What follows belongs to an exercise in optimizing a design on an open flow for small area and a short achievable clock period; a production flow would make more cautious choices. In this exercise RTL edits were held to simulation tests only and were not proved equivalent to the original. Not every run is shown, and edits may drop behaviour that the tests do not exercise. No activity file was given, so power comes from the tool's default toggle rates.

`design/flow/constraint.sdc`:
```
create_clock -name core_clock -period 12.0 [get_ports {clk}]
set_input_delay 2.4000 -clock core_clock [delete_from_list [all_inputs] [get_ports {clk}]]
set_output_delay 2.4000 -clock core_clock [all_outputs]
set_load 0.01 [all_outputs]
```
`design/flow/config.mk`:
```
export PLATFORM = sky130hd
export DESIGN_NAME = STFT
export DESIGN_NICKNAME = STFT
export VERILOG_FILES = /design/flow/design.v
export SDC_FILE = /design/flow/constraint.sdc
export NUM_CORES = 4
export LEC_CHECK = 0
export CAP_MARGIN = 20
export CORE_MARGIN = 2
export CORE_UTILIZATION = 45
export PLACE_DENSITY = 0.6
export SLEW_MARGIN = 20
export SYNTH_MEMORY_MAX_BITS = 16384
```
`design/flow/run.sh`:
```
#!/bin/bash
# synth_recipe.tcl (not shown) runs the flow's synth.tcl, then flattens the netlist and writes it again
# the make line also repeats each setting of config.mk as NAME=value (left out here)
make -C /OpenROAD-flow-scripts/flow DESIGN_CONFIG=/design/flow/config.mk WORK_HOME=/design/flow/orfs CLKGATE_MAP_FILE= SYNTH_SCRIPT=/design/flow/synth_recipe.tcl finish
```
`design/flow/factor128.hex`:
```
7fff0000
7fd70647
7f610c8b
7e9c12c7
7d8918f8
7c291f19
7a7c2527
78832b1e
764030fb
73b536b9
70e13c56
6dc941cd
6a6c471c
66ce4c3f
62f15133
5ed655f4
5a815a81
55f45ed6
513362f1
4c3f66ce
471c6a6c
41cd6dc9
3c5670e1
36b973b5
30fb7640
2b1e7883
25277a7c
1f197c29
18f87d89
12c77e9c
0c8b7f61
06477fd7
00007fff
f9b97fd7
f3757f61
ed397e9c
e7087d89
e0e77c29
dad97a7c
d4e27883
cf057640
c94773b5
c3aa70e1
be336dc9
b8e46a6c
b3c166ce
aecd62f1
aa0c5ed6
a57f5a81
a12a55f4
9d0f5133
99324c3f
9594471c
923741cd
8f1f3c56
8c4b36b9
89c030fb
877d2b1e
85842527
83d71f19
827718f8
816412c7
809f0c8b
80290647
80010000
8029f9b9
809ff375
8164ed39
8277e708
83d7e0e7
8584dad9
877dd4e2
89c0cf05
8c4bc947
8f1fc3aa
9237be33
9594b8e4
9932b3c1
9d0faecd
a12aaa0c
a57fa57f
aa0ca12a
aecd9d0f
b3c19932
b8e49594
be339237
c3aa8f1f
c9478c4b
cf0589c0
d4e2877d
dad98584
e0e783d7
e7088277
ed398164
f375809f
f9b98029
00008001
06478029
0c8b809f
12c78164
18f88277
1f1983d7
25278584
2b1e877d
30fb89c0
36b98c4b
3c568f1f
41cd9237
471c9594
4c3f9932
51339d0f
55f4a12a
5a81a57f
5ed6aa0c
62f1aecd
66ceb3c1
6a6cb8e4
6dc9be33
70e1c3aa
73b5c947
7640cf05
7883d4e2
7a7cdad9
7c29e0e7
7d89e708
7e9ced39
7f61f375
7fd7f9b9
```
`design/flow/design.v`:
```
module twiddleROM (
    input wire [6:0] read_address,
    output wire [31:0] twiddle
);
reg [31:0] twiddleROM [127:0];
initial begin
    $readmemh("factor128.hex", twiddleROM);
end
assign twiddle = twiddleROM[read_address];
endmodule
module STFT (
    input wire clk,
    input wire SAMPLE_VALID,
    input wire signed [23:0] SAMPLE,
    input wire reset,
    output wire wr_en,
    output wire [6:0] wr_idx,
    output wire [31:0] wr_data
);
localparam N = 128;
localparam INS = 126;    
reg vq, vq2;
reg [7:0] xs;
always @(posedge clk) begin
    vq  <= SAMPLE_VALID;
    vq2 <= vq;
    xs  <= SAMPLE[23:16];
end
wire rise = vq & ~vq2;
reg [6:0] c;         
reg [6:0] oidx;      
reg feed;            
reg [6:0] n;
reg signed [8:0] d;
reg [7:0] xp;        
reg pend;
reg [6:0] p;         
reg [7:0] xo;        
reg clr;             
reg [6:0] cc;
reg v0, v1, v2;
reg [32*N-1:0] B;    
reg [8*N-1:0]  S;    
always @(posedge clk) begin
    if (reset) begin
        c <= 7'd0;
        oidx <= INS[6:0];
        feed <= 1'b0;
        n <= 7'd0;
        d <= 9'd0;
        pend <= 1'b0;
        p <= 7'd0;
        xo <= 8'd0;
        clr <= 1'b1;
        cc <= 7'd0;
        v0 <= 1'b0;
        v1 <= 1'b0;
        v2 <= 1'b0;
    end else begin
        c <= c + 7'd1;
        oidx <= oidx + 7'd1;
        if (clr) begin
            cc <= cc + 7'd1;
            if (&cc) clr <= 1'b0;
        end
        if (rise) begin
            feed <= 1'b1;
            n <= 7'd0;
            d <= {1'b0, xo} - {1'b0, xs};
            xp <= xs;
            pend <= 1'b1;
        end else if (feed) begin
            n <= n + 7'd1;
            if (&n) begin
                feed <= 1'b0;
                d <= 9'd0;
            end
        end
        if (pend && c == p) begin
            pend <= 1'b0;
            p <= p + 7'd1;
            xo <= S[15:8];
        end
        v0 <= feed;
        v1 <= v0;
        v2 <= v1;
    end
end
wire [31:0] w_next;
twiddleROM rom (.read_address(c + 7'd1), .twiddle(w_next));
reg [31:0] w;
always @(posedge clk) w <= w_next;
wire signed [15:0] Wr = w[31:16];
wire signed [15:0] Wi = w[15:0];
wire signed [15:0] A  = B[31:16];
wire signed [15:0] Xi = B[15:0];
reg [30:0] rr, ii, ri, ir;
always @(posedge clk) begin
    rr <= Wr * A;
    ii <= Wi * Xi;
    ri <= Wr * Xi;
    ir <= Wi * A;
end
wire [30:0] Rs = rr - ii + 31'h4000;
wire [30:0] Is = ri + ir + 31'h4000;
wire [31:0] res = {Rs[30:15], Is[30:15]};
wire [31:0] b1 = B[63:32];
always @(posedge clk) begin
    B <= {B[31:0],
          clr ? 32'd0 : v1 ? res : B[32*(N-1) +: 32],
          B[32*(N-1)-1:64],
          b1[31:16] + {{7{d[8]}}, d}, b1[15:0]};
    S <= {clr ? 8'd0 : (pend && c == p) ? xp : S[7:0], S[8*N-1:8]};
end
assign wr_en = v2;
assign wr_idx = oidx;
assign wr_data = B[32*INS +: 32];
endmodule
```
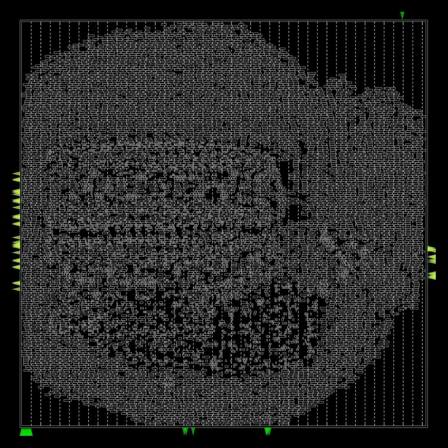
Figure 1: run 1, cell outlines without signal wires.
non-filler cells, final: 16200
number of fillers in the final layout: 28600
number of tap instances: 4557

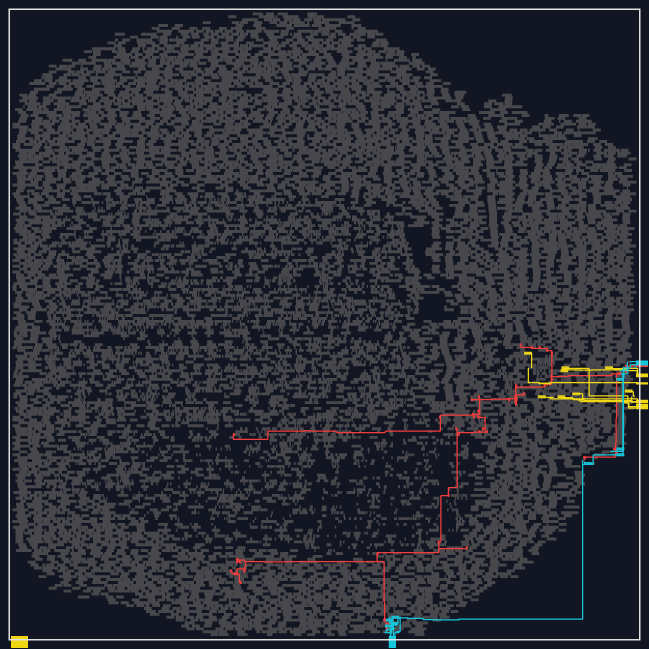
Figure 2: run 1, port wiring.
- yellow: SAMPLE (direction input; edge 16 bottom, 8 right; end cells 8; buffers 8; wire 653 um)
- red: reset (direction input; edge right; end cells 45; buffers 2; wire 1230 um)
- cyan: wr_idx (direction output; edge 4 bottom, 3 right; end cells 7; buffers 8; wire 737 um)
num ports: 67
IO buf count: 50

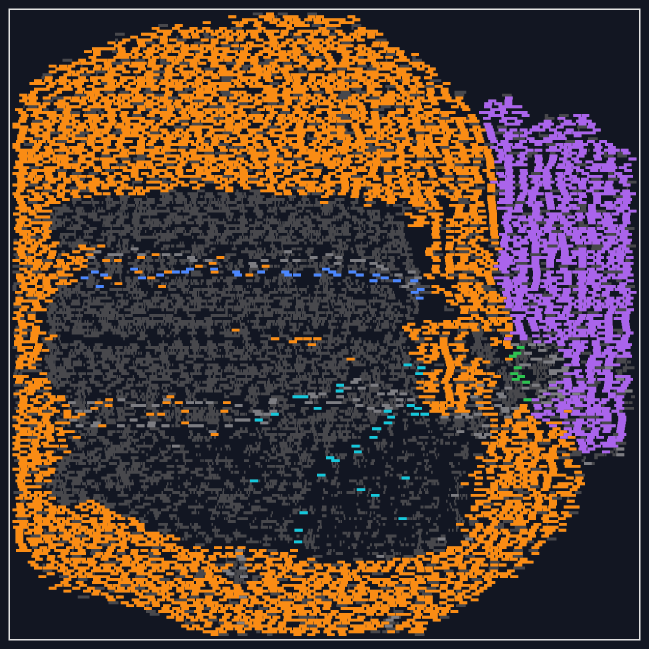
Figure 3: run 1, sequential cells grouped by signal name.
Other sequential cells in the stronger gray, the rest of the logic in the fainter gray.
- cyan: w (placed flops 32)
- purple: S (placed flops 1024)
- green: d (placed flops 9; where middle right)
- orange: B (placed flops 4096; where widely spread)
- blue: ir (placed flops 31)
- not colored: 160
core occupancy in the finished layout: 0.515
sequential cell power: 18.1 mW
area taken by flip-flops and latches: 107000 um2

-- run 1: stage by stage --
step	utilization	area, um2	worst slack [ns]
after floorplan	-	154000	5.80
after global placement	0.468	160000	4.81
after detailed placement	0.468	160000	4.81
after CTS	0.515	176000	4.75
after global routing	0.515	176000	4.22
final	0.515	176000	4.61
-- run 1: power breakdown --
part           total, mW  internal, mW  leakage, nW  switching [mW]
combinational       4.85          1.99         25.0            2.86
sequential          18.1          18.0         43.1           0.127
clock               15.0          8.65         7.85            6.32
-- run 1: cells in the mapped netlist (all sizes together), types with 16 or more instances --
cell / count
dfxtp: 5344
inv: 1193
fa: 1026
nand2: 671
and2: 488
ha: 479
nor2: 284
clkbuf: 258
a21oi: 184
xnor2: 156
o21ai: 149
xor2: 61
buf: 55
nor3: 52
a21o: 48
nand2b: 46
nand3: 44
a211oi: 43
mux2i: 38
a31oi: 37
o21a: 24
and3: 23
o211ai: 23
nand4: 20
o31ai: 19
o21bai: 18
or3: 17
nor2b: 16
-- run 1: worst register-to-register path, cell delays in order, from the launching register on --
cell and delay [ns]:
sky130_fd_sc_hd__dfxtp_2 0.90, sky130_fd_sc_hd__nand2_1 0.23, sky130_fd_sc_hd__fa_1 0.56, sky130_fd_sc_hd__inv_1 0.05, sky130_fd_sc_hd__fa_1 0.50, sky130_fd_sc_hd__inv_1 0.05
sky130_fd_sc_hd__fa_1 0.53, sky130_fd_sc_hd__inv_1 0.05, sky130_fd_sc_hd__fa_1 0.40, sky130_fd_sc_hd__fa_1 0.52, sky130_fd_sc_hd__inv_1 0.05, sky130_fd_sc_hd__fa_1 0.48
sky130_fd_sc_hd__inv_1 0.04, sky130_fd_sc_hd__ha_1 0.35, sky130_fd_sc_hd__a21oi_1 0.30, sky130_fd_sc_hd__inv_1 0.08, sky130_fd_sc_hd__a2111oi_1 0.90, sky130_fd_sc_hd__o31ai_1 0.22
sky130_fd_sc_hd__buf_4 0.21, sky130_fd_sc_hd__nand3_1 0.12, sky130_fd_sc_hd__o211ai_1 0.19, sky130_fd_sc_hd__a31o_2 0.28, sky130_fd_sc_hd__a21oi_1 0.17, sky130_fd_sc_hd__xnor2_1 0.13
-- run 1: cell type report --
cell class	instances	area, um2
multi-input cells	4128	41500
repair buffers	129	1090
inverters	1193	4480
clock inverters	171	2360
fillers	28600	166000
diodes	7	17.5
well taps	4557	5700
flip-flops and latches	5352	107000
clock buffers	691	13700
-- run 1: sequential cells by signal (all words and copies together), names as in the netlist, 8 cells and up --
signal	count
B	4096
S	1024
w	32
ii	31
ir	31
ri	31
rr	31
d	9
xo	8
xp	8
xs	8
-- run 1: final timing paths --
kind / end / slack (ns) / cells past startpoint
min reg2reg: S[482] / 0.20 / 0
min: S[482] / 0.20 / 0
max reg2reg: ii[30] / 4.61 / 23
max: ii[30] / 4.61 / 23
-- run 1: per-layer routing --
layer,routed length (um),vias to the layer above,global-route usage,part of all wire
li1,-,34300,-,-
met1,122000,35300,0.213,0.49
met2,105000,1542,0.217,0.42
met3,13900,433,0.0295,0.056
met4,7510,10,0.0485,0.030
met5,289,-,0,0.0012
-- run 1: kinds of logic (layout without fill, tap and decap cells) --
kind of cell,after synthesis,count (layout),share of synthesized area
AND/OR/NAND/NOR,1702,1702,0.0530
other,0,7,0
flip-flops,5352,5352,0.694
multiplexers,46,46,0.00319
AO/OA/AOI/OAI,658,658,0.0279
buffers and inverters,1506,2184,0.0374
XOR/XNOR,217,217,0.0124
adder cells (fa/ha/maj),1505,1505,0.172
==> reports/summary.md, run 1 <==
The max-cap check violation count was 0. The ratio of routed vias to standard cells was 4.41. The number of synthesized flops with an enable pin is 8, and the summed negative setup slack over all endpoints is 0 ns. In this run the mean area of a mapped cell was 14.1 um2. Hold is met by 0.202 ns.

The relative max-transition margin is 0.230. Number of H-tree levels: 5. The top cell types in the final layout, fill and taps aside, are sky130_fd_sc_hd__dfxtp_1 (5296), sky130_fd_sc_hd__inv_1 (1191), sky130_fd_sc_hd__fa_1 (1026), sky130_fd_sc_hd__nand2_1 (671), sky130_fd_sc_hd__and2_1 (488). The tree built by TritonCTS fans out to 5352 sinks. The synthesized design contains 5352 register bits.

The clock latency on the worst-skew pair was 1.01 ns; the highest attainable clock frequency was 135 MHz. The sequential cell area fraction in the yosys report came out at 0.694. After floorplanning, the core was divided into 215 placement rows. Once detail routing completed, the nets flagged for antenna violations numbered 0. The logs give 37.9 mW for the overall power and 0 for the final-report setup violation count. The effective utilization at floorplan came out at 0.451. The number of gates resized after CTS came out at 0.

The slowest cell on the critical path is sky130_fd_sc_hd__dfxtp_2. The instance count after placement with tap cells included is 15400, and the initial antenna violation count is 11. The floorplan step set the die height to 590 um. After global routing the overflow that remains totals 0.

The run gives 0 as the remaining routing DRC violations. The tools report the critical path launch point type as a register. The proportion of netlist area held by the largest area contributor is 0.693. Clock tree synthesis selected as its root buffer the cell sky130_fd_sc_hd__clkbuf_16. Total routing usage reported by global routing: 0.146.

The worst register-to-register path begins at w[7]. In this run, CTS created clock tree buffers numbering 465. The worst path in the final design needs a cycle of 7.39 ns, including I/O delays and setup. The wire length per cell after detailed routing was 15.3 um. The worst hold path belongs to the class reg -> reg. The worst setup path is of the reg -> reg kind. TritonCTS built the clock tree. Walking the worst path, the cells encountered are nand2_1 -> fa_1 -> inv_1 -> fa_1 -> inv_1 -> fa_1 -> inv_1 -> fa_1 -> fa_1 -> inv_1 -> fa_1 -> inv_1 -> ha_1 -> a21oi_1 -> inv_1 -> a2111oi_1 -> o31ai_1 -> buf_4 -> nand3_1 -> o211ai_1 -> a31o_2 -> a21oi_1 -> xnor2_1. Hold repair after CTS inserted 0 buffers. The areal power density over the cells was 215 nW/um2; the share of post-route cells with drive strength above 1 was 0.0804. In this run the cell area of the synthesized design comes to 154000 um2. Setup repair after global routing left no endpoint under its margin. Between clock sinks in the finished design, the worst skew comes to 0.125 ns. From synthesis to final layout, the design area changed by 14.1%.

Broken down by cell family, the worst path's largest delay share belongs to adder cells. The data required time at the worst endpoint was 12.87 ns. The fraction of the cycle the final worst path needs works out to 0.616. Among all flip-flop cells after synthesis, the most frequent one is sky130_fd_sc_hd__dfxtp_1. Area inside the core boundary: 342000 um2. The die covers 348000 um2.

For the maximum count of clock buffers along a single path, the log shows 4. The clock slew at the register clock pins of the worst setup and hold paths is 0.07 ns, and the global-route wire length before repair is 407000 um. The peak ir drop on the vdd network was 0.000188 V; the count of different cell masters after synthesis was 86. When the netlist entered floorplanning its net count stood at 12500. The buffer count from post-CTS setup fixing is 0. The run gives 3611 as the number of DRC violations after detailed-routing iteration 0.

The congestion estimate from routability-driven global placement came to 0.807. The worst hold path begins at S[490]. The first detailed-routing pass took 5 iterations.

STA puts the critical path data arrival time at 8.26 ns. Detailed placement finished with a half-perimeter wire length of 156000 um. The die is 590 um wide. Dominant cell type by area after synthesis: sky130_fd_sc_hd__dfxtp_1. The tools report the count of final hold-check violations as 0.

The maximum net fanout on the critical path works out to 32. The library cell used most frequently in the layout, excluding fill and tap cells, is sky130_fd_sc_hd__dfxtp_1. STA classifies the critical path endpoint as a register. Wires add up to 248000 um.

Entering global routing, the biggest net connects 63 pins. The run gives 2 as the count of yosys warnings during synthesis. The longest individual stage delay on the worst path works out to 0.90 ns. The buffer and inverter count on the worst path was 7. The count of pins over their slew limit is 0, and the number of global-route vias before repair is 75400.

Transition time at the pin with the least slew margin: 1.16 ns. Start point of the critical path: w[7]. Post-synthesis async set-or-reset flop share: 0. The flow ran to the end and the layout has no timing, DRC or antenna violations. The leakage power of the design was 76.0 nW.

After synthesis, the cell types taking the most area are sky130_fd_sc_hd__dfxtp_1 (69%), sky130_fd_sc_hd__fa_1 (13%), sky130_fd_sc_hd__ha_1 (3.9%). After technology mapping, the gate count stands at 11000. The routed layout has 71600 vias.

The tools report the final-stage net count as 12800.
Figure 4. Local utilization (run 1).
The bar under the picture is 200 um long. The die is cut into 29 by 29 equal tiles; dark blue is low, red is high, 0 to 100% covered.
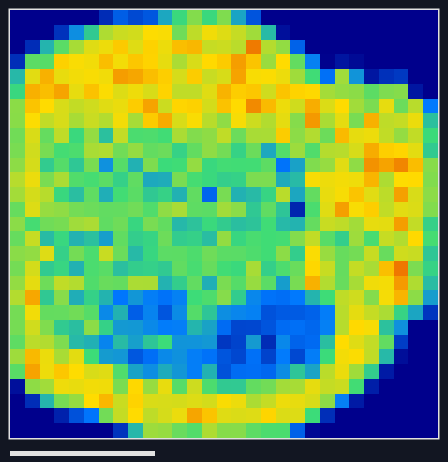

==> run 2: too many edits to list; what changed since run 1 <==
design/flow/design.v: 118 -> 3863 lines; modules unchanged: 0
  twiddleROM: edited, 10 -> 54 lines
  cMult: new, 3712 lines
  STFT: edited, 108 -> 97 lines
==> module twiddleROM as of run 2 <==
module twiddleROM (
    input wire [6:0] read_address,
    output wire [47:0] twiddle
);
function [23:0] mag;    
    input [5:0] m;
    case (m)
        6'd0: mag = 24'h000000;
        6'd1: mag = 24'h00d40e;
        6'd2: mag = 24'h0b2ab6;
        6'd3: mag = 24'h096c0e;
        6'd4: mag = 24'h06a928;
        6'd5: mag = 24'h06606a;
        6'd6: mag = 24'h55254e;
        6'd7: mag = 24'h5b6065;
        6'd8: mag = 24'h582936;
        6'd9: mag = 24'h58ed2a;
        6'd10: mag = 24'h53048d;
        6'd11: mag = 24'h401cb2;
        6'd12: mag = 24'h40e070;
        6'd13: mag = 24'h4b0526;
        6'd14: mag = 24'h482596;
        6'd15: mag = 24'h491990;
        6'd16: mag = 24'h476a02;
        6'd17: mag = 24'h466c8d;
        6'd18: mag = 24'h356982;
        6'd19: mag = 24'h34eca5;
        6'd20: mag = 24'h3b53b0;
        6'd21: mag = 24'h3b1caa;
        6'd22: mag = 24'h382942;
        6'd23: mag = 24'h394d92;
        6'd24: mag = 24'h38d400;
        6'd25: mag = 24'h32aa16;
        6'd26: mag = 24'h335330;
        6'd27: mag = 24'h3305aa;
        6'd28: mag = 24'h331aaa;
        6'd29: mag = 24'h326a70;
        6'd30: mag = 24'h326342;
        6'd31: mag = 24'h324c8e;
        6'd32: mag = 24'h324926;
        default: mag = 24'h000000;
    endcase
endfunction
function [23:0] sgn;    
    input [23:0] e;
    input s;
    sgn = e ^ {8{s, 2'b00}};
endfunction
wire [6:0] ki = read_address;
wire [6:0] kr = read_address + 7'd32;
wire [5:0] mi = ki[5] ? 6'd32 - {1'b0, ki[4:0]} : {1'b0, ki[4:0]};
wire [5:0] mr = kr[5] ? 6'd32 - {1'b0, kr[4:0]} : {1'b0, kr[4:0]};
assign twiddle = {sgn(mag(mr), kr[6]), sgn(mag(mi), ki[6])};
endmodule
==> module STFT as of run 2 <==
module STFT (
    input wire clk,
    input wire SAMPLE_VALID,
    input wire signed [23:0] SAMPLE,
    input wire reset,
    output wire wr_en,
    output wire [6:0] wr_idx,
    output wire [31:0] wr_data
);
localparam N = 128;
localparam INS = 126;    
reg vq, vq2;
reg [7:0] xs;
always @(posedge clk) begin
    vq  <= SAMPLE_VALID;
    vq2 <= vq;
    xs  <= SAMPLE[23:16];
end
wire rise = vq & ~vq2;
reg [6:0] c;         
reg [6:0] oidx;      
reg feed;            
reg [6:0] n;
reg signed [8:0] d;
reg [7:0] xp;        
reg pend;
reg [6:0] p;         
reg [7:0] xo;        
reg clr;             
reg [6:0] cc;
reg v0, v1, v2;
reg [32*N-1:0] B;    
reg [8*N-1:0]  S;    
always @(posedge clk) begin
    if (reset) begin
        c <= 7'd0;
        oidx <= INS[6:0];
        feed <= 1'b0;
        n <= 7'd0;
        d <= 9'd0;
        pend <= 1'b0;
        p <= 7'd0;
        xo <= 8'd0;
        clr <= 1'b1;
        cc <= 7'd0;
        v0 <= 1'b0;
        v1 <= 1'b0;
        v2 <= 1'b0;
    end else begin
        c <= c + 7'd1;
        oidx <= oidx + 7'd1;
        if (clr) begin
            cc <= cc + 7'd1;
            if (&cc) clr <= 1'b0;
        end
        if (rise) begin
            feed <= 1'b1;
            n <= 7'd0;
            d <= {1'b0, xo} - {1'b0, xs};
            xp <= xs;
            pend <= 1'b1;
        end else if (feed) begin
            n <= n + 7'd1;
            if (&n) begin
                feed <= 1'b0;
                d <= 9'd0;
            end
        end
        if (pend && c == p) begin
            pend <= 1'b0;
            p <= p + 7'd1;
            xo <= S[15:8];
        end
        v0 <= feed;
        v1 <= v0;
        v2 <= v1;
    end
end
wire [47:0] w_next;
twiddleROM rom (.read_address(c + 7'd1), .twiddle(w_next));
reg [47:0] w;
always @(posedge clk) w <= w_next;
wire [31:0] res;
cMult mul (.clk(clk), .er(w[47:24]), .ei(w[23:0]), .A(B[31:16]), .Xi(B[15:0]),
           .Cr(res[31:16]), .Ci(res[15:0]));
wire [31:0] b1 = B[63:32];
always @(posedge clk) begin
    B <= {B[31:0],
          clr ? 32'd0 : v1 ? res : B[32*(N-1) +: 32],
          B[32*(N-1)-1:64],
          b1[31:16] + {{7{d[8]}}, d}, b1[15:0]};
    S <= {clr ? 8'd0 : (pend && c == p) ? xp : S[7:0], S[8*N-1:8]};
end
assign wr_en = v2;
assign wr_idx = oidx;
assign wr_data = B[32*INS +: 32];
endmodule
--- a/design/flow/config.mk
+++ b/design/flow/config.mk
@@ -8,6 +8,7 @@
 export CAP_MARGIN = 20
 export CORE_MARGIN = 2
-export CORE_UTILIZATION = 45
-export PLACE_DENSITY = 0.6
+export CORE_UTILIZATION = 55
+export CTS_BUF_LIST = sky130_fd_sc_hd__clkbuf_8
+export PLACE_DENSITY = 0.7
 export SLEW_MARGIN = 20
 export SYNTH_MEMORY_MAX_BITS = 16384
removed: design/flow/factor128.hex
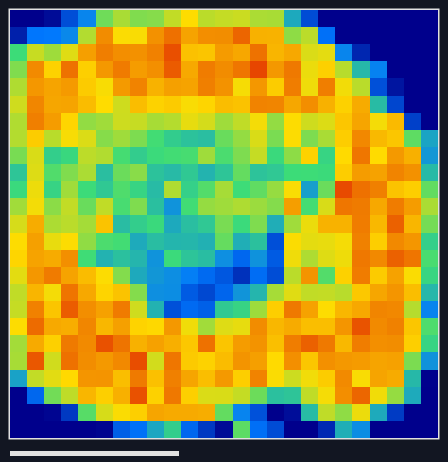
Figure 5: run 2, local utilization.
The bar under the picture is 200 um long. The die is cut into 25 by 25 equal tiles; dark blue is low, red is high, 0 to 100% covered.
- fullest tile: 92%
- tiles over 75% full: 40%
- emptiest ninth of the die: upper right
- nearly empty tiles: 7.7%
Starting Density: 0.553
area of the core: 251000 um2
core occupancy in the finished layout: 0.629

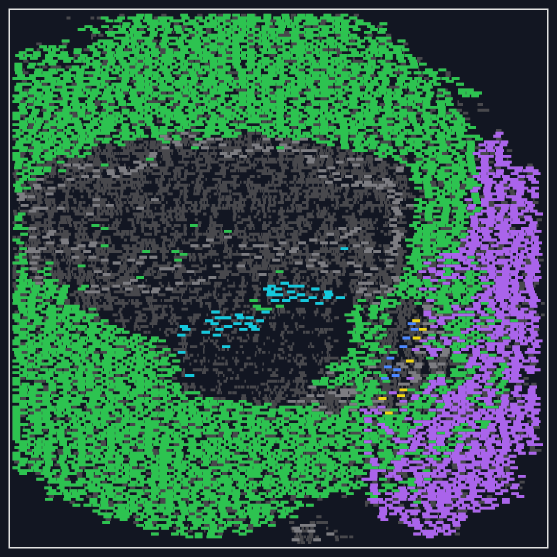
Figure 6: run 2, sequential cells grouped by signal name.
Other sequential cells in the stronger gray, the rest of the logic in the fainter gray.
- green: B (placed flops 4096; where widely spread)
- yellow: xo (placed flops 8)
- purple: S (placed flops 1024)
- cyan: w (placed flops 48; where center)
- blue: d (placed flops 9)
sequential cell power: 19.0 mW
register share of the cell area: 0.695

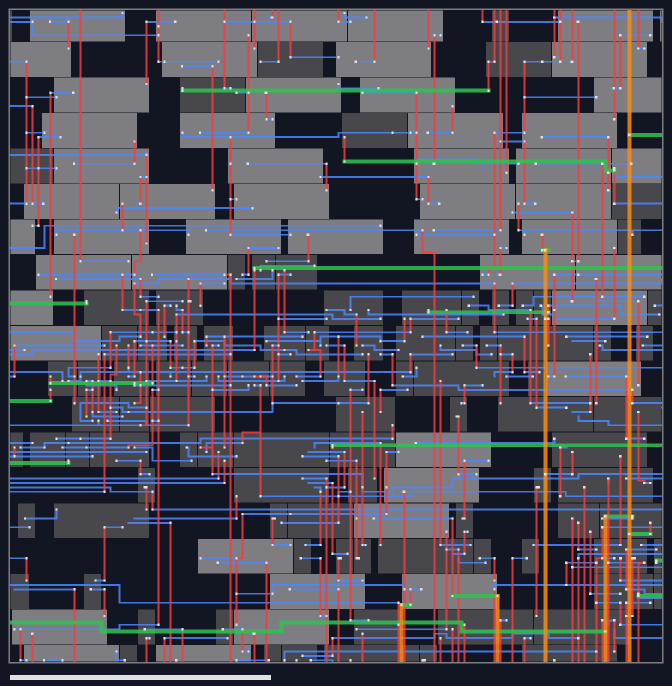
Figure 7: run 2, zoomed window.
The bar under the picture is 20 um long. Region (102, 355) to (152, 405) um. Cells in gray, sequential cells in the stronger gray; small squares are vias.
- red: M2
- green: M3
- blue: M1
- orange: M4
- cells with their middle in the window: 134
- netlist names of flops here include: B (37)
- sequential cells in the window: 47
- most frequent: dfxtp_1 (47), inv_1 (28), fa_1 (12)

==> run 2 against run 1 <==
Total power up 11%. Largest power group unchanged. Critical endpoint is now B[4047]. Sequential power up 5%. Hold slack better by 0.076 ns. Largest cell class unchanged. Routed wire length down 3.9%.
==> reports/summary.md, run 2 <==
The overall die height came out at 507 um (was 590 um). TritonCTS built the clock tree. Instance count after placement with tap cells included: 12200 (was 15400). The mux contribution to synthesized area was 0.00218 (was 0.00319). Largest family of logic cells by synthesized area: adder cells (unchanged). The remaining routing DRC violations was 0 (unchanged); the residual overflow from global routing was 0 (unchanged). The longest individual stage delay on the worst path is 0.80 ns (was 0.90 ns), and the number of synthesized flops with an enable pin is 8 (unchanged). Biggest regs: B x4096, S x1024, w x48 (was B x4096, S x1024, w x32). The tools report the number of DRC violations after detailed-routing iteration 0 as 4486 (was 3611). For the last weighted congestion value of the routability-driven placer, the log shows 0.858 (was 0.807).

Post-synthesis async set-or-reset flop share: 0 (unchanged). CP cell instances: inv_1 -> fa_1 -> fa_1 -> inv_1 -> ha_1 -> nand2_1 -> a2111oi_1 -> nor4_2 -> a211oi_1 -> o211ai_1 -> a21boi_0 -> a311oi_1 -> o41ai_1 (was nand2_1 -> fa_1 -> inv_1 -> fa_1 -> inv_1 -> fa_1 -> inv_1 -> fa_1 -> fa_1 -> inv_1 -> fa_1 -> inv_1 -> ha_1 -> a21oi_1 -> inv_1 -> a2111oi_1 -> o31ai_1 -> buf_4 -> nand3_1 -> o211ai_1 -> a31o_2 -> a21oi_1 -> xnor2_1). The wire length per cell after detailed routing works out to 17.6 um (was 15.3 um). The number of clock sinks was 5483 (was 5352).

The most frequent cell after synthesis is sky130_fd_sc_hd__dfxtp_1 (unchanged). The tools report the number of placement rows as 184 (was 215). The number of gates resized after CTS is 0 (unchanged), and the max-cap check violation count is 0 (unchanged). The run gives 12.90 ns (was 12.87 ns) as the data required time at the worst endpoint. The critical setup path kind is reg -> reg (unchanged). The global-route wire length before repair was 381000 um (was 407000 um). The transition time at the pin with the least slew margin was 1.21 ns (was 1.16 ns); the adder-cell share of the synthesized area was 0.0786 (was 0.172). For the count of yosys warnings during synthesis, the log shows 3 (was 2). The run gives 0 (unchanged) as the hold buffer count at cts. Critical path launch point type: a register (unchanged). The number of antenna-violating nets in the routed design is 0 (unchanged). The root cell of the clock tree was sky130_fd_sc_hd__clkbuf_8 (was sky130_fd_sc_hd__clkbuf_16).

The estimated wirelength of the detail-placed design was 126000 um (was 156000 um); the fraction of the cycle the final worst path needs was 0.436 (was 0.616). The relative max-transition margin was 0.184 (was 0.230); the number of global-route vias before repair was 69100 (was 75400). The complex-gate fraction of the synthesized area was 0.0448 (was 0.0279). The sequential cell area fraction in the yosys report is 0.790 (was 0.694). The flip-flop count of the largest register, all copies and words added works out to 4096 (unchanged).

For the number of optimization iterations in the first detailed-route pass, the log shows 7 (was 5). Leading cell types by count after synthesis: sky130_fd_sc_hd__dfxtp_1 (5475), sky130_fd_sc_hd__inv_1 (633), sky130_fd_sc_hd__xnor2_1 (518) (was sky130_fd_sc_hd__dfxtp_1 (5344), sky130_fd_sc_hd__inv_1 (1192), sky130_fd_sc_hd__fa_1 (1026)). The proportion of netlist area held by the largest area contributor came out at 0.789 (was 0.693).

For the largest net degree at the start of global routing, the log shows 50 (was 63). The number of H-tree levels came out at 6 (was 5). Setup repair after global routing left no endpoint under its margin. The most common cell after layout, fill and taps aside was sky130_fd_sc_hd__dfxtp_1 (unchanged). The clock slew at the register clock pins of the worst setup and hold paths is 0.07 ns (about the same). The initial antenna violation count is 8 (was 11). The count of buffers inserted at the top-level ports was 50 (unchanged); the ratio of routed vias to standard cells was 4.74 (was 4.41). The tools report the sort of element at the end of the critical path as a register (unchanged). The tools report the total number of vias as 64000 (was 71600). Dominant register cell in the synthesized netlist: sky130_fd_sc_hd__dfxtp_1 (unchanged). Simple-gate area share of the yosys netlist: 0.0154 (was 0.0530). Post-synthesis to final-layout area growth: 13.8% (was 14.1%).

The combinational group share of total power was 0.217 (was 0.128); the CTS buffer count was 744 (was 465). For the summed negative setup slack over all endpoints, the log shows 0 ns (unchanged). The most flop-heavy register is B (unchanged). The minimum clock period after layout is 5.23 ns (was 7.39 ns), and the buffer count from post-CTS setup fixing is 0 (unchanged).

The sequential fraction of design power was 0.453 (was 0.477); the worst clock skew on the final layout was 0.0754 ns (was 0.125 ns). The run gives 1.08 ns (was 1.01 ns) as the clock latency on the worst-skew pair. The die outline area was 257000 um2 (was 348000 um2). The run finished with no timing, DRC or antenna violations. Type of the worst min-delay path: reg -> reg (unchanged). The count of final hold-check violations came out at 0 (unchanged). Leading cell types in the layout, fill and taps excluded: sky130_fd_sc_hd__dfxtp_1 (5406), sky130_fd_sc_hd__clkbuf_8 (926), sky130_fd_sc_hd__inv_1 (874), sky130_fd_sc_hd__xnor2_1 (518), sky130_fd_sc_hd__a22oi_1 (480) (was sky130_fd_sc_hd__dfxtp_1 (5296), sky130_fd_sc_hd__inv_1 (1191), sky130_fd_sc_hd__fa_1 (1026), sky130_fd_sc_hd__nand2_1 (671), sky130_fd_sc_hd__and2_1 (488)). The die extent in x came out at 507 um (was 590 um).

The run gives 0.331 (was 0.395) as the portion of total power attributed to the clock network.
## run 2: changes by cell type after synthesis, sizes merged, moves of 46 or more
cell	previous run	this run
inv	1193	643
nor2	284	133
xor2	61	108
fa	1026	454
ha	479	147
buf	55	101
a22oi	1	480
and2	488	8
xnor2	156	521
a21oi	184	94
nand2	671	134
dfxtp	5344	5475
## run 2: logic make-up (layout without fill, tap and decap cells)
kind of cell,after synthesis,in the layout
AOI/OAI and AO/OA,876,876
and+or+nand+nor,454,454
xor gates and xnor gates,629,629
adders and majority gates,601,601
other,0,9
DFF,5483,5483
muxes,30,30
buffers and inverters,1008,2084
## run 2: power by group through the flow
stage	Sequential, mW	Combinational (mW)	Clock (mW)
floorplan	19.2	6.48	0
global placement	19.4	8.79	0
detailed placement	19.4	8.96	0
CTS	19.0	9.03	14.3
global route	19.0	10.4	15.1
finish	19.0	9.07	13.9
## run 2: layer usage
metal | wire length [um] | share of wire | GRT usage
met5 | 13 | 0.000055 | 0.00537
met4 | 8040 | 0.034 | 0.0799
met3 | 20100 | 0.084 | 0.0533
met2 | 104000 | 0.44 | 0.282
met1 | 106000 | 0.44 | 0.256
## run 2: path summary, 6_finish.rpt
kind                    start  depth (start not counted)      end  slack (ns)
setup / recovery  mul.pi_c8_2                         13  B[4047]        6.77
hold / removal        B[2514]                          0  B[2482]        0.28
setup reg to reg  mul.pi_c8_2                         13  B[4047]        6.77
hold reg to reg       B[2514]                          0  B[2482]        0.28
## run 2: layout make-up
| cell class | count | area [um2] |
|---|---|---|
| Sequential cell | 5483 | 110000 |
| Fill cell | 17900 | 93300 |
| Multi-Input combinational cell | 2590 | 25200 |
| Clock buffer | 926 | 12700 |
| Tap cell | 3348 | 4190 |
| Clock inverter | 387 | 2500 |
| Inverter | 644 | 2420 |
| Timing Repair Buffer | 127 | 1090 |
| Antenna cell | 9 | 22.5 |
## run 2: critical path: cells and delay by family (launching register included)
family	cells	cell delay [ns]
flops	1	0.31
compound gates	6	2.95
buf+inv	2	0.09
simple gates	2	0.31
fa+ha+maj	3	1.39
## run 2: stage by stage
stage / power (mW) / hold WS [ns] / util / cell area, um2
2_1_floorplan: 25.7 / 0.310 / - / 139000
3_3_place_gp: 28.1 / 0.310 / 0.568 / 143000
3_5_place_dp: 28.3 / 0.312 / 0.568 / 143000
4_1_cts: 42.3 / 0.269 / 0.629 / 158000
5_1_grt: 44.5 / 0.267 / 0.629 / 158000
6_report: 41.9 / 0.278 / 0.629 / 158000
Figure 8. Cell outlines without signal wires (run 2).
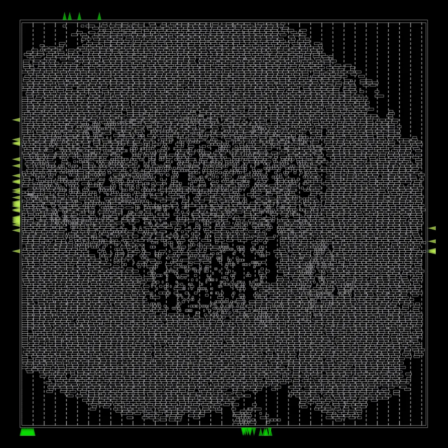

==> run 3, diff against run 2 <==
==> design/flow/flow/run.sh (new file) <==
#!/bin/bash
set -euo pipefail
export CTS_ARGS="-sink_clustering_enable -repair_clock_nets -dont_use_dummy_load -buf_list sky130_fd_sc_hd__clkbuf_8"
export SETUP_SLACK_MARGIN=8
bash standard.sh > standard.log 2>&1
==> design/flow/standard.sh (new file) <==
#!/bin/bash
# synth_recipe.tcl (not shown) runs the flow's synth.tcl, then flattens the netlist and writes it again
# the make line also repeats each setting of config.mk as NAME=value (left out here)
make -C /OpenROAD-flow-scripts/flow DESIGN_CONFIG=/design/flow/config.mk WORK_HOME=/design/flow/orfs CLKGATE_MAP_FILE= SYNTH_SCRIPT=/design/flow/synth_recipe.tcl "${@:-finish}"
--- a/design/flow/config.mk
+++ b/design/flow/config.mk
@@ -8,7 +8,7 @@
 export CAP_MARGIN = 20
 export CORE_MARGIN = 2
 export CORE_UTILIZATION = 55
-export CTS_BUF_LIST = sky130_fd_sc_hd__clkbuf_8
 export PLACE_DENSITY = 0.7
 export SLEW_MARGIN = 20
 export SYNTH_MEMORY_MAX_BITS = 16384
+export TNS_END_PERCENT = 0
removed: design/flow/run.sh
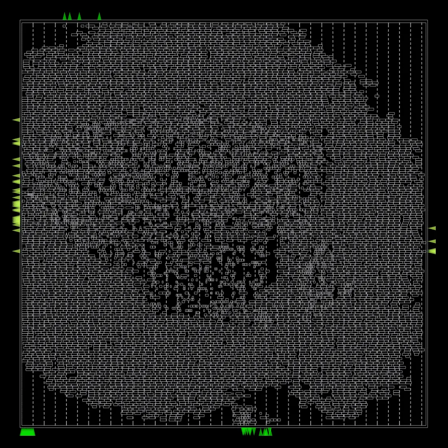
Figure 9: run 3, cell outlines without signal wires.
count of sequential standard cells: 5483
non-filler cells, final: 13000
register share of the cell area: 0.717

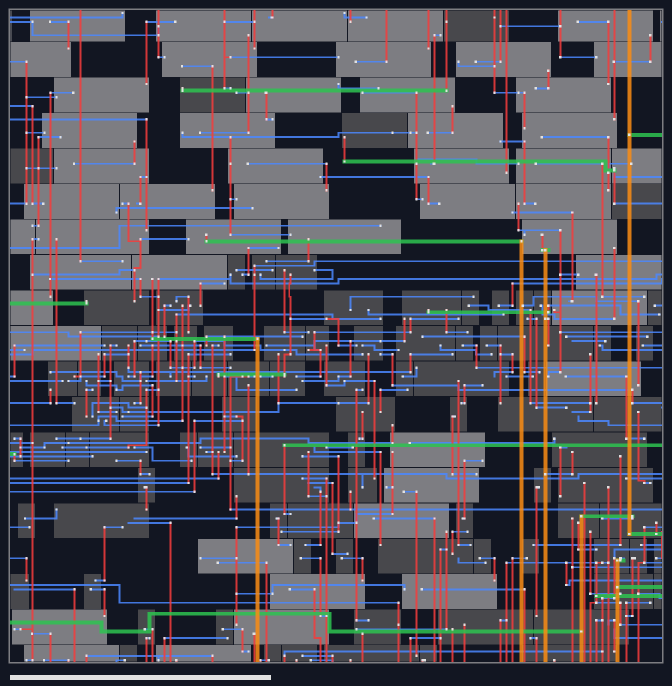
Figure 10: run 3, zoomed window.
The bar under the picture is 20 um long. Region (102, 355) to (152, 405) um. Cells in gray, sequential cells in the stronger gray; small squares are vias.
- orange: M4
- green: M3
- red: M2
- blue: M1
- cells with their middle in the window: 129
- most frequent: dfxtp_1 (43), inv_1 (27), fa_1 (12)
- netlist names of flops here include: B (36)
- sequential cells in the window: 46

==> run 3 against run 2 <==
Clock skew grew 0.025 ns. Critical path depth is 1 lower. First-iteration DRC count decreased by 2.4%. Area after synthesis did not move. Critical endpoint is now B[4051]. Largest cell class unchanged.
==> reports/summary.md, run 3 <==
The run finished with no timing, DRC or antenna violations. The total number of vias is 62900 (was 64000), and the number of H-tree levels is 6 (unchanged). The estimated wirelength of the detail-placed design was 126000 um (unchanged); the transition time at the pin with the least slew margin was 1.21 ns (about the same). The areal power density over the cells was 257 nW/um2 (was 265 nW/um2). Most common cell after layout, fill and taps aside: sky130_fd_sc_hd__dfxtp_1 (unchanged). The critical setup path kind is reg -> reg (unchanged). The synthesis-stage register bit count is 5483 (unchanged), and the summed negative setup slack over all endpoints is 0 ns (unchanged).

Slowest cell on the critical path: sky130_fd_sc_hd__a31oi_1 (was sky130_fd_sc_hd__a2111oi_1). The run gives 0.100 ns (was 0.0754 ns) as the worst clock skew on the final layout. The sort of element at the end of the critical path was a register (unchanged).

Remaining routing DRC violations: 0 (unchanged). The logs give 4380 (was 4486) for the number of DRC violations after detailed-routing iteration 0 and 257000 um2 (unchanged) for the die outline area. The post-synthesis to final-layout area growth is 10.3% (was 13.8%). The CTS buffer count is 744 (unchanged).

Number of I/O pins: 67 (unchanged). The number of synthesized flops with an enable pin was 8 (unchanged). The longest individual stage delay on the worst path is 0.58 ns (was 0.80 ns), and the count of mapped cells out of synthesis is 9081 (unchanged). The largest net degree at the start of global routing was 50 (unchanged); the minimum clock period after layout was 4.19 ns (was 5.23 ns).

Total routing usage reported by global routing: 0.183 (was 0.188). Biggest regs: B x4096, S x1024, w x48 (unchanged). The ratio of routed vias to standard cells came out at 4.86 (was 4.74). Dominant register cell in the synthesized netlist: sky130_fd_sc_hd__dfxtp_1 (unchanged). The run gives 0 (unchanged) as the number of antenna-violating nets in the routed design.

The final-stage net count came out at 10200 (about the same). The tools report the relative max-transition margin as 0.196 (was 0.184). The portion of total power attributed to the clock network was 0.280 (was 0.331); the count of buffers inserted at the top-level ports was 50 (unchanged). Share of post-route cells with drive strength above 1: 0.105 (was 0.125). Overall die height: 507 um (unchanged). The logs give 0.790 (unchanged) for the sequential cell area fraction in the yosys report and 4 (unchanged) for the maximum count of clock buffers along a single path. For the total internal power, the log shows 27.9 mW (was 29.7 mW).

The clock latency on the worst-skew pair came out at 1.09 ns (was 1.08 ns). The tools report the global-route wire length before repair as 370000 um (was 381000 um). The tools report the number of placement rows as 184 (unchanged). Synthesized netlist net count: 9709 (unchanged). The area inside the core boundary came out at 251000 um2 (unchanged). The post-synthesis async set-or-reset flop share is 0 (unchanged). The fraction of the cycle the final worst path needs was 0.349 (was 0.436); the final-report setup violation count was 0 (unchanged). The run gives 6.83 ns (unchanged) as the pre-CTS setup slack. The count of different cell masters after synthesis is 85 (unchanged), and the total standard cell area after synthesis is 139000 um2 (unchanged). The initial antenna violation count was 9 (was 8).

Leading cell types in the layout, fill and taps excluded: sky130_fd_sc_hd__dfxtp_1 (5386), sky130_fd_sc_hd__clkbuf_8 (744), sky130_fd_sc_hd__inv_1 (632), sky130_fd_sc_hd__xnor2_1 (518), sky130_fd_sc_hd__a22oi_1 (480) (was sky130_fd_sc_hd__dfxtp_1 (5406), sky130_fd_sc_hd__clkbuf_8 (926), sky130_fd_sc_hd__inv_1 (874), sky130_fd_sc_hd__xnor2_1 (518), sky130_fd_sc_hd__a22oi_1 (480)). For the worst path arrival time, the log shows 5.00 ns (was 6.13 ns). The buffer and inverter count on the worst path is 2 (unchanged). The run gives 61.8 nW (was 65.0 nW) as the leakage power of the design.

Peak ir drop on the vdd network: 0.000293 V (was 0.000281 V). The number of fill cells in the layout is 18400 (was 17900), and the clock slew at the register clock pins of the worst setup and hold paths is 0.06 ns (was 0.07 ns). The count of final hold-check violations came out at 0 (unchanged). The data required time at the worst endpoint is 12.81 ns (was 12.90 ns), and the sequential fraction of design power is 0.481 (was 0.453).

The run gives 0.239 (was 0.217) as the combinational group share of total power. Leading cell types by count after synthesis: sky130_fd_sc_hd__dfxtp_1 (5475), sky130_fd_sc_hd__inv_1 (633), sky130_fd_sc_hd__xnor2_1 (518) (unchanged). The run gives 0 (unchanged) as the residual overflow from global routing. The maximum net fanout on the critical path came out at 3 (was 5). The count of pins over their slew limit was 0 (unchanged). Die extent in x: 507 um (unchanged). The effective utilization at floorplan was 0.553 (unchanged). The family of cells with the greatest summed delay on the critical path was compound AO/OA/AOI/OAI gates (unchanged). The highest attainable clock frequency came out at 239 MHz (was 191 MHz). CP cell instances: inv_1 -> fa_1 -> fa_1 -> inv_1 -> ha_1 -> nand3_1 -> a21oi_1 -> o21ai_0 -> a31oi_1 -> o31a_1 -> nor4_1 -> a311o_1 (was inv_1 -> fa_1 -> fa_1 -> inv_1 -> ha_1 -> nand2_1 -> a2111oi_1 -> nor4_2 -> a211oi_1 -> o211ai_1 -> a21boi_0 -> a311oi_1 -> o41ai_1). The dominant cell type by area after synthesis was sky130_fd_sc_hd__dfxtp_1 (unchanged). The tools report the number of optimization iterations in the first detailed-route pass as 7 (unchanged). For the number of clock sinks, the log shows 5483 (unchanged). Setup repair after global routing could not meet its margin everywhere. The wire length reported by the detailed router is 232000 um (was 238000 um).
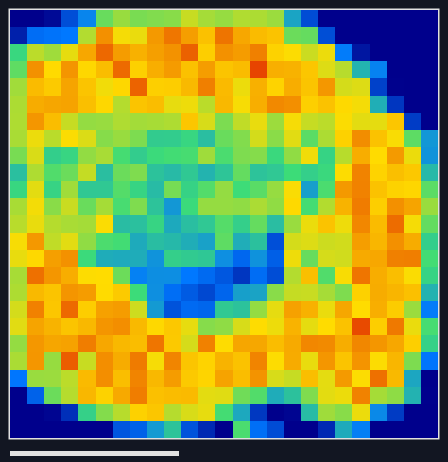
Figure 11: run 3, local utilization.
The bar under the picture is 200 um long. The die is cut into 25 by 25 equal tiles; dark blue is low, red is high, 0 to 100% covered.
- nearly empty tiles: 8.2%
- fullest tile: 92%
- mean over tiles: 58%
- emptiest ninth of the die: upper right
- tiles over 75% full: 34%
core occupancy in the finished layout: 0.610

## run 3: layout make-up
class	count	share of cell area
Timing Repair Buffer	136	0.00730
Tap cell	3348	0.0273
Multi-Input combinational cell	2590	0.165
Sequential cell	5483	0.717
Inverter	644	0.0158
Clock buffer	744	0.0668
Antenna cell	9	0.000147
## run 3: per-layer routing
metal	wire, um	up-vias	GRT usage
met4	8520	2	0.0807
li1	-	29300	-
met2	99400	2305	0.270
met1	104000	30700	0.253
met5	9	-	0.00556
met3	19900	628	0.0507
## run 3: cell families after synthesis
kind of cell,synth area share
DFF,0.790
buffers and inverters,0.0286
AOI/OAI and AO/OA,0.0448
xor gates and xnor gates,0.0399
adders and majority gates,0.0786
and+or+nand+nor,0.0154
muxes,0.00218
## run 3: what timing repair did
item                                   4_1_cts  5_1_grt
setup buffers                                8        2
pin swaps                                    4        6
setup endpoints to repair                  113       91
gates resized for setup                    127       13
endpoints found under the hold margin        0        0
hold buffers                                 0        0
cloned                                       0        0
## run 3: metrics by stage
step | hold slack, ns | total power [mW] | cells | util | instance area [um2]
2_1_floorplan | 0.310 | 25.7 | 9081 | - | 139000
3_3_place_gp | 0.310 | 28.1 | 12200 | 0.568 | 143000
3_5_place_dp | 0.312 | 28.3 | 12200 | 0.568 | 143000
4_1_cts | 0.220 | 39.7 | 12900 | 0.609 | 153000
5_1_grt | 0.225 | 41.9 | 13000 | 0.610 | 153000
6_report | 0.230 | 39.4 | 13000 | 0.610 | 153000
## run 3: worst paths after layout
check,startpoint,slack [ns],to,cells past startpoint
setup reg to reg,mul.pr_c4_2,7.81,B[4051],12
hold / removal,B[1413],0.23,B[1381],0
hold reg to reg,B[1413],0.23,B[1381],0
setup / recovery,mul.pr_c4_2,7.81,B[4051],12
## run 3: power by group through the flow
stage	Combinational (mW)	Sequential, mW	Clock (mW)
after floorplan	6.48	19.2	0
after global placement	8.79	19.4	0
after detailed placement	8.96	19.4	0
after CTS	9.27	19.0	11.5
after global routing	10.8	19.0	12.2
final	9.43	19.0	11.0
Figure 12. Sequential cells grouped by signal name (run 3).
Other sequential cells in the stronger gray, the rest of the logic in the fainter gray.
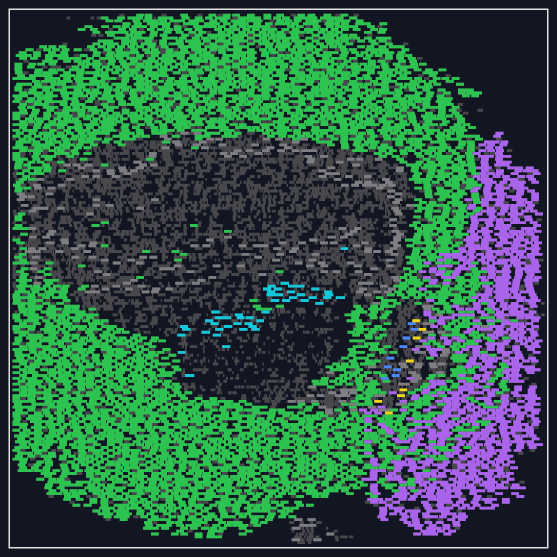

==> run 4, diff against run 3 <==
--- a/design/flow/design.v
+++ b/design/flow/design.v
@@ -1,6 +1,7 @@
 module twiddleROM (
+    input wire clk,
     input wire [6:0] read_address,
-    output wire [47:0] twiddle
+    output reg [47:0] twiddle
 );
 function [23:0] mag;    
     input [5:0] m;
@@ -48,9 +49,15 @@
 endfunction
 wire [6:0] ki = read_address;
 wire [6:0] kr = read_address + 7'd32;
-wire [5:0] mi = ki[5] ? 6'd32 - {1'b0, ki[4:0]} : {1'b0, ki[4:0]};
-wire [5:0] mr = kr[5] ? 6'd32 - {1'b0, kr[4:0]} : {1'b0, kr[4:0]};
-assign twiddle = {sgn(mag(mr), kr[6]), sgn(mag(mi), ki[6])};
+reg [5:0] mi, mr;
+reg si, sr;
+always @(posedge clk) begin
+    mi <= ki[5] ? 6'd32 - {1'b0, ki[4:0]} : {1'b0, ki[4:0]};
+    mr <= kr[5] ? 6'd32 - {1'b0, kr[4:0]} : {1'b0, kr[4:0]};
+    si <= ki[6];
+    sr <= kr[6];
+    twiddle <= {sgn(mag(mr), sr), sgn(mag(mi), si)};
+end
 endmodule
 module cMult (
     input wire clk,
@@ -3784,6 +3791,7 @@
 end
 wire rise = vq & ~vq2;
 reg [6:0] c;         
+reg [6:0] ra;        
 reg [6:0] oidx;      
 reg feed;            
 reg [6:0] n;
@@ -3800,6 +3808,7 @@
 always @(posedge clk) begin
     if (reset) begin
         c <= 7'd0;
+        ra <= 7'd2;
         oidx <= INS[6:0];
         feed <= 1'b0;
         n <= 7'd0;
@@ -3814,6 +3823,7 @@
         v2 <= 1'b0;
     end else begin
         c <= c + 7'd1;
+        ra <= ra + 7'd1;
         oidx <= oidx + 7'd1;
         if (clr) begin
             cc <= cc + 7'd1;
@@ -3842,10 +3852,8 @@
         v2 <= v1;
     end
 end
-wire [47:0] w_next;
-twiddleROM rom (.read_address(c + 7'd1), .twiddle(w_next));
-reg [47:0] w;
-always @(posedge clk) w <= w_next;
+wire [47:0] w;
+twiddleROM rom (.clk(clk), .read_address(ra), .twiddle(w));
 wire [31:0] res;
 cMult mul (.clk(clk), .er(w[47:24]), .ei(w[23:0]), .A(B[31:16]), .Xi(B[15:0]),
            .Cr(res[31:16]), .Ci(res[15:0]));
==> design/flow/flow/run.sh (replaced) <==
#!/bin/bash
set -euo pipefail
export CTS_ARGS="-sink_clustering_enable -repair_clock_nets -dont_use_dummy_load -buf_list sky130_fd_sc_hd__clkbuf_16 -sink_clustering_size 30 -sink_clustering_max_diameter 60"
export SETUP_SLACK_MARGIN=8.3
bash standard.sh > standard.log 2>&1
--- a/design/flow/config.mk
+++ b/design/flow/config.mk
@@ -7,8 +7,8 @@
 export LEC_CHECK = 0
 export CAP_MARGIN = 20
 export CORE_MARGIN = 2
-export CORE_UTILIZATION = 55
-export PLACE_DENSITY = 0.7
+export CORE_UTILIZATION = 62
+export PLACE_DENSITY = 0.75
 export SLEW_MARGIN = 20
 export SYNTH_MEMORY_MAX_BITS = 16384
 export TNS_END_PERCENT = 0
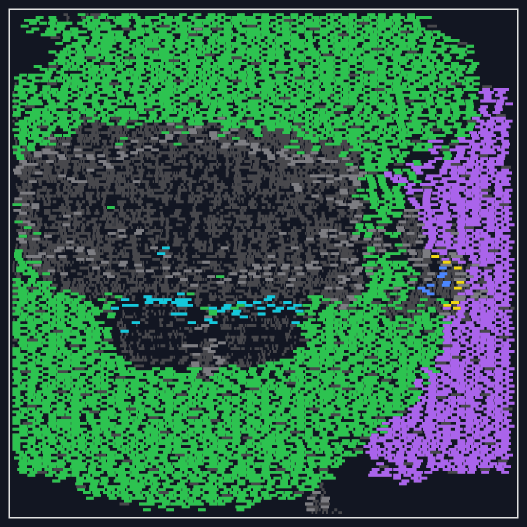
Figure 13: run 4, sequential cells grouped by signal name.
Other sequential cells in the stronger gray, the rest of the logic in the fainter gray.
- green: B (placed flops 4096; where widely spread)
- blue: d (placed flops 9; where middle right)
- yellow: xo (placed flops 8; where middle right)
- cyan: rom.twiddle (placed flops 48)
- purple: S (placed flops 1024)
sequential cell power: 19.2 mW
core occupancy in the finished layout: 0.666
register share of the cell area: 0.739

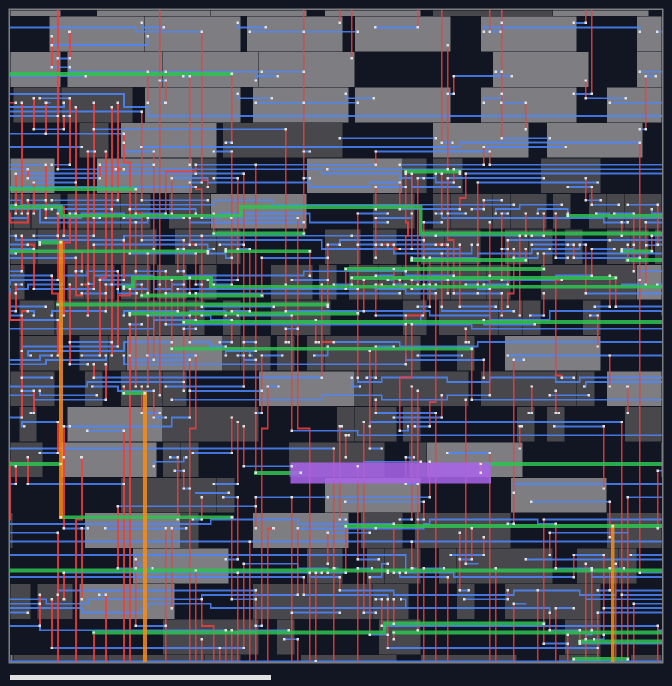
Figure 14: run 4, zoomed window.
The bar under the picture is 20 um long. Region (95, 334) to (145, 384) um. Cells in gray, sequential cells in the stronger gray; small squares are vias.
- orange: M4
- blue: M1
- red: M2
- green: M3
- purple: M5
- cells with their middle in the window: 144
- sequential cells in the window: 34
- most frequent: dfxtp_1 (34), inv_1 (25), fa_1 (12)
- netlist names of flops here include: B (23)

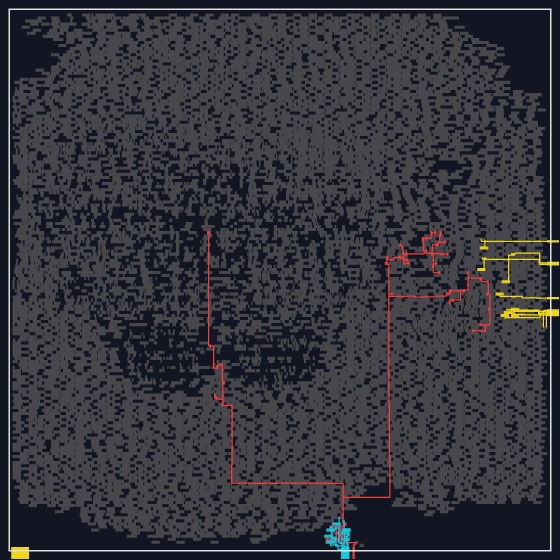
Figure 15: run 4, port wiring.
- cyan: wr_idx (direction output; edge bottom; end cells 7; buffers 7; wire 204 um)
- yellow: SAMPLE (direction input; edge 16 bottom, 8 right; end cells 8; buffers 8; wire 500 um)
- red: reset (direction input; edge bottom; end cells 52; buffers 2; wire 1120 um)

==> run 4 against run 3 <==
Still clean on timing, DRC and antenna. Utilization up 5.6 points. Die area down 11%. Sequential cell count is 20 higher. Critical path type unchanged. Largest cell class unchanged. Largest power group unchanged.
==> reports/summary.md, run 4 <==
The startpoint of the worst hold path is B[2702] (was B[1413]). The dominant cell type by area after synthesis was sky130_fd_sc_hd__dfxtp_1 (unchanged). The minimum hold slack is 0.218 ns (was 0.230 ns). The hold buffer count at cts is 0 (unchanged).

The clock slew at the register clock pins of the worst setup and hold paths is 0.10 ns (was 0.06 ns). The family of cells with the greatest summed delay on the critical path is adder cells (was compound AO/OA/AOI/OAI gates). The most flop-heavy register was B (unchanged).

The run gives 60.0 nW (was 61.8 nW) as the leakage power of the design. The minimum clock period after layout came out at 3.88 ns (was 4.19 ns). The peak ir drop on the vdd network came out at 0.000438 V (was 0.000293 V). TritonCTS built the clock tree. CP cell instances: inv_2 -> ha_1 -> inv_1 -> fa_1 -> fa_1 -> fa_1 (was inv_1 -> fa_1 -> fa_1 -> inv_1 -> ha_1 -> nand3_1 -> a21oi_1 -> o21ai_0 -> a31oi_1 -> o31a_1 -> nor4_1 -> a311o_1). The area of all placed cells without fillers was 149000 um2 (was 153000 um2); the setup slack of the most critical reg-to-reg path was 8.12 ns (was 7.81 ns). The number of I/O pins was 67 (unchanged); the clock latency on the worst-skew pair was 0.92 ns (was 1.09 ns). The wire length reported by the detailed router was 237000 um (was 232000 um). The synthesis-stage register bit count works out to 5503 (was 5483).

The initial antenna violation count is 10 (was 9), and the die extent in x is 479 um (was 507 um). Root cell of the clock tree: sky130_fd_sc_hd__clkbuf_16 (was sky130_fd_sc_hd__clkbuf_8). Most common cell after layout, fill and taps aside: sky130_fd_sc_hd__dfxtp_1 (unchanged). The run gives 129000 um (was 126000 um) as the estimated wirelength of the detail-placed design.

The launch instance of the worst register-to-register path is rom.twiddle[17] (was mul.pr_c4_2). The die outline area is 229000 um2 (was 257000 um2). The run gives 72 (was 85) as the count of different cell masters after synthesis. The overall power is 42.6 mW (was 39.4 mW).

The flip-flop count of the largest register, all copies and words added works out to 4096 (unchanged). Leading cell types by count after synthesis: sky130_fd_sc_hd__dfxtp_1 (5495), sky130_fd_sc_hd__inv_1 (643), sky130_fd_sc_hd__xnor2_1 (529) (was sky130_fd_sc_hd__dfxtp_1 (5475), sky130_fd_sc_hd__inv_1 (633), sky130_fd_sc_hd__xnor2_1 (518)). Critical path launch point type: a register (unchanged). The sort of element at the end of the critical path was a register (unchanged). The count of yosys warnings during synthesis is 3 (unchanged). The combined area of the multi-input logic cells is 25900 um2 (was 25400 um2).

Share of post-route cells with drive strength above 1: 0.0585 (was 0.105). The tools report the non-filler instance count after layout as 12200 (was 13000). The summed negative setup slack over all endpoints is 0 ns (unchanged), and the number of global-route vias before repair is 64700 (was 67800).

The count of mapped cells out of synthesis was 9233 (was 9081). The CTS buffer count is 230 (was 744). The final-report setup violation count came out at 0 (unchanged). The residual overflow from global routing was 0 (unchanged). The number of antenna-violating nets in the routed design came out at 0 (unchanged).

The slowest cell on the critical path is sky130_fd_sc_hd__dfxtp_2 (was sky130_fd_sc_hd__a31oi_1). The proportion of netlist area held by the largest area contributor is 0.786 (was 0.789). Type of the worst min-delay path: reg -> reg (unchanged). The last weighted congestion value of the routability-driven placer came out at 0.991 (was 0.858).

The run finished with no timing, DRC or antenna violations. Highest attainable clock frequency: 258 MHz (was 239 MHz). The worst hold path endpoint was B[2670] (was B[1381]).

Largest cells by area after synthesis: sky130_fd_sc_hd__dfxtp_1 (79%), sky130_fd_sc_hd__fa_1 (6.5%), sky130_fd_sc_hd__xnor2_1 (3.3%) (unchanged). The post-synthesis to final-layout area growth is 6.79% (was 10.3%), and the sequential cell area fraction in the yosys report is 0.788 (was 0.790). For the relative max-transition margin, the log shows 0.206 (was 0.196). For the largest net degree at the start of global routing, the log shows 53 (was 50).

For the area inside the core boundary, the log shows 224000 um2 (was 251000 um2). The number of H-tree levels is 4 (was 6), and the transition time at the pin with the least slew margin is 1.19 ns (was 1.21 ns). The maximum count of clock buffers along a single path was 3 (was 4); the number of clock sinks was 5503 (was 5483). Number of fill cells in the layout: 15100 (was 18400). Count of final hold-check violations: 0 (unchanged). The longest individual stage delay on the worst path was 1.02 ns (was 0.58 ns).

The number of cells on the worst reg-to-reg path was 6 (was 12). The number of synthesized flops with an enable pin was 8 (unchanged); the synthesized netlist net count was 9872 (was 9709). The post-synthesis async set-or-reset flop share came out at 0 (unchanged). Dominant register cell in the synthesized netlist: sky130_fd_sc_hd__dfxtp_1 (unchanged). The wire length per cell after detailed routing is 19.4 um (was 17.9 um), and the instance count after placement with tap cells included is 12000 (was 12200).

The area of placed instances came out at 143000 um2 (about the same). The number of DRC violations after detailed-routing iteration 0 is 5030 (was 4380), and the fraction of the cycle the final worst path needs is 0.323 (was 0.349). The total stage count of the critical path was 6 (was 12). The areal power density over the cells came out at 285 nW/um2 (was 257 nW/um2). The total number of vias came out at 61900 (was 62900). The buffer and inverter count on the worst path came out at 2 (unchanged). The number of stages on the worst hold path came out at 0 (unchanged). The mean cell area of the mapped netlist came out at 15.2 um2 (was 15.3 um2). The most frequent cell after synthesis was sky130_fd_sc_hd__dfxtp_1 (unchanged). The number of placement rows was 174 (was 184).

Destination of the worst register-to-register timing path: mul.pi_c10_3 (was B[4051]). For the worst path arrival time, the log shows 4.59 ns (was 5.00 ns). For the final-stage net count, the log shows 9872 (was 10200).

Biggest regs: B x4096, S x1024, rom.twiddle x48 (was B x4096, S x1024, w x48). Max-cap check violation count: 0 (unchanged). The remaining routing DRC violations is 0 (unchanged), and the maximum net fanout on the critical path is 19 (was 3). The ratio of routed vias to standard cells is 5.06 (was 4.86), and the data required time at the worst endpoint is 12.71 ns (was 12.81 ns). Setup repair after global routing could not meet its margin everywhere.

The critical setup path kind is reg -> reg (unchanged). The tools report the pre-CTS setup slack as 7.41 ns (was 6.83 ns). For the setup slack of the critical path after layout, the log shows 8.12 ns (was 7.81 ns). The total standard cell area after synthesis was 140000 um2 (was 139000 um2).
## run 4: cell types whose count changed after synthesis, moves of 13 or more
| cell | change |
|---|---|
| sky130_fd_sc_hd__a21o_1 | +14 |
| sky130_fd_sc_hd__a21oi_1 | +34 |
| sky130_fd_sc_hd__buf_2 | -20 |
| sky130_fd_sc_hd__clkbuf_1 | +36 |
| sky130_fd_sc_hd__dfxtp_1 | +20 |
| sky130_fd_sc_hd__nand2_1 | +23 |
| sky130_fd_sc_hd__nor2_1 | +21 |
| sky130_fd_sc_hd__o21ai_1 | +13 |
| sky130_fd_sc_hd__xor2_1 | +14 |
## run 4: per-layer routing
layer	vias to the layer above	share of wire	GRT usage
met2	2287	0.44	0.323
met4	8	0.034	0.0688
met5	-	0.0016	0.00497
li1	28800	-	-
met1	30300	0.43	0.290
met3	606	0.089	0.0527
## run 4: where the power goes
group	internal, mW	switching, mW
sequential	18.9	0.358
clock	3.41	4.97
combinational	5.70	9.31
## run 4: layout make-up
class	count	area share
inverters	656	0.0165
repair buffers	144	0.00729
multi-input cells	2698	0.174
diodes	2	0.0000335
flip-flops and latches	5503	0.739
clock buffers	230	0.0385
well taps	2992	0.0251
## run 4: worst register-to-register path: cells and delay by family (launching register included)
family | cells | cell delay (ns)
adders and majority gates | 4 | 2.06
DFF | 1 | 1.02
buffers and inverters | 2 | 0.72
## run 4: how the worst max path moves through the flow
| stage | from | slack (ns) | endpoint |
|---|---|---|---|
| 2_1_floorplan | rom.twiddle[38] | 8.44 | mul.pr_c14_3 |
| 3_3_place_gp | rom.twiddle[44] | 7.45 | mul.pi_c18_3 |
| 3_5_place_dp | rom.twiddle[44] | 7.41 | mul.pi_c18_3 |
| 4_1_cts | B[4041] | 8.14 | wr_data[9] |
| 5_1_grt | mul.pi_c11_2 | 8.08 | B[4035] |
| 6_report | rom.twiddle[17] | 8.12 | mul.pi_c10_3 |
## run 4: cells by family (layout without fill, tap and decap cells)
kind of cell    after synthesis  after routing  share of synthesized area
buf+inv                    1032           1030                     0.0286
simple gates                479            479                     0.0155
mux                          33             33                    0.00249
other cells                   0              2                          0
fa+ha+maj                   612            612                     0.0791
compound gates              923            923                     0.0455
flops                      5503           5503                      0.788
xor+xnor                    651            651                     0.0408
## run 4: timing repair
| action | in CTS | in global routing |
|---|---|---|
| setup buffers | 22 | 2 |
| endpoints found under the setup margin | 155 | 109 |
| gates resized for setup | 230 | 49 |
| pin swaps | 4 | 11 |
Figure 16. Cell outlines without signal wires (run 4).
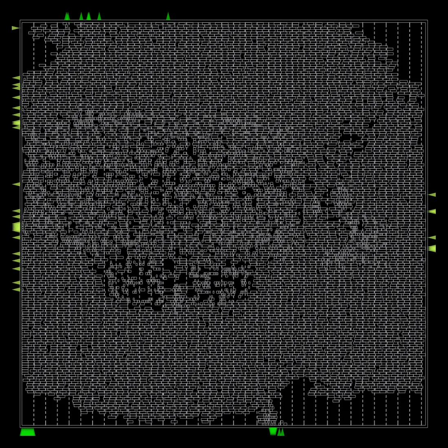

==> run 5: too many edits to list; what changed since run 4 <==
design/flow/design.v: 3871 -> 3763 lines; modules unchanged: 2
  cMult: edited, 3712 -> 3604 lines
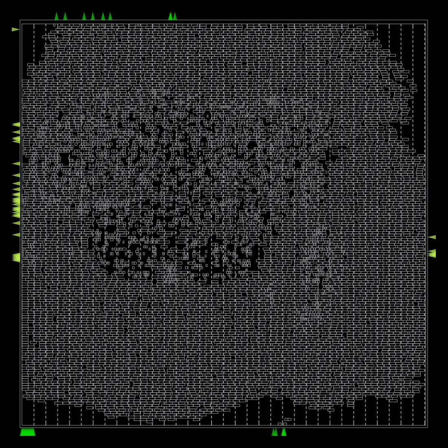
Figure 17: run 5, cell outlines without signal wires.
non-filler cells, final: 11900
area of the core: 220000 um2

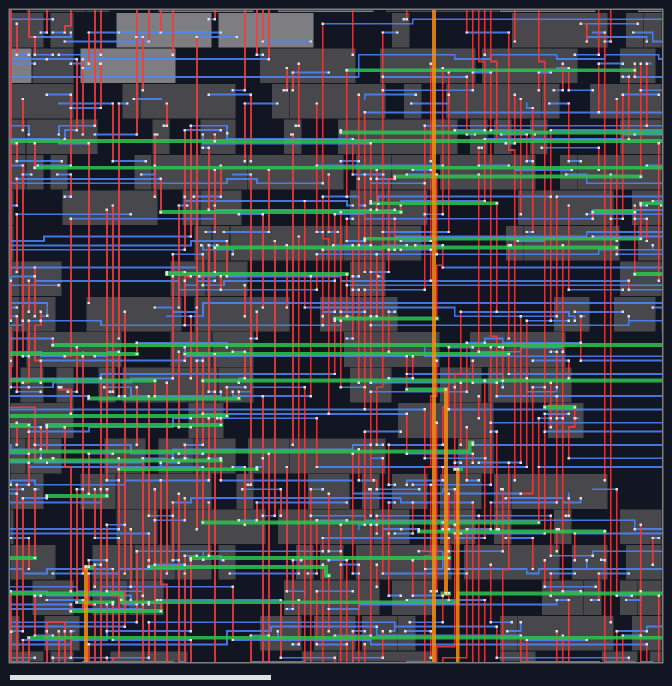
Figure 18: run 5, zoomed window.
The bar under the picture is 20 um long. Region (94, 331) to (144, 381) um. Cells in gray, sequential cells in the stronger gray; small squares are vias.
- blue: M1
- red: M2
- green: M3
- orange: M4
- cells with their middle in the window: 136
- most frequent: inv_1 (33), fa_1 (33), a22oi_1 (29)
- sequential cells in the window: 3

==> run 5 against run 4 <==
Critical path depth rose by 4. Sequential share of layout area rose by 0.35 points. Utilization is 0.36 points higher. Total power fell by 12%. Largest power group unchanged. Non-clock buffer count rose by 18. Sequential power about the same. Clock power down 2.6%. Combinational power decreased by 32%. Count of clock-buffer cells in the layout is 9 lower. Clock skew is 0.054 ns lower. Setup slack better by 0.047 ns. First-iteration DRC count shrank 4.0%.
==> reports/summary.md, run 5 <==
The run finished with no timing, DRC or antenna violations. The share of post-route cells with drive strength above 1 is 0.0585 (about the same). Biggest regs: B x4096, S x1024, rom.twiddle x48 (unchanged).

Leading cell types in the layout, fill and taps excluded: sky130_fd_sc_hd__dfxtp_1 (5334), sky130_fd_sc_hd__xnor2_1 (534), sky130_fd_sc_hd__a22oi_1 (480), sky130_fd_sc_hd__inv_1 (472), sky130_fd_sc_hd__fa_1 (453) (was sky130_fd_sc_hd__dfxtp_1 (5388), sky130_fd_sc_hd__inv_1 (641), sky130_fd_sc_hd__xnor2_1 (527), sky130_fd_sc_hd__a22oi_1 (484), sky130_fd_sc_hd__fa_1 (454)). Leading cell types by count after synthesis: sky130_fd_sc_hd__dfxtp_1 (5442), sky130_fd_sc_hd__xnor2_1 (535), sky130_fd_sc_hd__a22oi_1 (480) (was sky130_fd_sc_hd__dfxtp_1 (5495), sky130_fd_sc_hd__inv_1 (643), sky130_fd_sc_hd__xnor2_1 (529)). The instance count after placement with tap cells included is 11600 (was 12000).

The worst path arrival time was 4.52 ns (was 4.59 ns). The initial antenna violation count came out at 7 (was 10). The overall die height was 475 um (was 479 um). The ratio of routed vias to standard cells was 5.01 (was 5.06).

The max-cap check violation count came out at 0 (unchanged). The logs give 8 (was 7) for the number of optimization iterations in the first detailed-route pass and 0 (unchanged) for the final-report setup violation count. The most flop-heavy register was B (unchanged).

The logs give 0 (unchanged) for the number of antenna-violating nets in the routed design and 4 (unchanged) for the number of H-tree levels. The count of pins over their slew limit came out at 0 (unchanged). Most common cell after layout, fill and taps aside: sky130_fd_sc_hd__dfxtp_1 (unchanged). For the number of clock sinks, the log shows 5450 (was 5503). The worst clock skew on the final layout was 0.113 ns (was 0.167 ns); the wire length reported by the detailed router was 229000 um (was 237000 um). The transition time at the pin with the least slew margin is 1.05 ns (was 1.19 ns), and the number of cells on the worst reg-to-reg path is 10 (was 6). The residual overflow from global routing is 0 (unchanged), and the number of stages on the worst hold path is 0 (unchanged). The global-route wire length before repair is 357000 um (was 371000 um). The synthesis-stage register bit count was 5450 (was 5503).

The tools report the critical path launch point type as a register (unchanged). The critical setup path kind is reg -> reg (unchanged). The mean cell area of the mapped netlist works out to 15.4 um2 (was 15.2 um2). TritonCTS built the clock tree. The post-synthesis async set-or-reset flop share is 0 (unchanged).

The minimum hold slack came out at 0.253 ns (was 0.218 ns). Number of synthesized flops with an enable pin: 8 (unchanged). The most frequent cell after synthesis was sky130_fd_sc_hd__dfxtp_1 (unchanged).

For the relative max-transition margin, the log shows 0.300 (was 0.206). The logs give 59600 (was 61900) for the total number of vias and 69 (was 72) for the count of different cell masters after synthesis. The number of I/O pins was 67 (unchanged); the maximum count of clock buffers along a single path was 3 (unchanged).

The area of placed instances is 141000 um2 (was 143000 um2). The synthesized netlist net count is 9547 (was 9872), and the area of all placed cells without fillers is 147000 um2 (was 149000 um2). The remaining routing DRC violations came out at 0 (unchanged). The sequential cell area fraction in the yosys report was 0.793 (was 0.788).

The wire length per cell after detailed routing was 19.3 um (was 19.4 um); the flip-flop count of the largest register, all copies and words added was 4096 (unchanged). The last weighted congestion value of the routability-driven placer came out at 0.894 (was 0.991). The dominant register cell in the synthesized netlist was sky130_fd_sc_hd__dfxtp_1 (unchanged). The proportion of netlist area held by the largest area contributor works out to 0.792 (was 0.786).

The number of placement rows was 172 (was 174). The logs give 4831 (was 5030) for the number of DRC violations after detailed-routing iteration 0 and 138000 um2 (was 140000 um2) for the total standard cell area after synthesis. The highest attainable clock frequency is 261 MHz (was 258 MHz).

The CTS buffer count came out at 221 (was 230). The die extent in x is 475 um (was 479 um). The final-stage net count came out at 9564 (was 9872).

The estimated wirelength of the detail-placed design was 125000 um (was 129000 um). The overall power is 37.4 mW (was 42.6 mW). The type of the worst min-delay path is reg -> reg (unchanged). The dominant cell type by area after synthesis is sky130_fd_sc_hd__dfxtp_1 (unchanged). The clock slew at the register clock pins of the worst setup and hold paths is 0.10 ns (about the same), and the count of buffers inserted at the top-level ports is 50 (unchanged).

Largest cells by area after synthesis: sky130_fd_sc_hd__dfxtp_1 (79%), sky130_fd_sc_hd__fa_1 (6.6%), sky130_fd_sc_hd__xnor2_1 (3.4%) (was sky130_fd_sc_hd__dfxtp_1 (79%), sky130_fd_sc_hd__fa_1 (6.5%), sky130_fd_sc_hd__xnor2_1 (3.3%)). The minimum clock period after layout is 3.83 ns (was 3.88 ns). The tools report the setup slack of the critical path after layout as 8.17 ns (was 8.12 ns).

Largest net degree at the start of global routing: 58 (was 53). The tools report the clock latency on the worst-skew pair as 0.88 ns (was 0.92 ns). Setup repair after global routing could not meet its margin everywhere. The tools report the hold buffer count at cts as 0 (unchanged). For the total routing usage reported by global routing, the log shows 0.204 (was 0.209). The peak ir drop on the vdd network is 0.000197 V (was 0.000438 V), and the areal power density over the cells is 254 nW/um2 (was 285 nW/um2). The run gives 58.4 nW (was 60.0 nW) as the leakage power of the design. The fraction of the cycle the final worst path needs is 0.319 (was 0.323). The count of yosys warnings during synthesis is 3 (unchanged), and the pre-CTS setup slack is 7.72 ns (was 7.41 ns). The number of global-route vias before repair is 62200 (was 64700). The summed negative setup slack over all endpoints was 0 ns (unchanged); the count of mapped cells out of synthesis was 8908 (was 9233).

Maximum net fanout on the critical path: 19 (unchanged). Data required time at the worst endpoint: 12.69 ns (was 12.71 ns). The die outline area came out at 226000 um2 (was 229000 um2). The root cell of the clock tree was sky130_fd_sc_hd__clkbuf_16 (unchanged). Count of final hold-check violations: 0 (unchanged). The post-synthesis to final-layout area growth was 7.05% (was 6.79%). The tools report the sort of element at the end of the critical path as a register (unchanged).
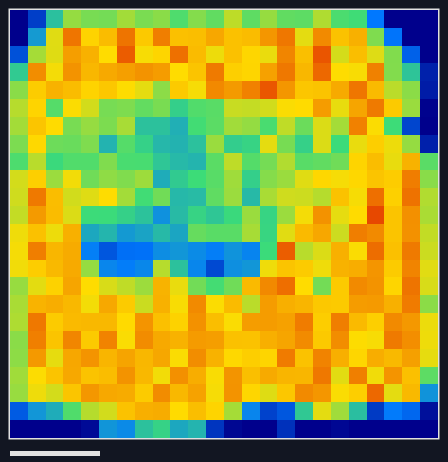
Figure 19: run 5, local utilization.
The bar under the picture is 100 um long. The die is cut into 24 by 24 equal tiles; dark blue is low, red is high, 0 to 100% covered.
- mean over tiles: 64%
- nearly empty tiles: 4.3%
- densest ninth of the die: middle right
- tiles over 75% full: 43%
- fullest tile: 92%
Starting Density: 0.625
core occupancy in the finished layout: 0.669

## run 5: final timing paths
path | start | endpoint | slack (ns)
min | S[562] | S[554] | 0.25
min reg2reg | S[562] | S[554] | 0.25
max reg2reg | rom.twiddle[20] | mul.pi_c17_1 | 8.17
max | rom.twiddle[20] | mul.pi_c17_1 | 8.17
## run 5: cell type report
type,instances,area [um2]
well taps,2958,3700
fillers,14700,72800
diodes,5,12.5
clock buffers,221,5530
inverters,488,1850
multi-input cells,2602,25200
flip-flops and latches,5450,109000
repair buffers,162,1650
## run 5: worst max-delay path, stage by stage (launching register included)
cell and delay, ns:
sky130_fd_sc_hd__dfxtp_1 0.30, sky130_fd_sc_hd__buf_4 0.27, sky130_fd_sc_hd__inv_2 0.71, sky130_fd_sc_hd__xnor2_1 0.22, sky130_fd_sc_hd__fa_1 0.56, sky130_fd_sc_hd__inv_1 0.06
sky130_fd_sc_hd__fa_1 0.48, sky130_fd_sc_hd__inv_1 0.08, sky130_fd_sc_hd__fa_1 0.51, sky130_fd_sc_hd__inv_1 0.05, sky130_fd_sc_hd__fa_1 0.42
## run 5: kinds of logic after synthesis
kind of cell,count (synthesis),synth area share
AO/OA/AOI/OAI,864,0.0435
multiplexers,37,0.00271
AND/OR/NAND/NOR,441,0.0145
XOR/XNOR,648,0.0412
buffers and inverters,856,0.0242
flip-flops,5450,0.793
adder cells (fa/ha/maj),612,0.0804
## run 5: power breakdown
| group | internal, mW | total, mW | switching, mW |
|---|---|---|---|
| combinational | 4.13 | 10.2 | 6.08 |
| clock | 3.29 | 8.17 | 4.88 |
| sequential | 18.7 | 19.1 | 0.363 |
## run 5: per-layer routing
layer	up-vias	global-route usage	routed length (um)
li1	27900	-	-
met1	29100	0.290	103000
met2	1953	0.312	100000
met3	562	0.0462	18700
met4	0	0.0684	7710
met5	-	0.00448	0
## run 5: timing repair
item	4_1_cts	5_1_grt
buffers inserted	16	24
resized for setup	258	97
pin swaps	1	6
cloned	1	0
setup endpoints to repair	93	82

==> layout pictures side by side <==
Port wiring.
(a)
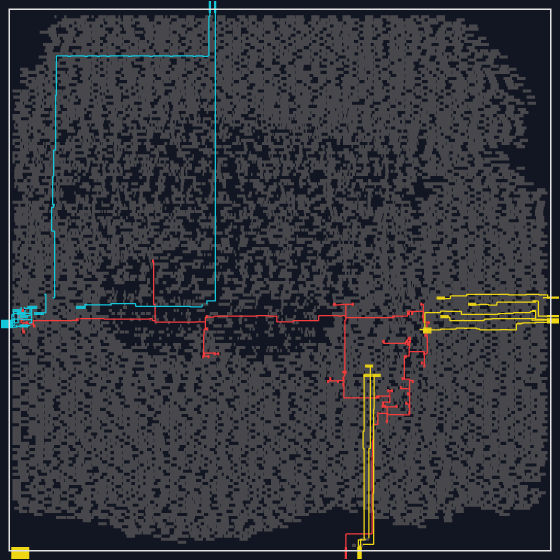
(b)
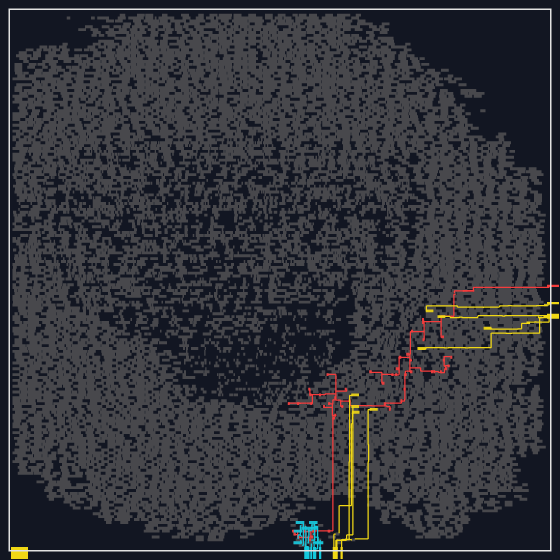
run 3: (b)
run 5: (a)

static timing again, ports no longer ideal:
In the flow no input, the clock included, has a driving cell. The finished layouts below were timed again as built, in two steps.
Step 1: set_driving_cell puts a clkbuf_16 on clk and a buf_2 on each other input, an assumption about the parent block.
Step 2 also shifts input and output timing later by t, the mid clock arrival at the registers, as if the neighbouring blocks saw the same clock.
Slacks: ideal / step 1 / step 2; pairs: ideal / step 1.
| run | shift t [ns] | setup slack, ns | worst register clock-pin slew, ns | worst data-port slew with drivers (ns) |
|---|---|---|---|---|
| run 1 | 1.060 | 4.607 / 4.607 / 4.607 | 0.08 / 0.08 | 0.11 |
| run 2 | 1.131 | 6.770 / 6.770 / 6.770 | 0.08 / 0.08 | 0.09 |
| run 3 | 1.093 | 7.813 / 7.813 / 7.797 | 0.07 / 0.07 | 0.09 |
| run 4 | 0.930 | 8.122 / 8.121 / 7.785 | 0.12 / 0.12 | 0.07 |
| run 5 | 0.934 | 8.168 / 8.106 / 8.022 | 0.11 / 0.11 | 0.11 |
After both steps every run listed still meets setup and hold. For run 4, which loses most, drivers alone change the setup slack by -0.001 ns; drivers and shift together by -0.337 ns.
